Context: an optimization exercise on an open-source flow, tuned for small area. The choices shown serve that exercise and are no tape-out recipe. The RTL was checked by simulation tests, not by an equivalence proof against the original design. Not every run is shown, and edits may drop behaviour that the tests do not exercise.

--- run.sh ---
#!/bin/bash
# synth_recipe.tcl (not shown) runs the flow's synth.tcl, then flattens the netlist and writes it again
# the make line also repeats each setting of config.mk as NAME=value (left out here)
make -C /OpenROAD-flow-scripts/flow DESIGN_CONFIG=/design/flow/config.mk WORK_HOME=/design/flow/orfs CLKGATE_MAP_FILE= SYNTH_SCRIPT=/design/flow/synth_recipe.tcl finish
--- config.mk ---
export PLATFORM = sky130hd
export DESIGN_NAME = sxp
export DESIGN_NICKNAME = sxp
export VERILOG_FILES = /design/flow/design.v
export SDC_FILE = /design/flow/constraint.sdc
export NUM_CORES = 4
export LEC_CHECK = 0
export CAP_MARGIN = 20
export CORE_MARGIN = 2
export CORE_UTILIZATION = 40
export PLACE_DENSITY = 0.6
export SLEW_MARGIN = 20
--- constraint.sdc ---
create_clock -name core_clock -period 11.5 [get_ports {clk}]
set_input_delay 2.3000 -clock core_clock [delete_from_list [all_inputs] [get_ports {clk}]]
set_output_delay 2.3000 -clock core_clock [all_outputs]
set_load 0.01 [all_outputs]
--- design.v ---
module generic_dpram(
	rclk, rrst, rce, oe, raddr, dout,
	wclk, wrst, wce, we, waddr, di
);
	parameter aw = 5;   
	parameter dw = 16;  
	input           rclk;   
	input           rrst;   
	input           rce;    
	input           oe;	    
	input  [aw-1:0] raddr;  
	output [dw-1:0] dout;   
	input          wclk;   
	input          wrst;   
	input          wce;    
	input          we;     
	input [aw-1:0] waddr;  
	input [dw-1:0] di;     
	reg	[dw-1:0]	mem [(1<<aw)-1:0];	 
	reg	[dw-1:0]	do_reg;             
	assign dout = do_reg;
	always @(posedge rclk)
		if (rce)
          		do_reg <= mem[raddr];
	always @(posedge wclk)
		if (wce && we)
			mem[waddr] <= di;
endmodule
module mem_regf (
		clk,			 
		reset_b,		 
		halt,			 
	   	addra,			 
                a_en,			 
		addrb,			 
                b_en,			 
		addrc,			 
	        dc,			 
		wec,			 
		qra,			 
		qrb);			 
parameter AWIDTH = 4;
parameter DSIZE  = 32;
input clk;
input reset_b;
input halt;
input [AWIDTH-1:0] addra;
input a_en;
input [AWIDTH-1:0] addrb;
input b_en;
input [AWIDTH-1:0] addrc;
input [DSIZE-1:0] dc;
input wec;
output [DSIZE-1:0] qra;
reg [DSIZE-1:0] qra;
output [DSIZE-1:0] qrb;
reg [DSIZE-1:0] qrb;
wire [DSIZE-1:0] qa;				 
wire [DSIZE-1:0] qb;				 
reg mem_a_enable;			 
reg mem_b_enable;			 
reg [DSIZE-1:0] mem_bypass_a_data;		 
reg [DSIZE-1:0] mem_bypass_b_data;		 
reg mem_bypass_a_enable;		 
reg mem_bypass_b_enable;		 
wire bypass_a;				 
wire bypass_b;				 
reg [AWIDTH-1:0] r_addra;		 
reg [AWIDTH-1:0] r_addrb;		 
wire [AWIDTH-1:0] mem_input_a;			 
wire [AWIDTH-1:0] mem_input_b;			 
always @(posedge clk or negedge reset_b)
  begin
    if (!reset_b)
      begin
        r_addra <= 'b 0;
        r_addrb <= 'b 0;
      end
    else
      if (!halt)
        begin
          r_addra <= mem_input_a;
          r_addrb <= mem_input_b;
        end
  end
assign mem_input_a = (halt) ? r_addra : addra;
assign mem_input_b = (halt) ? r_addrb : addrb;
generic_dpram #(AWIDTH,DSIZE) i1_generic_dpram (
  	   	.rclk(clk),
		.rrst(!reset_b),
		.rce(1'b 1),
                .oe(1'b 1),
    		.raddr(mem_input_a),
		.dout(qa),
  		.wclk(clk),
		.wrst(!reset_b),
                .wce(1'b 1),
		.we(wec),
		.waddr(addrc),
		.di(dc));
generic_dpram #(AWIDTH,DSIZE) i2_generic_dpram (
  	   	.rclk(clk),
		.rrst(!reset_b),
		.rce(1'b 1),
                .oe(1'b 1),
    		.raddr(mem_input_b),
		.dout(qb),
  		.wclk(clk),
		.wrst(!reset_b),
                .wce(1'b 1),
		.we(wec),
		.waddr(addrc),
		.di(dc));
assign bypass_a = ((addrc == mem_input_a) && a_en && wec) ? 1'b 1 : 1'b 0;
assign bypass_b = ((addrc == mem_input_b) && b_en && wec) ? 1'b 1 : 1'b 0;
always @(posedge clk or negedge reset_b)
  begin
    if (!reset_b)
      begin
        mem_bypass_a_data <= 'b 0;
        mem_bypass_a_enable <= 'b 0;
      end
    else
      if (!halt)
        begin
          mem_bypass_a_data <= dc;		 
          mem_bypass_a_enable <= bypass_a;	 
        end
  end      
always @(posedge clk or negedge reset_b)
  begin
    if (!reset_b)
      begin
        mem_bypass_b_data <= 'b 0;
        mem_bypass_b_enable <= 'b 0;
      end
    else
      if (!halt) 
        begin
          mem_bypass_b_data <= dc;		 
          mem_bypass_b_enable <= bypass_b;	 
        end
  end      
always @(posedge clk or negedge reset_b)
  begin
    if (!reset_b)
      mem_a_enable <= 1'b 0;
    else
      if (!halt)
        mem_a_enable <= a_en;
  end
always @(posedge clk or negedge reset_b)
  begin
    if (!reset_b)
      mem_b_enable <= 1'b 0;
    else
      if (!halt)
        mem_b_enable <= b_en;
  end
always @(mem_bypass_a_enable or mem_bypass_a_data or mem_a_enable or qa)
  begin
    if (mem_bypass_a_enable)
      qra = mem_bypass_a_data;
    else
      if (mem_a_enable)
        qra = qa;
      else
        qra = {DSIZE{1'b 0}};
  end
always @(mem_bypass_b_enable or mem_bypass_b_data or mem_b_enable or qb)
  begin
    if (mem_bypass_b_enable)
      qrb = mem_bypass_b_data;
    else
      if (mem_b_enable)
        qrb = qb;
      else
        qrb = {DSIZE{1'b 0}};
  end
endmodule
module regf_status (
		clk,		 
                reset_b,	 
		halt,		 
                dest_en,	 
		dest_addr,	 
  		wec,		 
		addrc,		 
                addra,		 
                addrb,		 
		a_en,		 
	        b_en,		 
		flush_pipeline,	 
                safe_switch,	 
                conflict);	 
parameter AWIDTH = 4;
input clk;
input reset_b;
input halt;
input dest_en;
input [AWIDTH-1:0] dest_addr;
input wec;
input [AWIDTH-1:0] addrc;
input [AWIDTH-1:0] addra;
input [AWIDTH-1:0] addrb;
input a_en;
input b_en;
input flush_pipeline;
output conflict;
output safe_switch;
reg [(1<<AWIDTH)-1:0] reg_stat;		 
wire [(1<<AWIDTH)-1:0] d_field;		 
wire [(1<<AWIDTH)-1:0] w_field;		 
reg status_a;
reg status_b;
assign d_field = (dest_en & (!conflict)) << dest_addr;
assign w_field = ~(wec << addrc);
always @(posedge clk or negedge reset_b)
  begin
    if (!reset_b)
      reg_stat <= 'b 0;
    else
      if (flush_pipeline)
        reg_stat <= 'b 0;
      else
        if (!halt)		 
          reg_stat <= (reg_stat & w_field) | d_field;
  end
always @(addrc or addra or wec or a_en or reg_stat)
  begin
    if (((addrc == addra) && wec) || !a_en)
      status_a = 1'b 0;
    else
      status_a = reg_stat[addra];
  end
always @(addrc or addrb or wec or b_en or reg_stat)
  begin
    if (((addrc == addrb) && wec) || !b_en)
      status_b = 1'b 0;
    else
      status_b = reg_stat[addrb];
  end
assign conflict = (status_a | status_b) & !flush_pipeline;
assign safe_switch = !reg_stat;		
endmodule
module alu     (opcode,		 
		a,		 
		b,		 
		cin,		 
		ya,		 
		yb,		 
		cvnz_a,		 
		cvnz_b		 
	       );
input [2:0] opcode;
input [31:0] a;
input [31:0] b;
input cin;
output [31:0] ya;
reg [31:0] ya;
output [31:0] yb;
reg [31:0] yb;
output [3:0] cvnz_a;
output [3:0] cvnz_b;
reg  c_flag_a;		 
reg  v_flag_a;		 
wire n_flag_a;		 
wire z_flag_a;		 
reg  c_flag_b;		 
reg  v_flag_b;		 
wire n_flag_b;		 
wire z_flag_b;		 
assign cvnz_a = {c_flag_a, v_flag_a, n_flag_a, z_flag_a};
assign cvnz_b = {c_flag_b, v_flag_b, n_flag_b, z_flag_b};
wire [31:0] b_se;	 
assign b_se = {{16{b[15]}}, b[15:0]};
always @(opcode or a or b or b_se or cin)
  begin
    ya = 'b 0;
    yb = 'b 0;
    c_flag_a = 'b 0;
    v_flag_a = 'b 0;
    c_flag_b = 'b 0;
    v_flag_b = 'b 0;
    case (opcode)
      3'd 0: begin	 
          ya = a;
          yb = b;
        end
      3'd 1: begin	 
          {c_flag_a, ya} = a + b + cin;
          {c_flag_b, yb} = a + b_se + cin;
	  v_flag_a = (~a[31] && ~b[31] && ya[31]) || (a[31] && b[31] && ~ya[31]);
	  v_flag_b = (~a[31] && ~b_se[31] && yb[31]) || (a[31] && b_se[31] && ~yb[31]);
        end
      3'd 2: begin	 
          ya = a - b - cin;
          yb = a - b_se - cin;
	  if(b + cin > a)
	    c_flag_a = 1'b 1;
	  if(b_se + cin > a)
	    c_flag_b = 1'b 1;
	  v_flag_a = (~a[31] & b[31] & ya[31]) || (a[31] & ~b[31] & ~ya[31]);
	  v_flag_b = (~a[31] & b[31] & yb[31]) || (a[31] & ~b[31] & ~yb[31]);
        end
      3'd 3: begin	 
	  {yb, ya} = a * b;
        end
      3'd 4: begin	 
          ya = a & b;
          yb = a | b;
        end
      3'd 5: begin	 
          ya = a ^ b;
          yb = ~(a ^ b);
        end
      3'd 7: begin	 
          ya = {a[15:0], a[31:16]};
          yb = {b[15:0], b[31:16]};
        end
    endcase
  end
assign n_flag_a = ya[31];
assign z_flag_a = !ya;
assign n_flag_b = yb[31];
assign z_flag_b = !yb;
endmodule
module fetch 
		(clk,			 
		 reset_b,		 
    		 stall,			 
		 set_pc,		 
		 pc_init,		 
		 mem_inst,		 
		 idle,			 
                 jal_req,		 
                 int_srv_num,		 
		 int_jal_req,		 
		 mem_pc,		 
 		 pcn,			 
		 flush_pipeline,	 
    		 inst_vld,		 
		 inst);			 
input clk;
input reset_b;
input stall;
input set_pc;
input [31:0] pc_init;
input [31:0] mem_inst;
input idle;
input jal_req;
input [15:0] int_srv_num;
output [31:0] mem_pc;
output flush_pipeline;
output int_jal_req;
reg int_jal_req;
output inst_vld;
reg inst_vld;
output [31:0] inst;
reg [31:0] inst;
output [31:0] pcn;
reg [31:0] pcn;
reg fetch_rdy;
reg [1:0] pc_reset_cnt;
reg inst_rdy;
reg [31:0] old_pc;
reg [31:0] pc;
reg [31:0] pc_lat;
wire [31:0] stall_pc;
wire pc_incr;
reg idle_lat;		 
always @(posedge clk or negedge reset_b)
  begin
    if (!reset_b)
      begin
        pc_reset_cnt <= 'b 00;
        fetch_rdy <= 'b 0;
      end
    else
      if (&pc_reset_cnt)
        fetch_rdy <= 1'b 1;
      else
        pc_reset_cnt <= pc_reset_cnt + 1'b 1;
  end
assign mem_pc = (set_pc) ? pc_init : stall_pc;
assign stall_pc = (stall) ? old_pc : pc;
always @(posedge clk or negedge reset_b)
  begin
    if (!reset_b)
      old_pc <= 'b 0;
    else
      if (set_pc)
        old_pc <= pc_init;	 
      else
        if (!stall)
          old_pc <= mem_pc;
  end
always @(posedge clk or negedge reset_b)
  begin
    if (!reset_b)
      pc_lat <= 'b 0;
    else 
      pc_lat <= mem_pc;
  end
always @(posedge clk or negedge reset_b)
  begin
    if (!reset_b)
      begin
        pc <= 'b 0;
        inst_rdy <= 1'b 0;
      end
    else
      if (fetch_rdy)
        begin
          inst_rdy <= 1'b 1;
          if (set_pc)
            pc <= pc_init + pc_incr;
          else 
            if (!stall)
              pc <= pc + pc_incr;
        end
  end
assign pc_incr = (idle) ? 1'b 0 : 1'b 1;
always @(posedge clk or negedge reset_b)
  begin
    if (!reset_b)
      idle_lat <= 'b 0;
    else
      if (!stall)
        idle_lat <= idle;
  end
assign flush_pipeline = set_pc;
always @(posedge clk)
  begin
    if (reset_b && fetch_rdy && !flush_pipeline && inst_rdy && !stall)
      int_jal_req <= jal_req;
  end
always @(posedge clk or negedge reset_b)
  begin
    if (!reset_b)
      begin
        inst_vld <= 'b 0;
        inst <= 'b 0;
        pcn <= 'b 0; 
      end
    else
      if (fetch_rdy)
        if (flush_pipeline)
          inst_vld <= 'b 0;
        else
          if (inst_rdy && !stall)
            begin
              inst_vld <= 'b 1;
              if (jal_req)
                inst <= {16'h 581f, int_srv_num};
              else
                if (idle_lat)
                  inst <= 32'h 5800_0000;
                else
                  inst <= mem_inst; 
              if (jal_req)
                pcn <= pc_lat;
              else
                pcn <= pc_lat + 1'b 1; 
            end
  end
endmodule
module int_cont (
		clk,		 
		reset_b,	 
                halt,		 
                int_req,	 
		int_num,	 
                nop_detect,	 
                int_rdy,	 
                idle,		 
                jal_req,	 
		int_srv_req,	 
                int_srv_num);	 
input clk;
input reset_b;
input halt;
input int_req;
input [15:0] int_num;
input nop_detect;
output int_rdy;
output idle;
output int_srv_req;
output jal_req;
output [15:0] int_srv_num;
reg [1:0] state;
reg [1:0] next_state;
reg [1:0] nop_cnt;
reg [15:0] r_int_num;
assign int_rdy = !state;
assign idle = (state == 2'b 01) ? 1'b 1 : 1'b 0;
always @(posedge clk or negedge reset_b)
  begin
    if (!reset_b)
      nop_cnt <= 'b 0;
    else
      if (!idle)
        nop_cnt <= 'b 0;
      else
        if (nop_detect && !halt)
          if (nop_cnt != 2'b 11)
            nop_cnt <= nop_cnt + 1'b 1;
  end
always @(posedge clk or negedge reset_b)
  begin
    if (!reset_b)
      r_int_num <= 'b 0;
    else
      if (int_req) 
        r_int_num <= int_num;
  end 
assign int_srv_num = r_int_num;
assign int_srv_req = |state; 
assign jal_req = (state == 2'b 10) ? 1'b 1 : 1'b 0;
always @(posedge clk or negedge reset_b)
  begin
    if (!reset_b)
      state <= 'b 0;
    else
      if (!halt)
        state <= next_state;
  end
always @(int_req or nop_cnt or state)
  begin
    case (state)
      2'b 00 : if (int_req)
                 next_state = 2'b 01;
               else
                 next_state = 2'b 00;
      2'b 01 : if (&nop_cnt)
                 next_state = 2'b 10;
               else
                 next_state = 2'b 01;
      2'b 10 : next_state = 2'b 00;
      default : next_state = 2'b 00;
    endcase
  end
endmodule
module sxp 
		(clk,
		 reset_b,
		 mem_inst,		 
		 spqa,			 
                 ext_ra,		 
		 ext_rb,		 
		 ext_result,		 
		 ext_cvnz,		 
                 halt,			 
                 int_req,		 
		 int_num,		 
		 int_rdy,		 
		 int_srv_req,		 
                 int_srv_num,		 
		 ext_alu_a,		 
		 ext_alu_b,		 
                 ext_inst,		 
		 ext_inst_vld,		 
		 ext_we,		 
 		 extr_addr,		 
		 extw_data,		 
                 extw_addr,		 
		 spl_addr,		 
		 spw_addr,		 
 		 spw_we,		 
		 spw_data,		 
		 mem_pc);		 
parameter RF_WIDTH = 4;
parameter RF_SIZE  = 16;
input clk;
input reset_b;
input [31:0] mem_inst;
input [31:0] spqa;
input [31:0] ext_ra;
input [31:0] ext_rb;
input [31:0] ext_result;
input [3:0] ext_cvnz;
input halt;
input int_req;
input [15:0] int_num;
output int_rdy;
output int_srv_req;
output [15:0] int_srv_num;
output [31:0] ext_alu_a;
output [31:0] ext_alu_b;
output  ext_we;
reg     ext_we;
output [31:0] extr_addr;
output [31:0] extw_data;
output [31:0] extw_addr;
output [31:0] spl_addr;
output [31:0] spw_addr;
output spw_we;
reg spw_we;
output [31:0] spw_data;
output [31:0] mem_pc;
output [31:0] ext_inst;
output ext_inst_vld;
reg [31:0] spl_addr_3;
reg [31:0] spl_addr_3_wb;
reg [31:0] spl_data_3_wb;
reg spl_we_3_wb;
reg [31:0] spl_data;
wire stall_1_2;			 
reg [31:0] wb_data;		 
reg  set_pc;
wire flush_pipeline;		 
wire stall_fetch;		 
reg wec;			 
wire [31:0] qra;		 
wire [31:0] qrb;		 
wire [3:0] cvnz_a;		 
wire [3:0] cvnz_b;		 
wire [31:0] ya;			 
wire [31:0] yb;			 
wire stall_1;			 
wire [31:0] pcn_1;		 
wire inst_vld_1;		 
wire [31:0] inst_1; 		 
wire [1:0] dest_cfg_1;		 
wire [RF_WIDTH-1:0] dest_addr_1; 
wire [2:0] src_cfg_1;		 
wire [2:0] alu_cfg_1;		 
wire [3:0] wb_cfg_1;		 
wire [RF_WIDTH-1:0] addra_1;	 
wire [RF_WIDTH-1:0] addrb_1;	 
wire [RF_WIDTH-1:0] addrc_1;	 
wire [15:0] imm_1;		 
reg dest_en_1;			 
reg a_en;			 
reg b_en;			 
wire cond_jump_1;		 
wire jz_1;			 
wire jal_1;			 
wire stall_2;			 
reg  inst_vld_2;		 
reg  [1:0] dest_cfg_2;		 
reg  [RF_WIDTH-1:0] dest_addr_2; 
reg  [2:0] src_cfg_2;		 
reg  [2:0] alu_cfg_2;		 
reg  [3:0] wb_cfg_2;		 
reg  [15:0] imm_2;		 
reg  [31:0] pcn_2;		 
reg  [31:0] a_2;		 
reg  [31:0] b_2;		 
reg  cond_jump_2;		 
reg  jz_2;			 
reg  jal_2;			 
reg [31:0] r_qra;		 
wire stall_3;			 
reg  inst_vld_3;		 
reg  [1:0] dest_cfg_3;		 
reg  [RF_WIDTH-1:0] dest_addr_3; 
reg  [2:0] alu_cfg_3;		 
reg  [3:0] wb_cfg_3;		 
reg  [31:0] pcn_3;		 
reg  [31:0] a_3;		 
reg  [31:0] b_3;		 
reg  cond_jump_3;		 
reg  jz_3;			 
reg  jal_3;			 
wire stall_4;			 
reg  inst_vld_4;		 
reg  [1:0] dest_cfg_4;		 
reg  [RF_WIDTH-1:0] dest_addr_4; 
reg  [3:0] wb_cfg_4;		 
reg  [31:0] spqa_4;		 
reg  [31:0] ya_4;		 
reg  [31:0] yb_4;		 
reg  [31:0] ext_result_4;	 
reg  [31:0] pcn_4;		 
reg  [3:0] ext_cvnz_4;		 
reg  [3:0] cvnz_a_4;		 
reg  [3:0] cvnz_b_4;		 
wire [RF_WIDTH-1:0] addrc_wb;	 
reg  cond_jump_4;		 
reg  jz_4;			 
reg  jal_4;			 
wire [31:0] regc_data;		 
assign stall_1 = stall_1_2 || halt;
assign stall_2 = stall_1_2 || halt;
assign stall_3 = halt;
assign stall_4 = halt;
wire idle;
wire jal_req;
wire safe_switch;
wire nop_detect;
wire int_jal_req;
int_cont i_int_cont(
                .clk(clk),                       
                .reset_b(reset_b),               
                .halt(halt),                     
                .int_req(int_req),               
                .int_num(int_num),               
                .nop_detect(nop_detect),         
                .int_rdy(int_rdy),               
                .idle(idle),          		 
                .jal_req(jal_req),               
                .int_srv_req(int_srv_req),       
                .int_srv_num(int_srv_num));      
fetch  	i_fetch (
		 .clk(clk),			 
		 .reset_b(reset_b),		 
    		 .stall(stall_1),		 
		 .set_pc(set_pc),		 
		 .pc_init(wb_data),		 
		 .mem_inst(mem_inst),		 
                 .idle(idle),			 
                 .jal_req(jal_req),		 
                 .int_srv_num(int_srv_num),	 
		 .int_jal_req(int_jal_req),	 
		 .mem_pc(mem_pc),		 
		 .pcn(pcn_1),			 
		 .flush_pipeline(flush_pipeline),	 
    		 .inst_vld(inst_vld_1),		 
		 .inst(inst_1));		 
assign ext_inst = inst_1;
assign ext_inst_vld = inst_vld_1;
assign dest_cfg_1 = inst_1[31:30];
assign src_cfg_1 = inst_1[29:27];
assign alu_cfg_1 = inst_1[26:24];
assign wb_cfg_1 = inst_1[23:20];
assign dest_addr_1 = inst_1[19:16];
assign addra_1 = (src_cfg_1 == 3'b001) ? dest_addr_1 : inst_1[15:12];
assign addrb_1 = inst_1[11:8];
assign imm_1 = inst_1[15:0]; 
assign cond_jump_1 = inst_1[0]; 
assign jz_1 = inst_1[1]; 
assign jal_1 = (!src_cfg_1[0] && !src_cfg_1[2]) ? inst_1[2] : int_jal_req; 
always @(src_cfg_1 or inst_vld_1 or dest_cfg_1)
  begin
    if (inst_vld_1) 
      begin
        dest_en_1 = !dest_cfg_1;		 
        case (src_cfg_1)
          3'b 000 : begin
                      a_en = 1'b 1;
                      b_en = 1'b 1;
                    end  
          3'b 001 : begin
                      a_en = 1'b 1;
                      b_en = 1'b 0;
                    end  
          3'b 010 : begin
                      a_en = 1'b 0;
                      b_en = 1'b 1;
                    end  
          3'b 011 : begin
                      a_en = 1'b 0;
                      b_en = 1'b 0;
                    end  
          3'b 100 : begin
                      a_en = 1'b 1;
                      b_en = 1'b 0;
                    end  
          3'b 101 : begin
                      a_en = 1'b 0;
                      b_en = 1'b 1;
                    end  
          3'b 110 : begin
                      a_en = 1'b 0;
                      b_en = 1'b 0;
                    end  
          3'b 111 : begin
                      a_en = 1'b 0;
                      b_en = 1'b 0;
                    end  
         endcase
      end
    else
      begin
        a_en = 1'b 0;
        b_en = 1'b 0;
        dest_en_1 = 1'b 0;
      end
  end
mem_regf #(4,32) i_regf ( 
	        .clk(clk),			 
		.reset_b(reset_b),		 
		.halt(halt),			 
	   	.addra(addra_1),		 
                .a_en(a_en),			 
		.addrb(addrb_1),		 
                .b_en(b_en),			 
		.addrc(addrc_wb),		 
	        .dc(regc_data),			 
		.wec(wec),			 
		.qra(qra),			 
		.qrb(qrb));			 
regf_status #(4) i_regf_status(
                .clk(clk),            		 
                .reset_b(reset_b),        	 
		.halt(halt),			 
                .dest_en(dest_en_1),        	 
                .dest_addr(dest_addr_1),      	 
                .wec(wec),   	         	 
                .addrc(addrc_wb),          	 
                .addra(addra_1),          	 
                .addrb(addrb_1),          	 
		.a_en(a_en),			 
		.b_en(b_en),			 
		.flush_pipeline(flush_pipeline), 
                .safe_switch(safe_switch),    	 
                .conflict(stall_1_2));    	 
always @(posedge clk or negedge reset_b)
  begin
    if (!reset_b)
      begin
        inst_vld_2 <= 'b 0;
        dest_cfg_2 <= 'b 0;
        dest_addr_2 <= 'b 0;
        src_cfg_2 <= 'b 0;
        alu_cfg_2 <= 'b 0;
        wb_cfg_2 <= 'b 0;
	imm_2 <= 'b 0;
        pcn_2 <= 'b 0;
        cond_jump_2 <= 'b 0;
        jz_2 <= 'b 0; 
        jal_2 <= 'b 0;
      end
    else
      if (flush_pipeline)
        inst_vld_2 <= 'b 0;
      else
        if (!halt)
          begin
            inst_vld_2 <= (stall_1_2) ? 1'b 0 : inst_vld_1; 	 
            if (inst_vld_1 && !stall_1_2)			 
              begin
                dest_cfg_2 <= dest_cfg_1;
                dest_addr_2 <= dest_addr_1;
                src_cfg_2 <= src_cfg_1;
                alu_cfg_2 <= alu_cfg_1;
                wb_cfg_2 <= wb_cfg_1;
                imm_2 <= imm_1;
                pcn_2 <= pcn_1;
                cond_jump_2 <= cond_jump_1 & b_en;	 
                jz_2 <= jz_1; 
 		jal_2 <= jal_1;	
              end
          end
  end
always @(posedge clk or negedge reset_b)
  begin
    if (!reset_b)
      r_qra <= 'b 0;
    else
      if (!halt)
        r_qra <= qra;
  end
assign spl_addr = (halt) ? r_qra : qra;  
assign extr_addr = (halt) ? r_qra : qra;  
always @(src_cfg_2 or qra or qrb or ext_ra or ext_rb or pcn_2 or imm_2)
  begin
    case (src_cfg_2)
      3'b 000 : begin
                  a_2 = qra;
                  b_2 = qrb;
                end
      3'b 001 : begin
                  a_2 = qra;
                  b_2 = {16'b 0, imm_2};
                end
      3'b 010 : begin
                  a_2 = pcn_2;
                  b_2 = qrb;
                end
      3'b 011 : begin
                  a_2 = pcn_2;
                  b_2 = {16'b 0, imm_2};
                end
      3'b 100 : begin
                  a_2 = qra;
                  b_2 = ext_rb;
                end
      3'b 101 : begin
                  a_2 = ext_ra;
                  b_2 = qrb;
                end
      3'b 110 : begin
                  a_2 = ext_ra;
                  b_2 = {16'b 0, imm_2};
                end
      3'b 111 : begin
                  a_2 = ext_ra;
                  b_2 = ext_rb;
                end
    endcase
  end
always @(posedge clk or negedge reset_b)
  begin
    if (!reset_b)
      begin
        inst_vld_3 <= 'b 0;
        a_3 <= 'b 0;
        b_3 <= 'b 0;
        dest_cfg_3 <= 'b 0;
        dest_addr_3 <= 'b 0;
        alu_cfg_3 <= 'b 0;
        wb_cfg_3 <= 'b 0;
	pcn_3 <= 'b 0;
        cond_jump_3 <= 'b 0;
        jz_3 <= 'b 0; 
	jal_3 <= 'b 0;
	spl_addr_3 <= 'b 0;
	spl_addr_3_wb <= 'b 0;
	spl_data_3_wb <= 'b 0;
        spl_we_3_wb <= 'b 0;
      end
    else
      if (flush_pipeline)		 
        inst_vld_3 <= 'b 0;
      else
        if (!stall_3)
          begin
            inst_vld_3 <= inst_vld_2;
            if (inst_vld_2)		 
              begin
                a_3 <= a_2;
                b_3 <= b_2;
                dest_cfg_3 <= dest_cfg_2;
                dest_addr_3 <= dest_addr_2;
                alu_cfg_3 <= alu_cfg_2;
                wb_cfg_3 <= wb_cfg_2;
		pcn_3 <= pcn_2;
                cond_jump_3 <= cond_jump_2;
                jz_3 <= jz_2; 
		jal_3 <= jal_2;
	        spl_addr_3 <= spl_addr;
	        spl_addr_3_wb <= spw_addr;
	        spl_data_3_wb <= spw_data;
		spl_we_3_wb <= spw_we;
              end          
          end
  end
assign ext_alu_a = a_3;			 
assign ext_alu_b = b_3;			 
alu      i_alu ( 
		.opcode(alu_cfg_3),	 
		.a(a_3),		 
		.b(b_3),		 
		.cin(1'b 0),		 
		.ya(ya),		 
		.yb(yb),		 
		.cvnz_a(cvnz_a),	 
		.cvnz_b(cvnz_b)		 
	        );
always @(spqa or spw_we or spl_addr_3 or spw_addr or spw_data or spl_we_3_wb or spl_addr_3_wb or spl_data_3_wb)
  begin
    if ((spl_addr_3 == spw_addr) && spw_we)
      spl_data = spw_data;
    else
      if ((spl_addr_3 == spl_addr_3_wb) && spl_we_3_wb)
        spl_data = spl_data_3_wb;
      else
        spl_data = spqa;
  end 
always @(posedge clk or negedge reset_b)
  begin
    if (!reset_b)
      begin
        ext_result_4 <= 'b 0;
        ext_cvnz_4 <= 'b 0;
	spqa_4 <= 'b 0;
        ya_4 <= 'b 0;
        cvnz_a_4 <= 'b 0;
        yb_4 <= 'b 0; 
        cvnz_b_4 <= 'b 0;
        inst_vld_4 <= 'b 0;
        wb_cfg_4 <= 'b 0;
        dest_addr_4 <= 'b 0;
        dest_cfg_4 <= 'b 0;
	pcn_4 <= 'b 0;
	cond_jump_4 <= 'b 0;
        jz_4 <= 'b 0; 
	jal_4 <= 'b 0;
      end
    else
      if (flush_pipeline)			 
        inst_vld_4 <= 'b 0;
      else
        if (!stall_4)
          begin
            inst_vld_4 <= inst_vld_3;
            if (inst_vld_3)			 
              begin
                ext_result_4 <= ext_result;
                ext_cvnz_4 <= ext_cvnz;
	        spqa_4 <= spl_data;
                ya_4 <= ya;
                cvnz_a_4 <= cvnz_a;
                yb_4 <= yb;		
                cvnz_b_4 <= cvnz_b;
                inst_vld_4 <= inst_vld_3;
                wb_cfg_4 <= wb_cfg_3;
                dest_addr_4 <= dest_addr_3;
                dest_cfg_4 <= dest_cfg_3;
		pcn_4 <= pcn_3;
	        cond_jump_4 <= cond_jump_3;
                jz_4 <= jz_3; 
		jal_4 <= jal_3;
              end
          end
  end
always @(wb_cfg_4 or ya_4 or cvnz_a_4 or yb_4 or cvnz_b_4 or spqa_4 or ext_cvnz_4 or ext_result_4)
  begin
    case (wb_cfg_4) 
      4'b 0000 : wb_data = ya_4;
      4'b 0001 : wb_data = yb_4;
      4'b 0010 : wb_data = spqa_4;
      4'b 0011 : wb_data = ext_result_4;
      4'b 0100 : wb_data = { {31{1'b 0}} , cvnz_a_4[0]}; 	 
      4'b 0101 : wb_data = { {31{1'b 0}} , cvnz_a_4[1]}; 	 
      4'b 0110 : wb_data = { {31{1'b 0}} , cvnz_a_4[2]}; 	 
      4'b 0111 : wb_data = { {31{1'b 0}} , cvnz_a_4[3]}; 	 
      4'b 1000 : wb_data = { {31{1'b 0}} , cvnz_b_4[0]}; 	 
      4'b 1001 : wb_data = { {31{1'b 0}} , cvnz_b_4[1]}; 	 
      4'b 1010 : wb_data = { {31{1'b 0}} , cvnz_b_4[2]}; 	 
      4'b 1011 : wb_data = { {31{1'b 0}} , cvnz_b_4[3]}; 	 
      4'b 1100 : wb_data = { {31{1'b 0}} , ext_cvnz_4[0]}; 	 
      4'b 1101 : wb_data = { {31{1'b 0}} , ext_cvnz_4[1]}; 	 
      4'b 1110 : wb_data = { {31{1'b 0}} , ext_cvnz_4[2]}; 	 
      4'b 1111 : wb_data = { {31{1'b 0}} , ext_cvnz_4[3]}; 	 
    endcase
  end
always @(dest_cfg_4 or inst_vld_4 or cond_jump_4 or yb_4 or jz_4 or jal_4 or wb_data or pcn_4)
  begin
    if (inst_vld_4)
      case (dest_cfg_4)
        2'b 00 : {wec, set_pc, spw_we, ext_we} = 4'b 1000;
        2'b 01 : begin
                   {spw_we, ext_we} = 2'b 00;
                   if (wb_data == pcn_4)
                     {wec, set_pc} = 2'b 00; 	 
                   else
                     if (cond_jump_4)
                       if (yb_4[0]^jz_4)	 
                         begin
                           wec = jal_4;
                           set_pc = 1'b 1;
                         end
                       else			 
                         {wec, set_pc} = 2'b 00; 
                     else 			 
                       begin
                         wec = jal_4;
                         set_pc = 1'b 1;
                       end
                 end
        2'b 10 : {wec, set_pc, spw_we, ext_we} = 4'b 0010;
        2'b 11 : {wec, set_pc, spw_we, ext_we} = 4'b 0001;
        default: {wec, set_pc, spw_we, ext_we} = 4'b 0000;
      endcase
    else 
      {wec, set_pc, spw_we, ext_we} = 4'b 0000;
  end
  assign regc_data = (wec && set_pc) ? pcn_4 : wb_data;		 
  assign addrc_wb = dest_addr_4;				 
  assign nop_detect = inst_vld_4 & ~(wec | set_pc | spw_we | ext_we);	 
  assign extw_data = wb_data;					 
  assign extw_addr = yb_4;
  assign spw_addr = yb_4;					 
  assign spw_data = wb_data;					 
endmodule
Run 1, signal wires on met1:
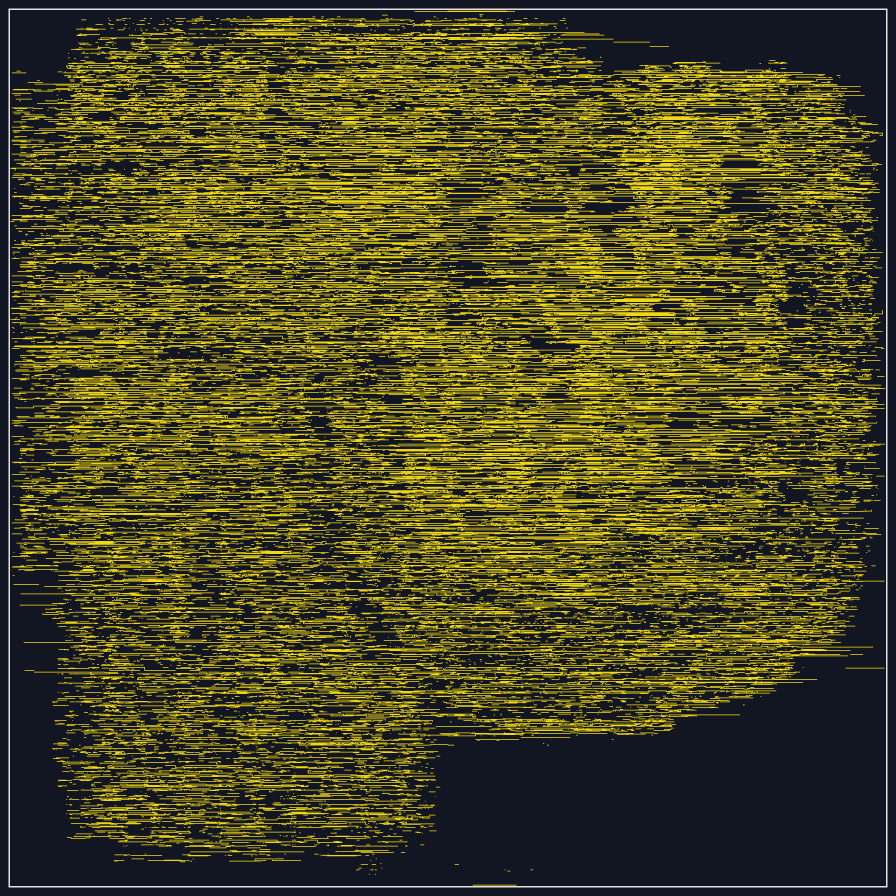
The longest straight run is 113 microns. The layer carries 172 mm of wire. The wires run mostly horizontal.
WL final: 468 mm
Vias: 84775
GRT met1 Usage: 44.1%

Run 1, the metal 2 layer:
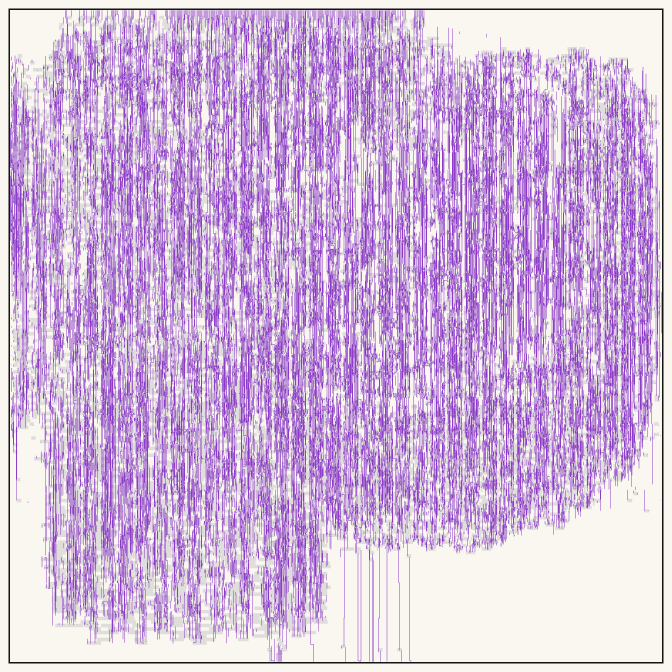
The layer holds 45% of the routed length. The layer carries 212 mm of wire.
met2 Usage GRT: 55.5%

==> results.txt, run 1 <==
status=complete, no violations; data required time at the worst endpoint=12.19 ns; starting DRC count in detailed routing=about 10000; Starting Density=between 40% and 50%; CTS tree=built; Final ANT Viol Nets=0; final routed DRC violation total=0; Period minus WS final=10.52 ns; Biggest register=i_regf.i2_generic_dpram.mem; R2R cell count=28; mux cell area share after synthesis=roughly an eighth; WP depth=28; first-pass GRT wire length=653 mm; worst r2r src=b_3[10]; setup bufs post-CTS=0; min-delay worst type=flop to flop; Post-Synth Adder-Cell Area=22.4%; Synth warnings=7; slowest stage delay, CP=0.98 ns; most frequent cells in the layout=nand2_1, inv_1, fa_1, nor2_1, dfrtp_1; compound-gate portion of the synthesized area=10.5%; Clk pin slew, worst setup/hold paths=approximately 0.060 ns; Tot GR Track Use=35.7%; Worst-Margin Slew=around 1.3 ns; Cells after Synth=about 10000; Largest register FFs=512; buffer depth of the longest clock path=3; Hold Buf Count CTS=0; startpoint types=flop; fin area=117000 sq um; WHS=0.467 ns; Max stage delay cell, worst path=dfrtp_1; share of post-route cells with drive strength above 1=13.3%; share of flip-flops with an asynchronous set or reset=56.2%; clk sinks=1316; f_max=95.0 MHz; area of the mapped netlist=103000 sq um; height of the die=~510 microns; final hold vios=0; DRT Pass-1 Iters=8; Worst-Skew Late Latency=0.85 ns; RSZ-0062 raised after global routing=no; row count=185; Placed Area=112000 sq um; CP dominant cell by count=fa_1; total clock buffers created by CTS=144; Synth Area in Simple Gates=12.2%; max-cap viol count=0; DP HPWL=around 340 mm; total gr overflow=0; worst endpoint data arrival time=roughly 11 ns; Mean Syn Cell Area=10.3 sq um; flop2flop setup slack=0.98 ns; CP delay by family, top=adder cells; largest family of logic cells by synthesized area=adder cells; P&R area growth vs syn=13.9%; die width=510 microns; Setup CP Type=flop to flop; worst-path maximum fanout=16; register area share after synthesis=about a third; initial antenna violation count=45; PortBufs=524; clk_skew=approximately 0.062 ns; TNS Setup=0 ns; # setup viols final=0; Most Crowded Layer GR=met2; largest net degree at the start of global routing=138; post_cts resized=0; Top FF cell, synth=dfrtp_1; EDFF count, synth=513; syn_nets=between 10000 and 15000; crit path from=b_3[10]; most common cell after layout, fill and taps aside=nand2_1; fin crit share=around nine tenths; average routed wire per standard cell=34.0 microns; #FFs+latches synth=1316
Run 1, met3 routing:
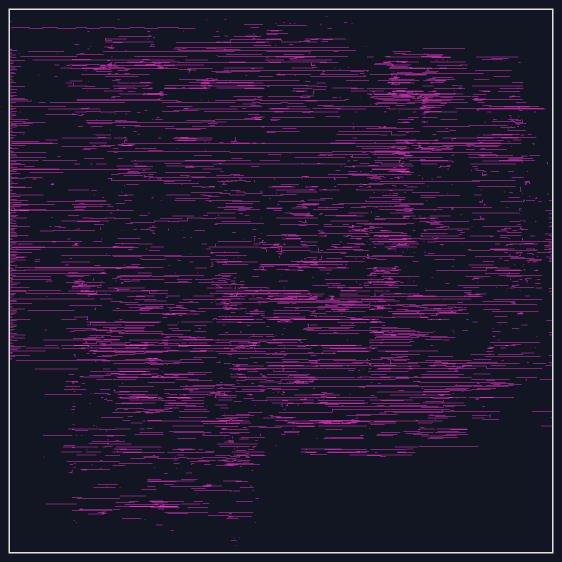
The layer holds 9.6% of the routed length. 1394 nets have wire on it. The layer carries 44.9 mm of wire.
met3 Usage GRT: 8.03%

[run 1: metrics by stage]
step	setup WS, ns	util [%]	instances
floorplan	2.67	-	10003
global placement	1.30	43.9	13469
detailed placement	1.21	43.9	13476
CTS	1.12	45.8	13741
global route	0.794	45.9	13749
finish	0.978	45.9	13767
[run 1: synth_stat cells, types with 17 or more instances]
cell	number	area (sq um)
a211o_1	28	245
a211oi_1	48	360
a21o_1	57	428
a21oi_1	366	1830
a221o_1	17	170
a221oi_1	79	692
a22o_1	82	718
a22oi_1	89	668
a31oi_1	114	713
a32o_1	19	190
and2_1	28	175
and3_1	102	638
buf_1	96	360
buf_2	41	205
buf_4	107	803
clkbuf_1	512	1920
dfrtp_1	739	18500
dfxtp_1	64	1280
edfxtp_1	513	15400
fa_1	897	18000
ha_1	400	5000
inv_1	1044	3920
mux2_2	388	4370
mux2i_1	136	1360
mux4_2	286	6440
nand2_1	1438	5400
nand2b_1	67	419
nand3_1	83	415
nand4_1	74	463
nor2_1	875	3280
nor2b_1	47	294
nor3_1	68	340
nor4_1	33	206
o211ai_1	43	323
o21a_1	23	173
o21ai_0	411	2060
o22ai_1	27	169
o31ai_1	24	180
or2_2	19	119
or3_1	25	156
xnor2_1	106	928
xor2_1	87	762
[run 1: worst min path at each step]
| stage | startpoint | to | slack, ns |
|---|---|---|---|
| 2_1_floorplan | dest_addr_3[2] | dest_addr_4[2] | 0.43 |
| 3_3_place_gp | dest_cfg_3[1] | dest_cfg_4[1] | 0.45 |
| 3_5_place_dp | pcn_3[11] | pcn_4[11] | 0.45 |
| 4_1_cts | pcn_3[11] | pcn_4[11] | 0.46 |
| 5_1_grt | pcn_3[26] | pcn_4[26] | 0.48 |
| 6_report | pcn_3[25] | pcn_4[25] | 0.47 |
[run 1: cells by family after synthesis]
family	after synthesis
xor+xnor	193
flops	1316
compound gates	1628
simple gates	2934
buf+inv	1823
mux	812
fa+ha+maj	1297
[run 1: worst min-delay path, cell delays in order, from the launching register on]
cell and delay (ns):
dfrtp_1 0.34, nand2_1 0.05, nand2_1 0.05
[run 1: metal layers]
layer | routed length (microns) | share of wire (%)
met1 | 172000 | 37
met2 | 212000 | 45
met3 | 44900 | 9.6
met4 | 38700 | 8.3
met5 | 154 | 0.033
[run 1: final cells by class]
type                    instances  area, sq um  area share, %
clock inverters                60          773          0.662
well taps                    3366         4210           3.60
inverters                    1064         4000           3.42
repair buffers                873         8020           6.86
multi-input cells            6864        60500           51.8
flip-flops and latches       1316        35200           30.1
diodes                         19         47.5         0.0407
clock buffers                 205         4130           3.53
Run 1, the clock tree on the layout:
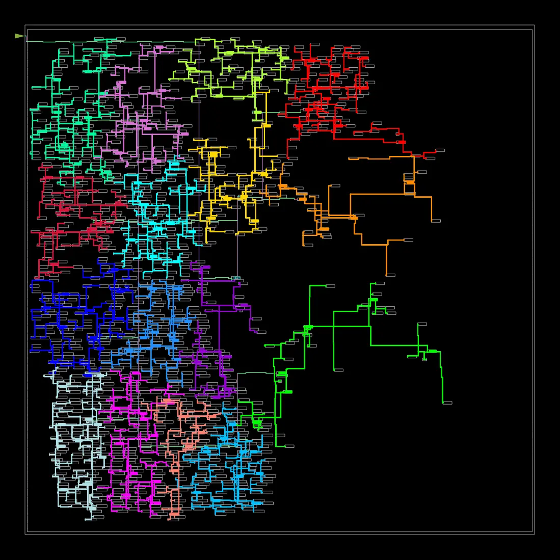

## Run 2: what changed since run 1
--- a/design.v
+++ b/design.v
@@ -264,15 +264,21 @@
 output [3:0] cvnz_b;
-reg  c_flag_a;		 
-reg  v_flag_a;		 
-wire n_flag_a;		 
-wire z_flag_a;		 
-reg  c_flag_b;		 
-reg  v_flag_b;		 
-wire n_flag_b;		 
-wire z_flag_b;		 
-assign cvnz_a = {c_flag_a, v_flag_a, n_flag_a, z_flag_a};
-assign cvnz_b = {c_flag_b, v_flag_b, n_flag_b, z_flag_b};
-wire [31:0] b_se;	 
-assign b_se = {{16{b[15]}}, b[15:0]};
-always @(opcode or a or b or b_se or cin)
+reg  c_flag_a;
+reg  v_flag_a;
+reg  c_flag_b;
+reg  v_flag_b;
+wire sub = opcode[1];				 
+wire [31:0] bx = b ^ {32{sub}};
+wire [16:0] lo = {1'b 0, a[15:0]} + {1'b 0, bx[15:0]} + sub;
+wire [16:0] hi_a = {1'b 0, a[31:16]} + {1'b 0, bx[31:16]} + lo[16];
+wire e = b[15] ^ sub;
+wire [16:0] hi_b = {1'b 0, a[31:16]} + {1'b 0, {16{e}}} + lo[16];
+wire [31:0] s_a = {hi_a[15:0], lo[15:0]};
+wire [31:0] s_b = {hi_b[15:0], lo[15:0]};
+wire co_a = hi_a[16] ^ sub;
+wire co_b = hi_b[16] ^ sub;
+wire vb_bit = sub ? ~b[31] : b[15];
+wire ov_a = (~a[31] & ~bx[31] & s_a[31]) | (a[31] & bx[31] & ~s_a[31]);
+wire ov_b = (~a[31] & ~vb_bit & s_b[31]) | (a[31] & vb_bit & ~s_b[31]);
+wire [63:0] p = a * b;
+always @(*)
   begin
@@ -285,3 +291,3 @@
     case (opcode)
-      3'd 0: begin	 
+      3'd 0: begin
           ya = a;
@@ -289,22 +295,15 @@
         end
-      3'd 1: begin	 
-          {c_flag_a, ya} = a + b + cin;
-          {c_flag_b, yb} = a + b_se + cin;
-	  v_flag_a = (~a[31] && ~b[31] && ya[31]) || (a[31] && b[31] && ~ya[31]);
-	  v_flag_b = (~a[31] && ~b_se[31] && yb[31]) || (a[31] && b_se[31] && ~yb[31]);
+      3'd 1, 3'd 2: begin
+          ya = s_a;
+          yb = s_b;
+          c_flag_a = co_a;
+          c_flag_b = co_b;
+          v_flag_a = ov_a;
+          v_flag_b = ov_b;
         end
-      3'd 2: begin	 
-          ya = a - b - cin;
-          yb = a - b_se - cin;
-	  if(b + cin > a)
-	    c_flag_a = 1'b 1;
-	  if(b_se + cin > a)
-	    c_flag_b = 1'b 1;
-	  v_flag_a = (~a[31] & b[31] & ya[31]) || (a[31] & ~b[31] & ~ya[31]);
-	  v_flag_b = (~a[31] & b[31] & yb[31]) || (a[31] & ~b[31] & ~yb[31]);
+      3'd 3: begin
+          ya = p[31:0];
+          yb = p[63:32];
         end
-      3'd 3: begin	 
-	  {yb, ya} = a * b;
-        end
-      3'd 4: begin	 
+      3'd 4: begin
           ya = a & b;
@@ -312,3 +311,3 @@
         end
-      3'd 5: begin	 
+      3'd 5: begin
           ya = a ^ b;
@@ -316,3 +315,3 @@
         end
-      3'd 7: begin	 
+      3'd 7: begin
           ya = {a[15:0], a[31:16]};
@@ -320,8 +319,7 @@
         end
+      default: ;
     endcase
   end
-assign n_flag_a = ya[31];
-assign z_flag_a = !ya;
-assign n_flag_b = yb[31];
-assign z_flag_b = !yb;
+assign cvnz_a = {c_flag_a, v_flag_a, ya[31], ~|ya};
+assign cvnz_b = {c_flag_b, v_flag_b, yb[31], ~|yb};
 endmodule
@@ -365,8 +363,7 @@
 reg inst_rdy;
-reg [31:0] old_pc;
-reg [31:0] pc;
 reg [31:0] pc_lat;
-wire [31:0] stall_pc;
-wire pc_incr;
-reg idle_lat;		 
+reg pc_d;
+wire [31:0] pc_lat_p1 = pc_lat + 1'b 1;
+wire [31:0] pc = (pc_d) ? pc_lat_p1 : pc_lat;
+reg idle_lat;
 always @(posedge clk or negedge reset_b)
@@ -384,15 +381,3 @@
   end
-assign mem_pc = (set_pc) ? pc_init : stall_pc;
-assign stall_pc = (stall) ? old_pc : pc;
-always @(posedge clk or negedge reset_b)
-  begin
-    if (!reset_b)
-      old_pc <= 'b 0;
-    else
-      if (set_pc)
-        old_pc <= pc_init;	 
-      else
-        if (!stall)
-          old_pc <= mem_pc;
-  end
+assign mem_pc = (set_pc) ? pc_init : ((stall) ? pc_lat : pc);
 always @(posedge clk or negedge reset_b)
@@ -401,3 +386,3 @@
       pc_lat <= 'b 0;
-    else 
+    else
       pc_lat <= mem_pc;
@@ -408,3 +393,3 @@
       begin
-        pc <= 'b 0;
+        pc_d <= 1'b 0;
         inst_rdy <= 1'b 0;
@@ -412,13 +397,9 @@
     else
-      if (fetch_rdy)
-        begin
+      begin
+        if (fetch_rdy)
           inst_rdy <= 1'b 1;
-          if (set_pc)
-            pc <= pc_init + pc_incr;
-          else 
-            if (!stall)
-              pc <= pc + pc_incr;
-        end
+        if (set_pc || !stall)
+          pc_d <= fetch_rdy & !idle;
+      end
   end
-assign pc_incr = (idle) ? 1'b 0 : 1'b 1;
 always @(posedge clk or negedge reset_b)
@@ -463,3 +444,3 @@
               else
-                pcn <= pc_lat + 1'b 1; 
+                pcn <= pc_lat_p1; 
             end
@@ -603,5 +584,4 @@
 reg [31:0] spl_addr_3;
-reg [31:0] spl_addr_3_wb;
 reg [31:0] spl_data_3_wb;
-reg spl_we_3_wb;
+reg spl_hit_3_wb;		 
 reg [31:0] spl_data;
@@ -609,2 +589,3 @@
 reg [31:0] wb_data;		 
+reg [31:0] wb_sel_3;		 
 reg  set_pc;
@@ -669,11 +650,4 @@
 reg  [RF_WIDTH-1:0] dest_addr_4; 
-reg  [3:0] wb_cfg_4;		 
-reg  [31:0] spqa_4;		 
-reg  [31:0] ya_4;		 
 reg  [31:0] yb_4;		 
-reg  [31:0] ext_result_4;	 
 reg  [31:0] pcn_4;		 
-reg  [3:0] ext_cvnz_4;		 
-reg  [3:0] cvnz_a_4;		 
-reg  [3:0] cvnz_b_4;		 
 wire [RF_WIDTH-1:0] addrc_wb;	 
@@ -909,5 +883,4 @@
 	spl_addr_3 <= 'b 0;
-	spl_addr_3_wb <= 'b 0;
 	spl_data_3_wb <= 'b 0;
-        spl_we_3_wb <= 'b 0;
+        spl_hit_3_wb <= 'b 0;
       end
@@ -933,5 +906,4 @@
 	        spl_addr_3 <= spl_addr;
-	        spl_addr_3_wb <= spw_addr;
 	        spl_data_3_wb <= spw_data;
-		spl_we_3_wb <= spw_we;
+		spl_hit_3_wb <= (spl_addr == spw_addr) && spw_we;
               end          
@@ -951,3 +923,3 @@
 	        );
-always @(spqa or spw_we or spl_addr_3 or spw_addr or spw_data or spl_we_3_wb or spl_addr_3_wb or spl_data_3_wb)
+always @(*)
   begin
@@ -956,3 +928,3 @@
     else
-      if ((spl_addr_3 == spl_addr_3_wb) && spl_we_3_wb)
+      if (spl_hit_3_wb)
         spl_data = spl_data_3_wb;
@@ -961,2 +933,23 @@
   end 
+always @(*)
+  begin
+    case (wb_cfg_3) 
+      4'b 0000 : wb_sel_3 = ya;
+      4'b 0001 : wb_sel_3 = yb;
+      4'b 0010 : wb_sel_3 = spl_data;
+      4'b 0011 : wb_sel_3 = ext_result;
+      4'b 0100 : wb_sel_3 = { {31{1'b 0}} , cvnz_a[0]}; 	 
+      4'b 0101 : wb_sel_3 = { {31{1'b 0}} , cvnz_a[1]}; 	 
+      4'b 0110 : wb_sel_3 = { {31{1'b 0}} , cvnz_a[2]}; 	 
+      4'b 0111 : wb_sel_3 = { {31{1'b 0}} , cvnz_a[3]}; 	 
+      4'b 1000 : wb_sel_3 = { {31{1'b 0}} , cvnz_b[0]}; 	 
+      4'b 1001 : wb_sel_3 = { {31{1'b 0}} , cvnz_b[1]}; 	 
+      4'b 1010 : wb_sel_3 = { {31{1'b 0}} , cvnz_b[2]}; 	 
+      4'b 1011 : wb_sel_3 = { {31{1'b 0}} , cvnz_b[3]}; 	 
+      4'b 1100 : wb_sel_3 = { {31{1'b 0}} , ext_cvnz[0]}; 	 
+      4'b 1101 : wb_sel_3 = { {31{1'b 0}} , ext_cvnz[1]}; 	 
+      4'b 1110 : wb_sel_3 = { {31{1'b 0}} , ext_cvnz[2]}; 	 
+      4'b 1111 : wb_sel_3 = { {31{1'b 0}} , ext_cvnz[3]}; 	 
+    endcase
+  end
 always @(posedge clk or negedge reset_b)
@@ -965,11 +958,5 @@
       begin
-        ext_result_4 <= 'b 0;
-        ext_cvnz_4 <= 'b 0;
-	spqa_4 <= 'b 0;
-        ya_4 <= 'b 0;
-        cvnz_a_4 <= 'b 0;
+        wb_data <= 'b 0;
         yb_4 <= 'b 0; 
-        cvnz_b_4 <= 'b 0;
         inst_vld_4 <= 'b 0;
-        wb_cfg_4 <= 'b 0;
         dest_addr_4 <= 'b 0;
@@ -990,11 +977,4 @@
               begin
-                ext_result_4 <= ext_result;
-                ext_cvnz_4 <= ext_cvnz;
-	        spqa_4 <= spl_data;
-                ya_4 <= ya;
-                cvnz_a_4 <= cvnz_a;
+                wb_data <= wb_sel_3;
                 yb_4 <= yb;		
-                cvnz_b_4 <= cvnz_b;
-                inst_vld_4 <= inst_vld_3;
-                wb_cfg_4 <= wb_cfg_3;
                 dest_addr_4 <= dest_addr_3;
@@ -1008,24 +988,3 @@
   end
-always @(wb_cfg_4 or ya_4 or cvnz_a_4 or yb_4 or cvnz_b_4 or spqa_4 or ext_cvnz_4 or ext_result_4)
-  begin
-    case (wb_cfg_4) 
-      4'b 0000 : wb_data = ya_4;
-      4'b 0001 : wb_data = yb_4;
-      4'b 0010 : wb_data = spqa_4;
-      4'b 0011 : wb_data = ext_result_4;
-      4'b 0100 : wb_data = { {31{1'b 0}} , cvnz_a_4[0]}; 	 
-      4'b 0101 : wb_data = { {31{1'b 0}} , cvnz_a_4[1]}; 	 
-      4'b 0110 : wb_data = { {31{1'b 0}} , cvnz_a_4[2]}; 	 
-      4'b 0111 : wb_data = { {31{1'b 0}} , cvnz_a_4[3]}; 	 
-      4'b 1000 : wb_data = { {31{1'b 0}} , cvnz_b_4[0]}; 	 
-      4'b 1001 : wb_data = { {31{1'b 0}} , cvnz_b_4[1]}; 	 
-      4'b 1010 : wb_data = { {31{1'b 0}} , cvnz_b_4[2]}; 	 
-      4'b 1011 : wb_data = { {31{1'b 0}} , cvnz_b_4[3]}; 	 
-      4'b 1100 : wb_data = { {31{1'b 0}} , ext_cvnz_4[0]}; 	 
-      4'b 1101 : wb_data = { {31{1'b 0}} , ext_cvnz_4[1]}; 	 
-      4'b 1110 : wb_data = { {31{1'b 0}} , ext_cvnz_4[2]}; 	 
-      4'b 1111 : wb_data = { {31{1'b 0}} , ext_cvnz_4[3]}; 	 
-    endcase
-  end
-always @(dest_cfg_4 or inst_vld_4 or cond_jump_4 or yb_4 or jz_4 or jal_4 or wb_data or pcn_4)
+always @(*)
   begin
Run 2, the clock tree on the layout:
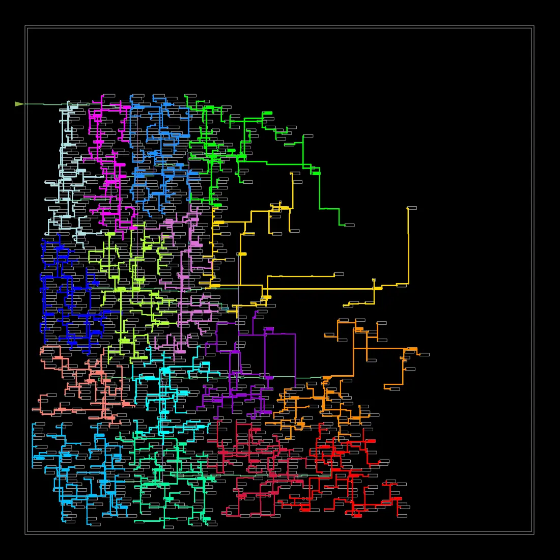
FFs & Latches: 1143
clk sinks: 1143

Run 2, met3 routing:
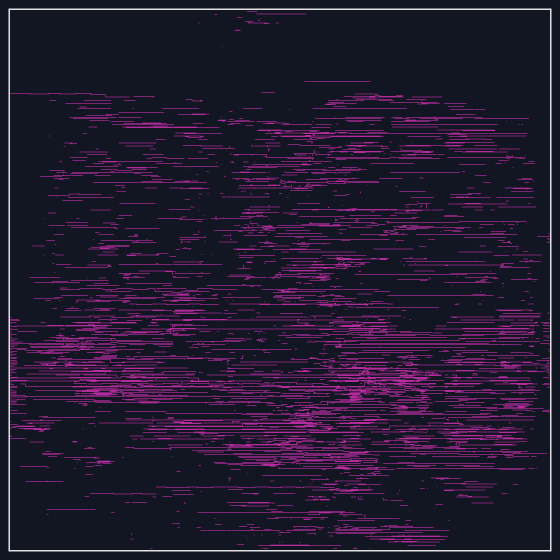
The longest straight run is 189 microns. The wires run mostly horizontal.
WL final: 399 mm
Vias: 72717

Run 2, signal wires on met4:
Bar = 100 microns.
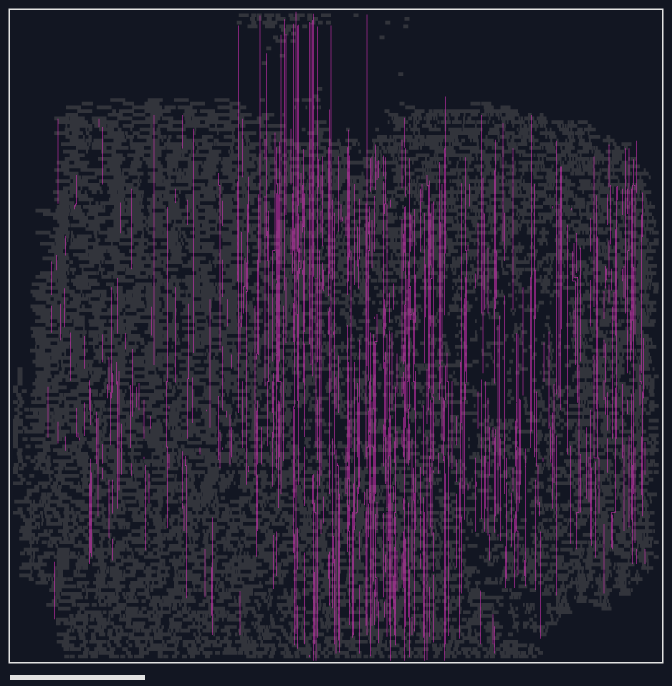
361 nets have wire on it. The wires run mostly vertical.

==> results.txt, run 2 <==
worst endpoint data arrival time=11.61 ns; startpoint types=flop; setup bufs post-CTS=0; TNS Setup=0 ns; post_cts resized=0; most frequent cells in the layout=nand2_1, inv_1, fa_1, nor2_1, dfrtp_1; WP depth=28; WHS=0.467 ns; crit path from=b_3[6]; data required time at the worst endpoint=12.21 ns; Clk pin slew, worst setup/hold paths=0.07 ns; area leader, netlist=fa_1; starting DRC count in detailed routing=8592; most frequent cells after synthesis=nand2_1, inv_1, fa_1; total clock buffers created by CTS=132; CTS tree=built; worst-path maximum fanout=27; EDFF count, synth=513; first-pass GRT wire length=559 mm; largest net degree at the start of global routing=174; Period minus WS final=10.90 ns; buffer depth of the longest clock path=3; syn_nets=10211; Worst-Margin Slew=1.24 ns; Setup CP Type=flop to flop; CP delay by family, top=adder cells; status=complete, no violations; Biggest register=i_regf.i2_generic_dpram.mem; Finished Layout Cells=12143; top cells by area, synth=fa_1, edfxtp_1, dfrtp_1; share of flip-flops with an asynchronous set or reset=49.5%; final routed DRC violation total=0; Final ANT Viol Nets=0; R2R cell count=28; DRT Pass-1 Iters=8; # setup viols final=0; #FFs+latches synth=1143; Cells after Synth=approximately 8800; RSZ-0062 raised after global routing=no; P&R area growth vs syn=14.1%; flop2flop setup slack=0.60 ns; total gr overflow=0; initial antenna violation count=39; DP HPWL=292 mm; final hold vios=0; Mean Syn Cell Area=10.4 sq um; worst r2r src=b_3[6]; slowest stage delay, CP=1.13 ns; f_max=91.8 MHz; average routed wire per standard cell=32.8 microns; CP dominant cell by count=fa_1; Max stage delay cell, worst path=dfrtp_1
==> run 2: changes by cell type after synthesis, moves of 45 or more <==
| cell | before | now |
|---|---|---|
| o21ai_0 | 411 | 230 |
| dfrtp_1 | 739 | 566 |
| mux2_2 | 388 | 266 |
| nand2_1 | 1438 | 1316 |
| xor2_1 | 87 | 183 |
| clkbuf_1 | 512 | 426 |
| mux2i_1 | 136 | 51 |
| inv_1 | 1044 | 962 |
| a21oi_1 | 366 | 285 |
| nand2b_1 | 67 | 22 |
==> run 2: how the worst min path moves through the flow <==
stage | from | end | depth (start not counted)
global placement | dest_cfg_2[1] | dest_cfg_3[1] | 2
CTS | i_fetch.inst_rdy | i_fetch.inst_rdy | 1
global route | pcn_3[2] | pcn_3[2] | 2
finish | i_fetch.inst_rdy | i_fetch.inst_rdy | 1
detailed placement | dest_addr_2[1] | dest_addr_3[1] | 2
floorplan | alu_cfg_2[0] | alu_cfg_3[0] | 2
==> run 2: metrics by stage <==
step | area (sq um) | worst slack, ns
2_1_floorplan | 91100 | 2.77
3_3_place_gp | 99500 | 0.872
3_5_place_dp | 99500 | 0.743
4_1_cts | 104000 | 0.723
5_1_grt | 104000 | 0.275
6_report | 104000 | 0.604
==> run 2: cells by family (layout without fill, tap and decap cells) <==
family | Yosys count | count (layout) | share of synthesized area, %
compound gates | 1161 | 1161 | 8.42
other cells | 0 | 17 | 0
simple gates | 2637 | 2637 | 12.2
buf+inv | 1661 | 2028 | 7.41
fa+ha+maj | 1277 | 1277 | 25.0
mux | 582 | 582 | 10.4
xor+xnor | 289 | 289 | 2.78
flops | 1143 | 1143 | 33.9
==> run 2: final cells by class <==
| type | count | area (sq um) |
|---|---|---|
| clock inverter | 55 | 634 |
| sequential | 1143 | 30900 |
| clock buffer | 186 | 3700 |
| multi-input combinational | 5946 | 53800 |
| fill | 21110 | 123000 |
| timing repair buffer | 806 | 7460 |
| inverter | 981 | 3690 |
| antenna | 17 | 42.5 |
| tap | 3009 | 3760 |
==> run 2: metal layers <==
layer | part of all wire, % | GRT usage (%) | wire, microns
met1 | 36 | 41.1 | 142000
met2 | 45 | 53.7 | 181000
met3 | 10 | 8.97 | 40400
met4 | 8.8 | 24.5 | 35000
met5 | 0.053 | 0 | 210
==> run 2: worst register-to-register path, delay by kind of cell (launching register included) <==
family	cells	cell delay, ns
fa+ha+maj	9	4.39
simple gates	7	2.09
compound gates	4	1.99
flops	1	1.13
buf+inv	7	1.09
xor+xnor	1	0.10
Run 2, the metal 2 layer:
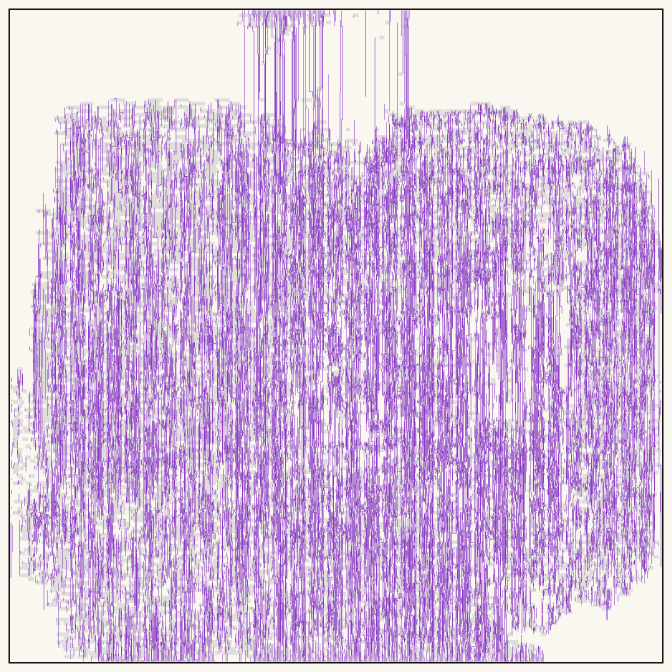

==> run 3: too many edits to list; what changed since run 2 <==
design.v: 1027 -> 2929 lines; modules unchanged: 6
  alu: edited, 80 -> 81 lines
  mul32: new, 1901 lines
==> module alu as of run 3 <==
module alu     (opcode,		 
		a,		 
		b,		 
		cin,		 
		ya,		 
		yb,		 
		cvnz_a,		 
		cvnz_b		 
	       );
input [2:0] opcode;
input [31:0] a;
input [31:0] b;
input cin;
output [31:0] ya;
reg [31:0] ya;
output [31:0] yb;
reg [31:0] yb;
output [3:0] cvnz_a;
output [3:0] cvnz_b;
reg  c_flag_a;
reg  v_flag_a;
reg  c_flag_b;
reg  v_flag_b;
wire sub = opcode[1];				 
wire [31:0] bx = b ^ {32{sub}};
wire [16:0] lo = {1'b 0, a[15:0]} + {1'b 0, bx[15:0]} + sub;
wire [16:0] hi_a = {1'b 0, a[31:16]} + {1'b 0, bx[31:16]} + lo[16];
wire e = b[15] ^ sub;
wire [16:0] hi_b = {1'b 0, a[31:16]} + {1'b 0, {16{e}}} + lo[16];
wire [31:0] s_a = {hi_a[15:0], lo[15:0]};
wire [31:0] s_b = {hi_b[15:0], lo[15:0]};
wire co_a = hi_a[16] ^ sub;
wire co_b = hi_b[16] ^ sub;
wire vb_bit = sub ? ~b[31] : b[15];
wire ov_a = (~a[31] & ~bx[31] & s_a[31]) | (a[31] & bx[31] & ~s_a[31]);
wire ov_b = (~a[31] & ~vb_bit & s_b[31]) | (a[31] & vb_bit & ~s_b[31]);
wire [63:0] p;
mul32 i_mul (.a(a), .b(b), .p(p));
always @(*)
  begin
    ya = 'b 0;
    yb = 'b 0;
    c_flag_a = 'b 0;
    v_flag_a = 'b 0;
    c_flag_b = 'b 0;
    v_flag_b = 'b 0;
    case (opcode)
      3'd 0: begin
          ya = a;
          yb = b;
        end
      3'd 1, 3'd 2: begin
          ya = s_a;
          yb = s_b;
          c_flag_a = co_a;
          c_flag_b = co_b;
          v_flag_a = ov_a;
          v_flag_b = ov_b;
        end
      3'd 3: begin
          ya = p[31:0];
          yb = p[63:32];
        end
      3'd 4: begin
          ya = a & b;
          yb = a | b;
        end
      3'd 5: begin
          ya = a ^ b;
          yb = ~(a ^ b);
        end
      3'd 7: begin
          ya = {a[15:0], a[31:16]};
          yb = {b[15:0], b[31:16]};
        end
      default: ;
    endcase
  end
assign cvnz_a = {c_flag_a, v_flag_a, ya[31], ~|ya};
assign cvnz_b = {c_flag_b, v_flag_b, yb[31], ~|yb};
endmodule
Run 3, the metal 2 layer:
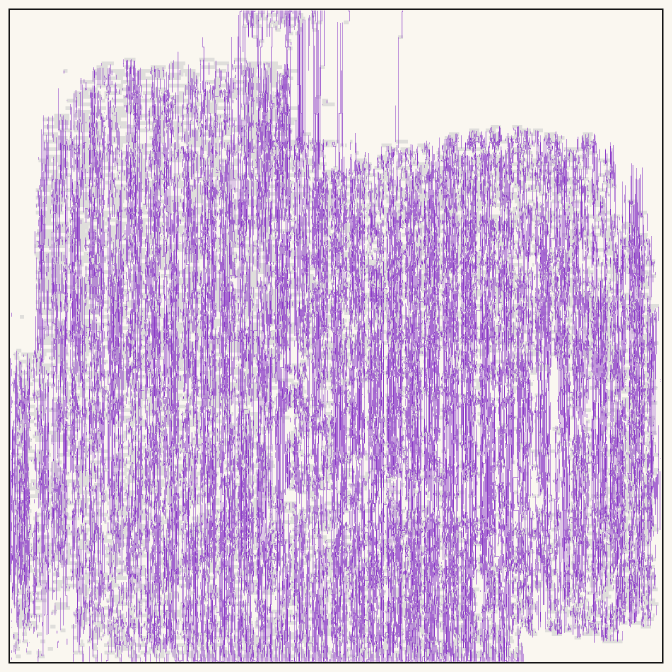
The longest straight run is 156 microns. The layer carries 187 mm of wire. The wires run mostly vertical. The layer holds 45% of the routed length. 8710 nets have wire on it.
Vias: 72874
WL final: 414 mm
met2 Usage GRT: 56.2%

Run 3, signal wires on met4:
Bar = 100 microns.
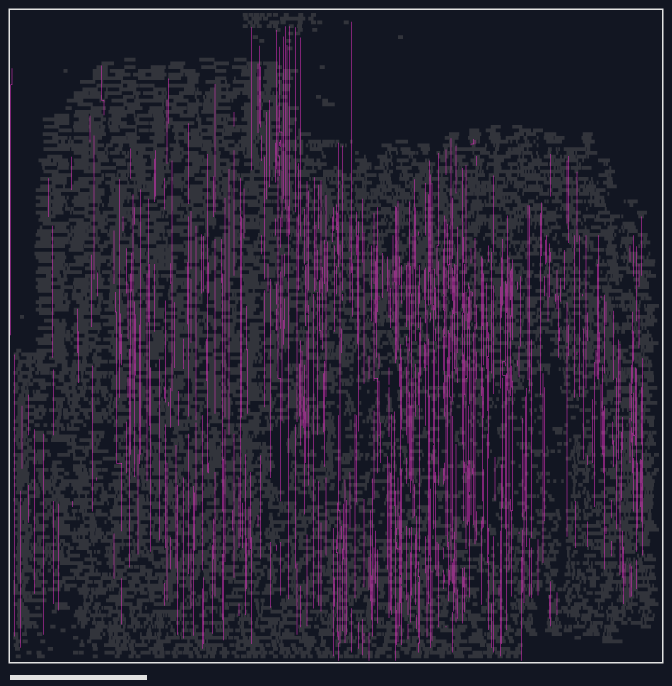
360 nets have wire on it. The layer holds 8.4% of the routed length. The wires run mostly vertical.

==> results.txt, run 3 <==
status=complete, no violations; share of post-route cells with drive strength above 1=between 10% and 20%; die width=475 microns; WHS=0.469 ns; total clock buffers created by CTS=120; area leader, netlist=fa_1; clk_skew=0.0580 ns; RSZ-0062 raised after global routing=no; EDFF count, synth=513; Placed Area=between 90000 and 100000 sq um; hold_sp=dest_addr_2[1]; Worst-Skew Late Latency=approximately 0.80 ns; data required time at the worst endpoint=12.19 ns; largest net degree at the start of global routing=~150; DP HPWL=296 mm; final routed DRC violation total=0; most frequent cell after synthesis=nand2_1; buffer depth of the longest clock path=3; worst endpoint data arrival time=11.21 ns; max-cap viol count=0; dpl ws=between 1 and 1.5 ns; dpl cells=11671; min-delay worst type=flop to flop; worst r2r src=b_3[20]; total gr overflow=0; average routed wire per standard cell=34.7 microns; Period minus WS final=10.52 ns; final hold vios=0; DRT Pass-1 Iters=8; flop2flop setup slack=about 1 ns; most frequent cells after synthesis=nand2_1, nor2_1, inv_1; Top FF cell, synth=dfrtp_1; fin crit share=around nine tenths; clk sinks=1143; crit path from=b_3[20]; row count=between 150 and 200; Largest register FFs=between 500 and 600; # setup viols final=0; Finished Layout Cells=11924; Synth top area share=20.4%; Final ANT Viol Nets=0; Starting Density=roughly two fifths; register area share after synthesis=between 30% and 40%; startpoint types=flop; setup bufs post-CTS=0; share of flip-flops with an asynchronous set or reset=49.5%; most common cell after layout, fill and taps aside=nand2_1; CTS tree=built; Setup CP Type=flop to flop; Biggest register=i_regf.i2_generic_dpram.mem; height of the die=roughly 480 microns; f_max=95.1 MHz; Hold Buf Count CTS=0; Cells after Synth=between 8000 and 9000; post_cts resized=0; fin area=102000 sq um; Synth warnings=7; #FFs+latches synth=roughly 1100; worst-path maximum fanout=13; Worst-Margin Slew=1.30 ns; Clk pin slew, worst setup/hold paths=about 0.07 ns; top cells by area, synth=fa_1, edfxtp_1, dfrtp_1; Tot GR Track Use=between 30% and 40%; syn_nets=9863
Run 3, met3 routing:
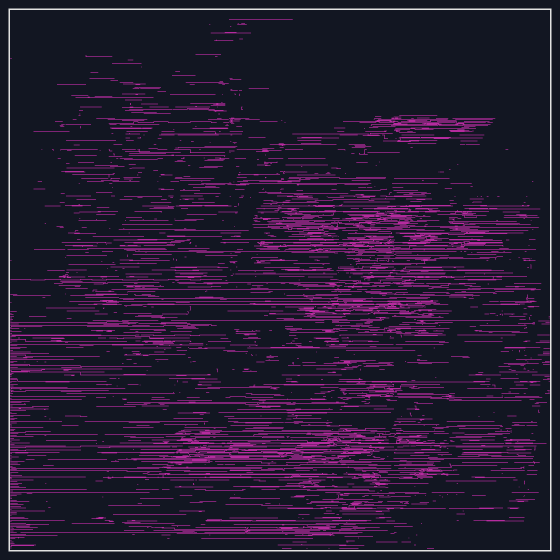
The longest straight run is 274 microns. The layer carries 46.8 mm of wire. 1140 nets have wire on it. The wires run mostly horizontal. The layer holds 11% of the routed length.
met3 Usage GRT: 10.8%

==> run 3: cell count changes after synthesis, sizes merged, moves of 27 or more <==
cell   change
ha       -170
nor2     +157
nand2    -153
a21oi     -64
xor2      -30
o21ai     +28
inv       -27
==> run 3: layout make-up <==
class	count	area, sq um
fill	20767	120000
inverter	961	3610
timing repair buffer	787	7310
antenna	21	52.6
sequential	1143	30900
tap	2975	3720
clock buffer	157	3380
multi-input combinational	5807	51900
clock inverter	73	960
==> run 3: worst min-delay path by stage <==
| stage | end | slack [ns] | cells past startpoint |
|---|---|---|---|
| 2_1_floorplan | alu_cfg_3[0] | 0.43 | 2 |
| 3_3_place_gp | dest_addr_3[2] | 0.45 | 2 |
| 3_5_place_dp | dest_addr_3[3] | 0.46 | 2 |
| 4_1_cts | spl_data_3_wb[27] | 0.47 | 2 |
| 5_1_grt | i_fetch.pc_reset_cnt[0] | 0.49 | 1 |
| 6_report | dest_addr_3[1] | 0.47 | 2 |
==> run 3: cell families (layout without fill, tap and decap cells) <==
logic type	Yosys count	in the layout	share of synthesized area, %
and+or+nand+nor	2670	2670	12.7
buffers and inverters	1618	1978	7.32
AOI/OAI and AO/OA	1155	1155	8.46
DFF	1143	1143	34.7
adders and majority gates	1111	1111	23.3
muxes	599	599	10.9
xor gates and xnor gates	272	272	2.68
other	0	21	0
==> run 3: layer usage <==
metal	vias to the layer above	track usage [%]	wire length [microns]
li1	29109	-	-
met1	37541	43.4	145000
met2	4892	56.2	187000
met3	1316	10.8	46800
met4	16	25.1	34600
met5	-	0	113
==> run 3: critical path: stages, from the launching register on <==
cell and delay (ns):
dfrtp_1 1.16, clkinv_1 0.84, buf_4 0.46, nor2_1 0.18
fa_1 0.47, fa_1 0.55, inv_1 0.05, fa_1 0.60
inv_1 0.09, fa_1 0.52, fa_1 0.40, inv_1 0.09
fa_1 0.42, inv_1 0.09, fa_1 0.44, ha_1 0.61
nand4_1 0.31, nor2_1 0.25, nand2_1 0.10, a211oi_1 0.86
o21ai_1 0.23, a211oi_1 0.44, o311ai_0 0.32, nor4bb_1 0.32
and4_1 0.21, and4_1 0.25, a31o_1 0.16
==> run 3: metrics by stage <==
stage               util (%)
floorplan                  -
global placement        43.9
detailed placement      43.9
CTS                     45.9
global route            45.9
finish                  45.9
Run 3, signal wires on met1:
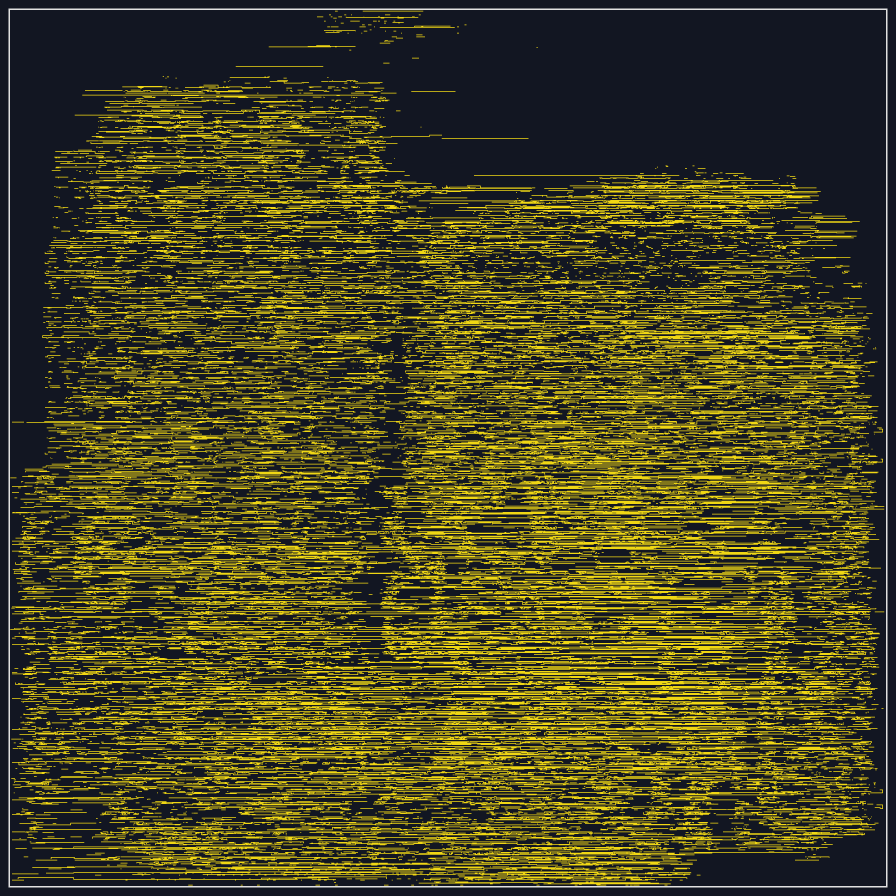

--- run 4: outline of the changes from run 3 ---
design.v: 2929 -> 2915 lines; modules unchanged: 5
  generic_dpram: edited, 28 -> 25 lines
  mem_regf: edited, 152 -> 132 lines
  mul32: edited, 1901 -> 1901 lines
  mul_fa: new, 9 lines
==> module mul_fa as of run 4 <==
module mul_fa (a, b, c, s, co);
input a;
input b;
input c;
output s;
output co;
assign s = a ^ b ^ c;
assign co = (a & b) | (a & c) | (b & c);
endmodule
==> module generic_dpram as of run 4 <==
module generic_dpram(clk, raddra, douta, raddrb, doutb, we, waddr, di);
	parameter aw = 5;   
	parameter dw = 16;  
	input           clk;
	input  [aw-1:0] raddra;
	output [dw-1:0] douta;
	input  [aw-1:0] raddrb;
	output [dw-1:0] doutb;
	input           we;
	input  [aw-1:0] waddr;
	input  [dw-1:0] di;
	reg	[dw-1:0]	mem [(1<<aw)-1:0];	 
	reg	[dw-1:0]	do_rega;
	reg	[dw-1:0]	do_regb;
	assign douta = do_rega;
	assign doutb = do_regb;
	always @(posedge clk)
	  begin
	    do_rega <= mem[raddra];
	    do_regb <= mem[raddrb];
	  end
	always @(posedge clk)
		if (we)
			mem[waddr] <= di;
endmodule
==> module mem_regf as of run 4 <==
module mem_regf (
		clk,			 
		reset_b,		 
		halt,			 
	   	addra,			 
                a_en,			 
		addrb,			 
                b_en,			 
		addrc,			 
	        dc,			 
		wec,			 
		qra,			 
		qrb);			 
parameter AWIDTH = 4;
parameter DSIZE  = 32;
input clk;
input reset_b;
input halt;
input [AWIDTH-1:0] addra;
input a_en;
input [AWIDTH-1:0] addrb;
input b_en;
input [AWIDTH-1:0] addrc;
input [DSIZE-1:0] dc;
input wec;
output [DSIZE-1:0] qra;
reg [DSIZE-1:0] qra;
output [DSIZE-1:0] qrb;
reg [DSIZE-1:0] qrb;
wire [DSIZE-1:0] qa;				 
wire [DSIZE-1:0] qb;				 
reg mem_a_enable;			 
reg mem_b_enable;			 
reg [DSIZE-1:0] mem_bypass_data;		 
reg mem_bypass_a_enable;		 
reg mem_bypass_b_enable;		 
wire bypass_a;				 
wire bypass_b;				 
reg [AWIDTH-1:0] r_addra;		 
reg [AWIDTH-1:0] r_addrb;		 
wire [AWIDTH-1:0] mem_input_a;			 
wire [AWIDTH-1:0] mem_input_b;			 
always @(posedge clk or negedge reset_b)
  begin
    if (!reset_b)
      begin
        r_addra <= 'b 0;
        r_addrb <= 'b 0;
      end
    else
      if (!halt)
        begin
          r_addra <= mem_input_a;
          r_addrb <= mem_input_b;
        end
  end
assign mem_input_a = (halt) ? r_addra : addra;
assign mem_input_b = (halt) ? r_addrb : addrb;
generic_dpram #(AWIDTH,DSIZE) i_generic_dpram (
		.clk(clk),
		.raddra(mem_input_a),
		.douta(qa),
		.raddrb(mem_input_b),
		.doutb(qb),
		.we(wec),
		.waddr(addrc),
		.di(dc));
assign bypass_a = ((addrc == mem_input_a) && a_en && wec) ? 1'b 1 : 1'b 0;
assign bypass_b = ((addrc == mem_input_b) && b_en && wec) ? 1'b 1 : 1'b 0;
always @(posedge clk or negedge reset_b)
  begin
    if (!reset_b)
      begin
        mem_bypass_data <= 'b 0;
        mem_bypass_a_enable <= 'b 0;
      end
    else
      if (!halt)
        begin
          mem_bypass_data <= dc;		 
          mem_bypass_a_enable <= bypass_a;	 
        end
  end      
always @(posedge clk or negedge reset_b)
  begin
    if (!reset_b)
      begin
        mem_bypass_b_enable <= 'b 0;
      end
    else
      if (!halt) 
        begin
          mem_bypass_b_enable <= bypass_b;	 
        end
  end      
always @(posedge clk or negedge reset_b)
  begin
    if (!reset_b)
      mem_a_enable <= 1'b 0;
    else
      if (!halt)
        mem_a_enable <= a_en;
  end
always @(posedge clk or negedge reset_b)
  begin
    if (!reset_b)
      mem_b_enable <= 1'b 0;
    else
      if (!halt)
        mem_b_enable <= b_en;
  end
always @(mem_bypass_a_enable or mem_bypass_data or mem_a_enable or qa)
  begin
    if (mem_bypass_a_enable)
      qra = mem_bypass_data;
    else
      if (mem_a_enable)
        qra = qa;
      else
        qra = {DSIZE{1'b 0}};
  end
always @(mem_bypass_b_enable or mem_bypass_data or mem_b_enable or qb)
  begin
    if (mem_bypass_b_enable)
      qrb = mem_bypass_data;
    else
      if (mem_b_enable)
        qrb = qb;
      else
        qrb = {DSIZE{1'b 0}};
  end
endmodule
--- a/config.mk
+++ b/config.mk
@@ -8,5 +8,6 @@
 export CAP_MARGIN = 20
 export CORE_MARGIN = 2
-export CORE_UTILIZATION = 40
-export PLACE_DENSITY = 0.6
+export CORE_UTILIZATION = 55
+export PLACE_DENSITY = 0.65
 export SLEW_MARGIN = 20
+export SYNTH_HIERARCHICAL = 1
Run 4, signal wires on met1:
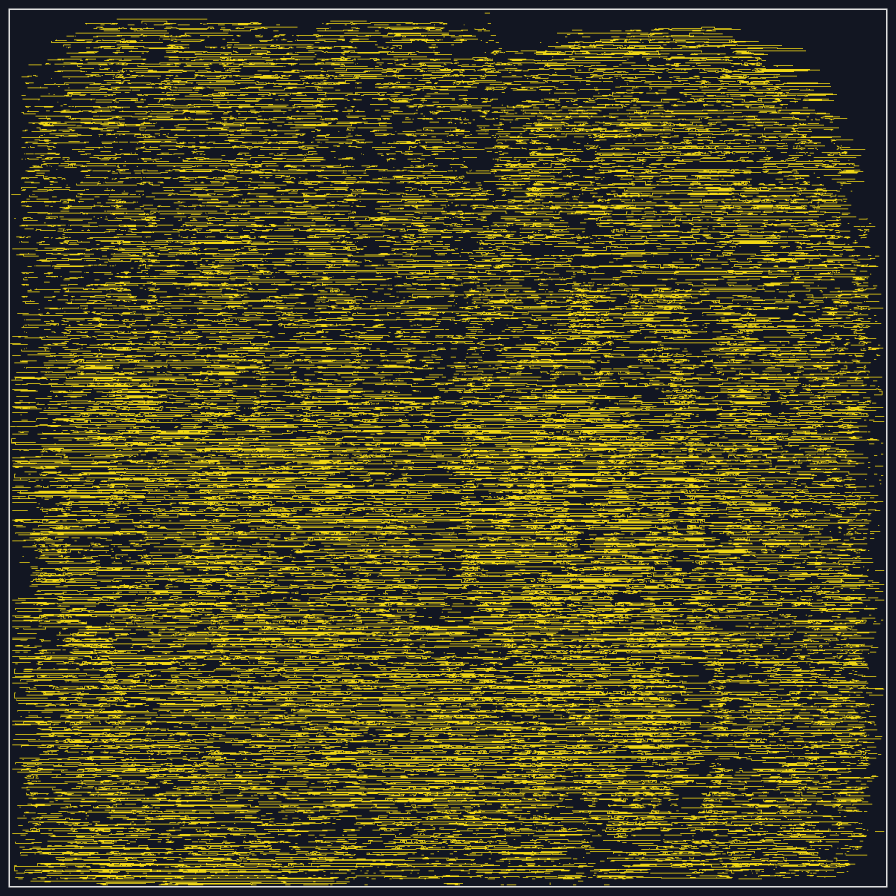
The layer holds 36% of the routed length. The layer carries 122 mm of wire. The wires run mostly horizontal. 8265 nets have wire on it.
Vias: 66950
GRT met1 Usage: 54.5%
WL final: 340 mm

Run 4, met3 routing:
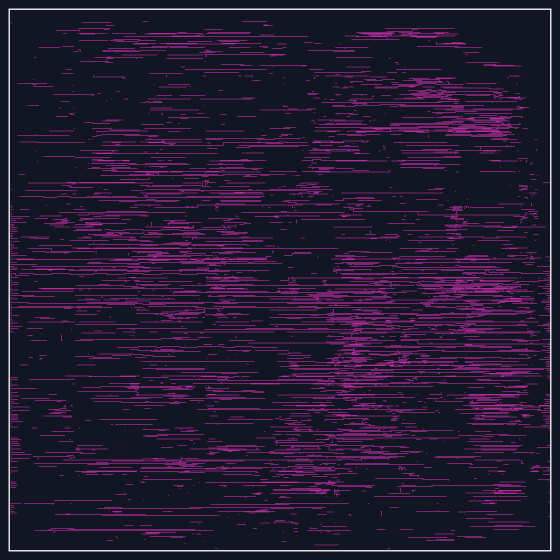
1188 nets have wire on it. The longest straight run is 194 microns.
met3 Usage GRT: 10.7%

Run 4, signal wires on met4:
Bar = 100 microns.
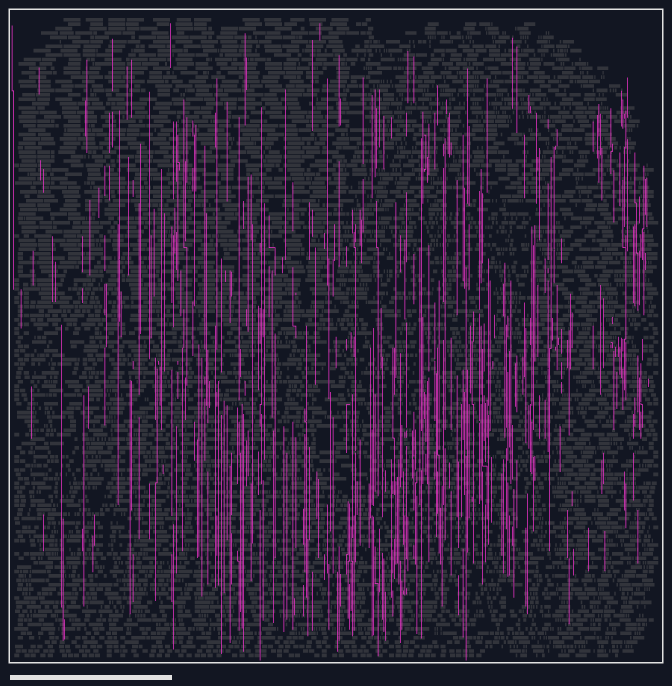
The wires run mostly vertical. The longest straight run is 197 microns.

==> results.txt, run 4 <==
nets=9158; post_cts resized=0; clk_skew=0.0335 ns; Clk pin slew, worst setup/hold paths=0.06 ns; syn_nets=roughly 8900; flop2flop setup slack=1.06 ns; min-delay worst type=flop to flop; crit end category=flop; row count=145; IO Count=525; most frequent cells in the layout=nand2_1, fa_1, dfrtp_1, clkdlybuf4s50_1, edfxtp_1; starting DRC count in detailed routing=8679; most common cell after layout, fill and taps aside=nand2_1; Placed Area=~94000 sq um; worst-path maximum fanout=31; Core Util, Final=62.3%; Starting Density=55.5%; Max-slew headroom=a little under a fifth; fin area=97700 sq um; total clock buffers created by CTS=approximately 120; Hold Buf Count CTS=0; average routed wire per standard cell=33.9 microns; final hold vios=0; # setup viols final=0; Period minus WS final=~10 ns; H-tree depth=3; initial antenna violation count=15; Biggest register=i_regf.i_generic_dpram.mem; buffer depth of the longest clock path=3; Setup CP Type=flop to flop; die width=402 microns; vias per inst=6.68; final slew viol count=0; Mean Syn Cell Area=11.4 sq um; CP dominant cell by count=fa_1; worst endpoint data arrival time=11.11 ns; clk sinks=1143; gp weighted congestion=roughly 1.1; height of the die=402 microns; Largest register FFs=512; first-pass GRT wire length=roughly 490 mm; max-cap viol count=0; Cells after Synth=roughly 7600; Tot GR Track Use=42.3%; Final ANT Viol Nets=0; worst setup margin=approximately 1.1 ns; DP HPWL=between 200 and 250 mm; Worst-Skew Late Latency=0.77 ns; Clock Root Buffer=clkbuf_16; largest net degree at the start of global routing=about 150; setup bufs post-CTS=0; DRT Pass-1 Iters=6; Worst-Margin Slew=approximately 1.2 ns; PortBufs=between 500 and 600; area of the core=157000 sq um; startpoint types=flop; TNS Setup=0 ns; fin crit share=90.7%; Synth warnings=13; f_max=95.8 MHz; RSZ-0062 raised after global routing=no; total gr overflow=0; CTS tree=built; dpl ws=around 1.3 ns; slowest stage delay, CP=roughly 1.1 ns; status=complete, no violations; Max stage delay cell, worst path=dfrtp_2; area of the mapped netlist=87000 sq um; final routed DRC violation total=0; vias in the first global route=68132; data required time at the worst endpoint=12.17 ns; P&R area growth vs syn=12.3%; DIE AREA=161000 sq um; share of post-route cells with drive strength above 1=13.7%
-- run 4: path summary, 6_finish.rpt --
kind | cells past startpoint | from | to
worst min register to register | 2 | dest_addr_2[2] | dest_addr_3[2]
worst max register to register | 32 | b_3[16] | wb_data[0]
max in group asynchronous | 3 | reset_b | a_3[20]
worst max-delay path | 32 | b_3[16] | wb_data[0]
min in group asynchronous | 1 | reset_b | i_int_cont.r_int_num[10]
worst min-delay path | 2 | dest_addr_2[2] | dest_addr_3[2]
-- run 4: final cells by class --
class | count | area [sq um]
clock inverters | 47 | 528
fillers | 12623 | 59100
clock buffers | 169 | 3340
flip-flops and latches | 1143 | 30900
well taps | 2058 | 2570
repair buffers | 745 | 6990
multi-input cells | 5527 | 52100
diodes | 8 | 20.0
inverters | 331 | 1240
-- run 4: critical path: cells and delay by family (launching register included) --
| kind | cells | cell delay, ns |
|---|---|---|
| fa+ha+maj | 8 | 3.96 |
| compound gates | 9 | 2.22 |
| simple gates | 10 | 2.21 |
| flops | 1 | 1.11 |
| mux | 3 | 0.62 |
| xor+xnor | 1 | 0.14 |
| buf+inv | 1 | 0.06 |
-- run 4: metal layers --
layer  track usage (%)  vias up  share of wire (%)
met4              24.5       14                7.1
met1              54.5    34273                 36
met2              65.3     4641                 45
li1                  -    26930                  -
met3              10.7     1092                 11
met5                 0        -              0.027
-- run 4: stage by stage --
step                      hold slack (ns)  std cells
after floorplan                     0.435       7639
after global placement              0.450       9799
after detailed placement            0.444       9799
after CTS                           0.461      10015
after global routing                0.489      10021
final                               0.461      10028
Run 4, the clock tree on the layout:
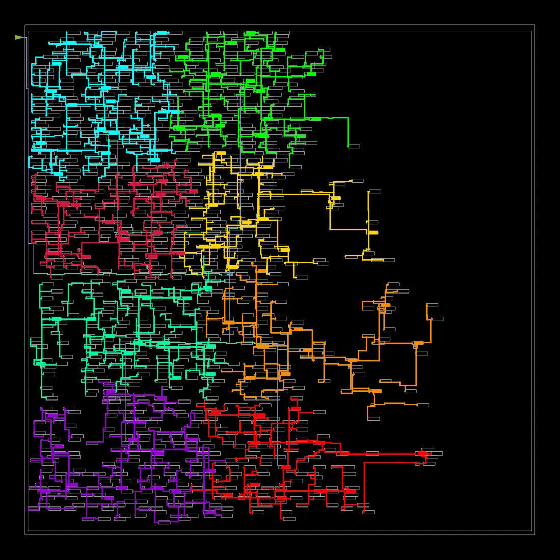

## Run 5: what changed since run 4
==> flow/run.sh (new file) <==
#!/bin/bash
# Standard layout, except that the port buffers buffer_ports inserts are the
# smallest plain buffer (buf_1) instead of the delay cell it picks by default.
set -euo pipefail
export BUFFER_PORTS_ARGS="-buffer_cell sky130_fd_sc_hd__buf_1"
bash standard.sh > standard.log 2>&1
==> standard.sh (new file) <==
#!/bin/bash
# synth_recipe.tcl (not shown) runs the flow's synth.tcl, then flattens the netlist and writes it again
# the make line also repeats each setting of config.mk as NAME=value (left out here)
make -C /OpenROAD-flow-scripts/flow DESIGN_CONFIG=/design/flow/config.mk WORK_HOME=/design/flow/orfs CLKGATE_MAP_FILE= SYNTH_SCRIPT=/design/flow/synth_recipe.tcl "${@:-finish}"
--- a/config.mk
+++ b/config.mk
@@ -10,2 +10,3 @@
 export CORE_UTILIZATION = 55
+export CTS_BUF_LIST = sky130_fd_sc_hd__clkbuf_4 sky130_fd_sc_hd__clkbuf_8
 export PLACE_DENSITY = 0.65
removed: run.sh
Run 5, the clock tree on the layout:
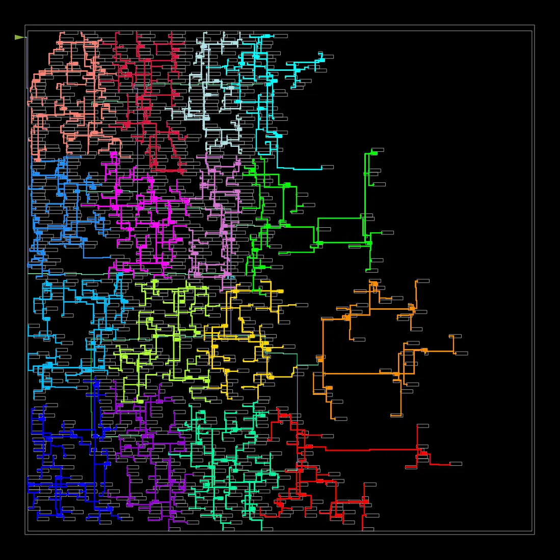
total clock buffers created by CTS: 184
Clock Root Buffer: clkbuf_8
H-tree depth: 4

Run 5, signal wires on met1:
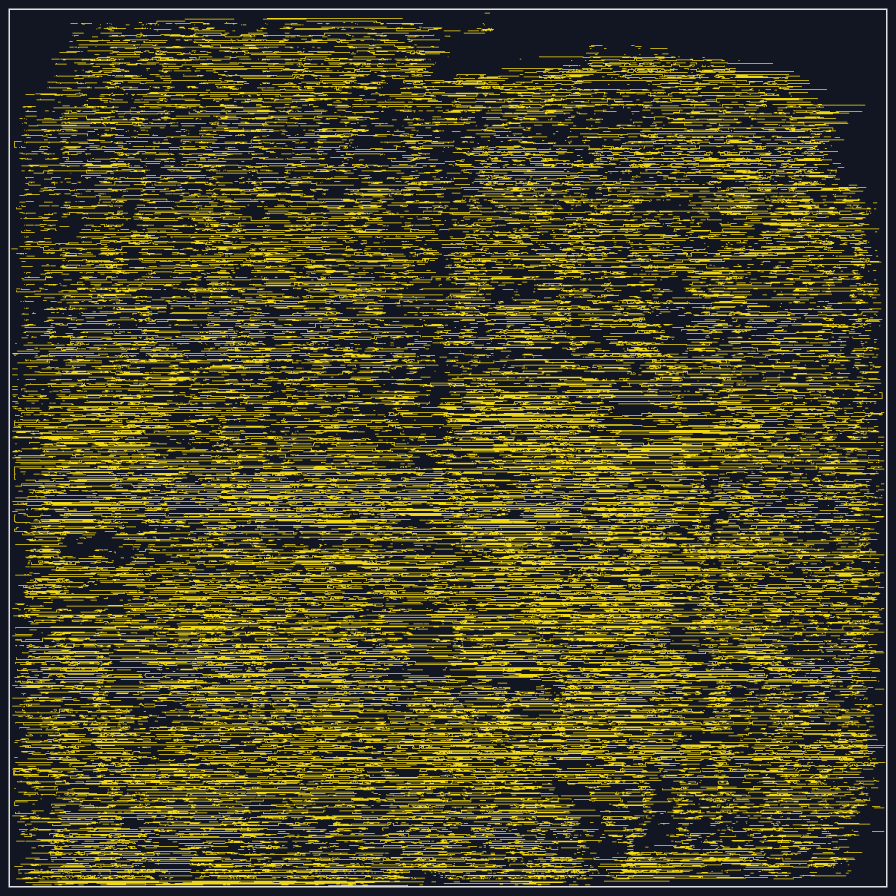
The layer carries 125 mm of wire. The layer holds 36% of the routed length. The wires run mostly horizontal.
GRT met1 Usage: 55.8%
Vias: 67402

==> results.txt, run 5 <==
CTS tree=built; Synth warnings=13; clk_skew=0.0437 ns; DRT Pass-1 Iters=7; PortBufs=524; Setup CP Type=flop to flop; worst-path maximum fanout=22; most common cell after layout, fill and taps aside=nand2_1; DIE AREA=between 150000 and 200000 sq um; dpl cells=9791; most frequent cells in the layout=nand2_1, fa_1, buf_1, dfrtp_1, edfxtp_1; WHS=between 0.4 and 0.5 ns; Placed Area=90400 sq um; fin area=94500 sq um; area of the mapped netlist=87000 sq um; largest net degree at the start of global routing=196; startpoint types=flop; total gr overflow=0; Cells after Synth=~7600; Hold Buf Count CTS=0; Biggest register=i_regf.i_generic_dpram.mem; vias per inst=6.64; data required time at the worst endpoint=12.34 ns; Max-slew headroom=about a tenth; clk sinks=1143; initial antenna violation count=25; Worst-Margin Slew=1.34 ns; fin crit share=93.3%; max-cap viol count=0; row count=145; gp weighted congestion=1.03; buffer depth of the longest clock path=3; RSZ-0062 raised after global routing=no; worst endpoint data arrival time=between 10 and 15 ns; setup bufs post-CTS=0; nets=9219; final hold vios=0; average routed wire per standard cell=between 30 and 40 microns; Tot GR Track Use=42.7%; crit end category=flop; Max stage delay cell, worst path=dfrtp_1; post_cts resized=0; height of the die=402 microns; die width=approximately 400 microns; final routed DRC violation total=0; slowest stage delay, CP=0.99 ns; min-delay worst type=flop to flop; Final ANT Viol Nets=0; Starting Density=55.5%; Clk pin slew, worst setup/hold paths=0.06 ns; syn_nets=between 8000 and 9000; first-pass GRT wire length=about 490 mm; TNS Setup=0 ns; area of the core=157000 sq um; # setup viols final=0; Period minus WS final=10.73 ns; final-layout fill cell count=13001; vias in the first global route=just under 70000; Mean Syn Cell Area=11.4 sq um; CP dominant cell by count=fa_1; Finished Layout Cells=about 10000; P&R area growth vs syn=8.64%; DP HPWL=about 250 mm; IO Count=525; Largest register FFs=512; Worst-Skew Late Latency=0.93 ns; Core Util, Final=approximately 60%; f_max=~93 MHz; status=complete, no violations; starting DRC count in detailed routing=between 9000 and 10000; final slew viol count=0; share of post-route cells with drive strength above 1=15.4%
Run 5, the metal 2 layer:
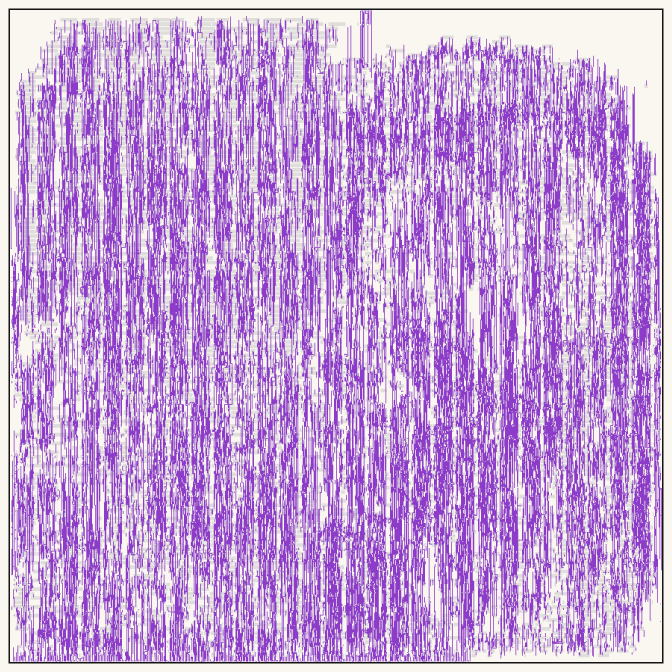
The wires run mostly vertical. The longest straight run is 108 microns.
met2 Usage GRT: 64.3%
WL final: 343 mm

[run 5: critical path, delay by kind of cell (launching register included)]
kind                     cells  cell delay (ns)
adder cells (fa/ha/maj)      9             4.54
AND/OR/NAND/NOR              9             2.20
AO/OA/AOI/OAI                8             2.15
flip-flops                   1             0.99
multiplexers                 3             0.57
XOR/XNOR                     1             0.15
buffers and inverters        1             0.05
[run 5: cell type report]
type,count,area [sq um],share of cell area [%]
clock inverter,52,470,0.498
sequential,1143,30900,32.7
clock buffer,290,3540,3.75
tap,2058,2570,2.72
antenna,15,37.5,0.0397
multi-input combinational,5527,52100,55.1
timing repair buffer,737,3670,3.88
inverter,331,1240,1.31
[run 5: routing by layer]
metal / global-route usage [%] / part of all wire [%] / vias to the layer above
met1: 55.8 / 36 / 34551
met4: 25.8 / 7.5 / 10
met3: 11.5 / 12 / 1133
met2: 64.3 / 44 / 4605
li1: - / - / 27103
met5: 0 / 0.032 / -
[run 5: final timing paths]
kind / cells after the start / slack [ns] / start / endpoint
max: 31 / 0.77 / a_3[31] / wb_data[0]
min: 2 / 0.46 / dest_addr_2[3] / dest_addr_3[3]
max reg2reg: 31 / 0.77 / a_3[31] / wb_data[0]
min reg2reg: 2 / 0.46 / dest_addr_2[3] / dest_addr_3[3]
max in group asynchronous: 4 / 7.46 / reset_b / b_3[6]
min in group asynchronous: 1 / 1.46 / reset_b / i_int_cont.state[0]
[run 5: through the flow]
stage / worst slack, ns
floorplan: 2.69
global placement: 0.935
detailed placement: 0.882
global route: 0.465
finish: 0.768
CTS: 0.833
Run 5, signal wires on met4:
Bar = 100 microns.
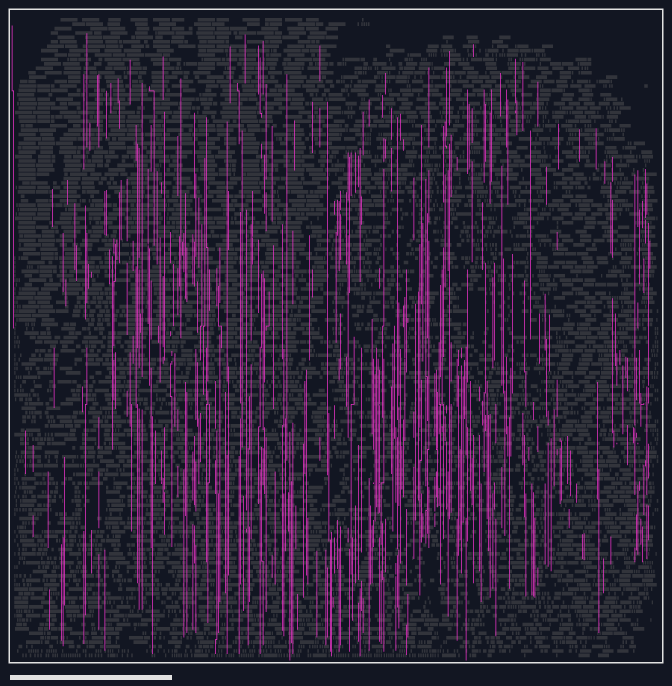

## Run 6: what changed since run 5
--- a/design.v
+++ b/design.v
@@ -300,4 +300,4 @@
   end
-assign cvnz_a = {c_flag_a, v_flag_a, ya[31], ~|ya};
-assign cvnz_b = {c_flag_b, v_flag_b, yb[31], ~|yb};
+assign cvnz_a = {c_flag_a, v_flag_a, ya[31], 1'b 0};
+assign cvnz_b = {c_flag_b, v_flag_b, yb[31], 1'b 0};
 endmodule
@@ -2476,3 +2476,5 @@
 wire stall_1_2;			 
-reg [31:0] wb_data;		 
+wire [31:0] wb_data;		 
+reg [31:0] wb_word;		 
+reg wb_zf;			 
 reg [31:0] wb_sel_3;		 
@@ -2828,3 +2830,3 @@
       4'b 0011 : wb_sel_3 = ext_result;
-      4'b 0100 : wb_sel_3 = { {31{1'b 0}} , cvnz_a[0]}; 	 
+      4'b 0100 : wb_sel_3 = ya;			 	 
       4'b 0101 : wb_sel_3 = { {31{1'b 0}} , cvnz_a[1]}; 	 
@@ -2832,3 +2834,3 @@
       4'b 0111 : wb_sel_3 = { {31{1'b 0}} , cvnz_a[3]}; 	 
-      4'b 1000 : wb_sel_3 = { {31{1'b 0}} , cvnz_b[0]}; 	 
+      4'b 1000 : wb_sel_3 = yb;			 	 
       4'b 1001 : wb_sel_3 = { {31{1'b 0}} , cvnz_b[1]}; 	 
@@ -2846,3 +2848,4 @@
       begin
-        wb_data <= 'b 0;
+        wb_word <= 'b 0;
+        wb_zf <= 'b 0;
         yb_4 <= 'b 0; 
@@ -2865,3 +2868,4 @@
               begin
-                wb_data <= wb_sel_3;
+                wb_word <= wb_sel_3;
+                wb_zf <= (wb_cfg_3 == 4'b 0100) || (wb_cfg_3 == 4'b 1000);
                 yb_4 <= yb;		
@@ -2876,2 +2880,3 @@
   end
+assign wb_data = (wb_zf) ? { {31{1'b 0}} , ~|wb_word} : wb_word;
 always @(*)
==> flow/run.sh (replaced) <==
#!/bin/bash
# Standard layout, except:
#  - the port buffers buffer_ports inserts are the smallest plain buffer
#    (buf_1) instead of the delay cell it picks by default;
#  - clock tree synthesis clusters up to 16 sinks per leaf buffer, uses
#    clkbuf_8 and inserts no dummy loads.
set -euo pipefail
export BUFFER_PORTS_ARGS="-buffer_cell sky130_fd_sc_hd__buf_1"
export CTS_ARGS="-sink_clustering_enable -repair_clock_nets -sink_clustering_size 16 -sink_clustering_max_diameter 50 -buf_list {sky130_fd_sc_hd__clkbuf_8} -dont_use_dummy_load"
bash standard.sh > standard.log 2>&1
--- a/config.mk
+++ b/config.mk
@@ -10,3 +10,2 @@
 export CORE_UTILIZATION = 55
-export CTS_BUF_LIST = sky130_fd_sc_hd__clkbuf_4 sky130_fd_sc_hd__clkbuf_8
 export PLACE_DENSITY = 0.65
Run 6, signal wires on met4:
Bar = 100 microns.
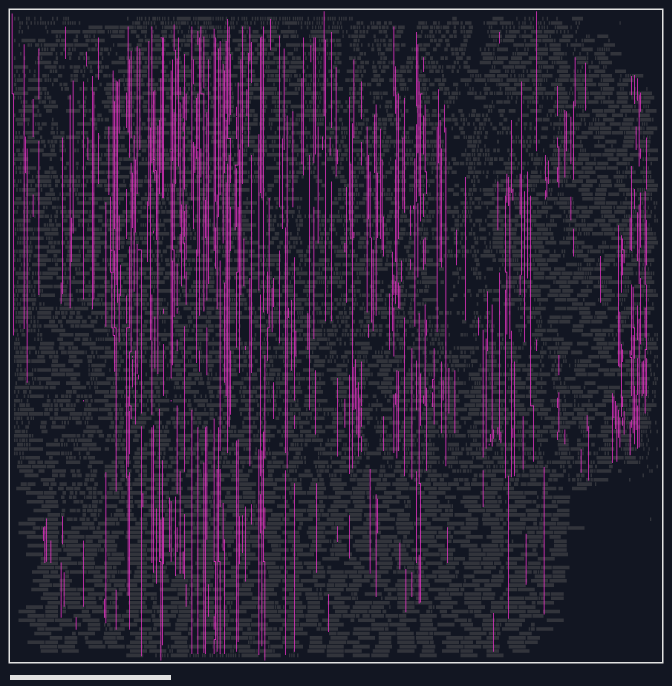
The layer carries 25.0 mm of wire. The layer holds 7.4% of the routed length. The wires run mostly vertical. 312 nets have wire on it.
Vias: 67386
WL final: 336 mm

Run 6, the clock tree on the layout:
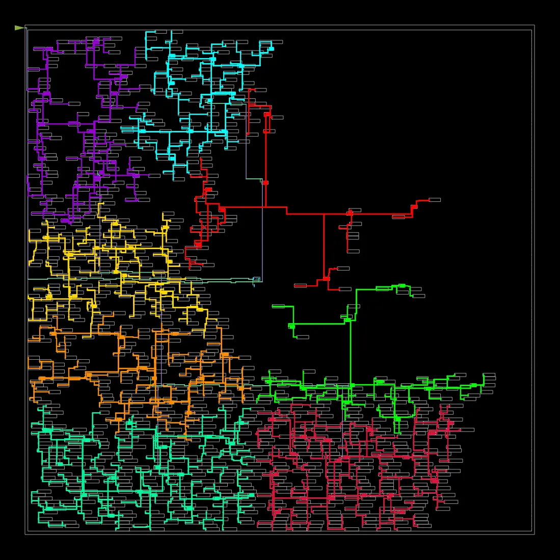
H-tree depth: 3
clk sinks: 1144
FFs & Latches: 1144

Run 6, the metal 2 layer:
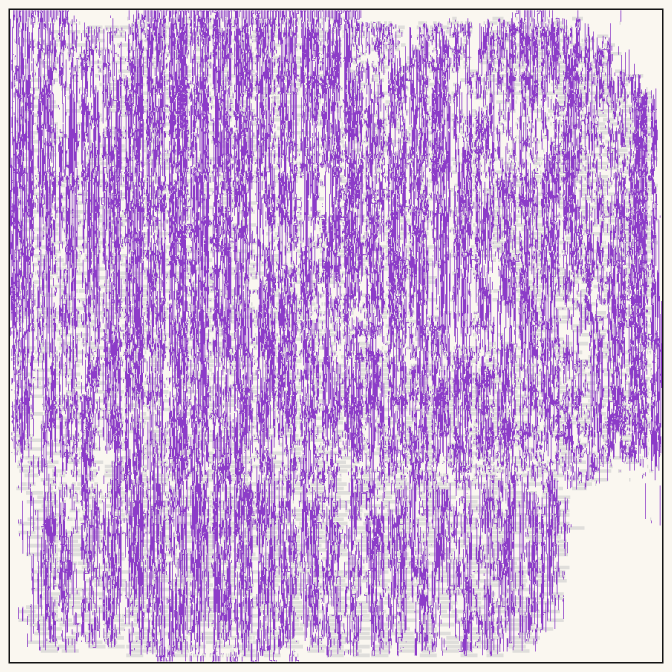
7964 nets have wire on it. The wires run mostly vertical. The layer holds 43% of the routed length. The longest straight run is 190 microns.
met2 Usage GRT: 60.5%

==> results.txt, run 6 <==
die width=404 microns; share of post-route cells with drive strength above 1=12.9%; Max stage delay cell, worst path=dfrtp_2; startpoint types=flop; Clock Root Buffer=clkbuf_8; min-delay worst type=flop to flop; height of the die=404 microns; DR top layer=met5; Mean Syn Cell Area=11.3 sq um; largest net degree at the start of global routing=86; final routed DRC violation total=0; final hold vios=0; initial antenna violation count=22; DP HPWL=245 mm; PortBufs=between 500 and 600; starting DRC count in detailed routing=8676; Worst-Margin Slew=1.27 ns; syn_nets=9082; Tot GR Track Use=41.4%; fin crit share=83.6%; Period minus WS final=about 9.6 ns; post_cts resized=0; most frequent cells in the layout=nand2_1, fa_1, buf_1, edfxtp_1, dfrtp_1; CTS tree=built; wire length on met3=around 43 mm; worst-path maximum fanout=39; total gr overflow=0; Final ANT Viol Nets=0; P&R area growth vs syn=5.34%; average routed wire per standard cell=approximately 34 microns; vias per inst=around 6.7; RSZ-0062 raised after global routing=no; area of the mapped netlist=just under 90000 sq um; Core Util, Final=between 50 and 60%; Placed Area=approximately 91000 sq um; vias in the first global route=68202; Max-slew headroom=about an eighth; DIE AREA=between 150000 and 200000 sq um; Setup CP Type=flop to flop; Starting Density=between 50% and 60%; Cells after Synth=7787; Synth warnings=13; nets=between 9000 and 10000; Hold Buf Count CTS=0; max-cap viol count=0; total clock buffers created by CTS=109; row count=around 150; clk_skew=0.141 ns; Largest register FFs=512; DRT Pass-1 Iters=9; IO Count=525; CP dominant cell by count=fa_1; DR WL met2=145 mm; crit end category=flop; worst endpoint data arrival time=a little over 10 ns; most common cell after layout, fill and taps aside=nand2_1; area of the core=about 160000 sq um; # setup viols final=0; status=complete, no violations; TNS Setup=0 ns; final slew viol count=0; setup bufs post-CTS=0; Biggest register=i_regf.i_generic_dpram.mem; Worst-Skew Late Latency=a little over 0.9 ns; slowest stage delay, CP=~1.1 ns; fin area=92600 sq um; Clk pin slew, worst setup/hold paths=0.08 ns; buffer depth of the longest clock path=3; f_max=104 MHz; first-pass GRT wire length=483 mm; gp weighted congestion=1.02; met1 WL=122 mm; data required time at the worst endpoint=roughly 12 ns
==> run 6: cell count changes in the layout (fill, tap and decap cells not counted), sizes merged, moves of 22 or more <==
cell    before   now
a21oi      149   214
nand2     1622  1682
nor2       214   164
nor2b       54    82
a22oi      168   192
buf        733   695
clkbuf     294   112
clkinv      35     0
mux2i      146   106
a221o       42     4
mux2       288   335
o21a         5    27
==> run 6: metal layers <==
metal	global-route usage, %	vias up
li1	-	27249
met1	53.9	34413
met2	60.5	4673
met3	13.1	1035
met4	25.6	16
met5	0	-
==> run 6: path summary, 6_finish.rpt <==
| check | start | end | slack [ns] | cells after the start |
|---|---|---|---|---|
| setup / recovery | b_3[5] | wb_word[0] | 1.89 | 30 |
| hold / removal | pcn_3[21] | pcn_4[21] | 0.45 | 2 |
| setup reg to reg | b_3[5] | wb_word[0] | 1.89 | 30 |
| hold reg to reg | pcn_3[21] | pcn_4[21] | 0.45 | 2 |
| max in group asynchronous | reset_b | a_3[7] | 7.51 | 3 |
| min in group asynchronous | reset_b | spl_addr_3[25] | 1.53 | 1 |
==> run 6: through the flow <==
stage / hold WS [ns] / cells / setup slack [ns]
2_1_floorplan: 0.433 / 7787 / 3.31
3_3_place_gp: 0.440 / 9904 / 1.97
3_5_place_dp: 0.446 / 9904 / 1.97
4_1_cts: 0.445 / 10013 / 1.95
5_1_grt: 0.472 / 10018 / 1.49
6_report: 0.447 / 10033 / 1.89
==> run 6: worst max-delay path, delay by kind of cell, from the launching register on <==
kind	cells	cell delay, ns
fa+ha+maj	9	4.51
compound gates	15	2.69
flops	1	1.14
simple gates	4	0.99
mux	1	0.08
buf+inv	1	0.05
==> run 6: cell type report <==
class                      count  area (sq um)
antenna                       20          50.0
clock buffer                 109          1500
fill                       13404         65900
inverter                     323          1210
multi-input combinational   5667         53000
sequential                  1144         30900
tap                         2072          2590
timing repair buffer         698          3290

-- port drivers added, routing unchanged --
The flow's constraints put no driver on any port. The routed layouts listed below were extracted and timed again, unchanged, in two steps. Step 1 (the two cells are an assumption about what drives the block):
set clk [get_ports {clk}]
set_driving_cell -lib_cell sky130_fd_sc_hd__clkbuf_16 $clk
set_driving_cell -lib_cell sky130_fd_sc_hd__buf_2 [delete_from_list [all_inputs] $clk]
Step 2 also shifts input and output timing later by t, the mid clock arrival at the registers, as if the neighbouring blocks saw the same clock. Three values: ideal ports, drivers, drivers and shift; two values: the first two.
run | t (ns) | setup WS [ns] | hold slack, ns | worst setup path after step 2
run 1 | 0.919 | 0.978 / 0.978 / 0.978 | 0.467 / 0.467 / 0.467 | register to register
run 2 | 0.890 | 0.604 / 0.604 / 0.604 | 0.467 / 0.467 / 0.467 | register to register
run 3 | 0.846 | 0.979 / 0.979 / 0.979 | 0.469 / 0.469 / 0.469 | register to register
run 4 | 0.835 | 1.065 / 1.065 / 1.065 | 0.461 / 0.461 / 0.461 | register to register
run 5 | 0.987 | 0.768 / 0.768 / 0.768 | 0.463 / 0.463 / 0.463 | register to register
run 6 | 0.950 | 1.889 / 1.883 / 1.889 | 0.447 / 0.447 / 0.447 | register to register
After both steps every run listed still meets setup and hold.
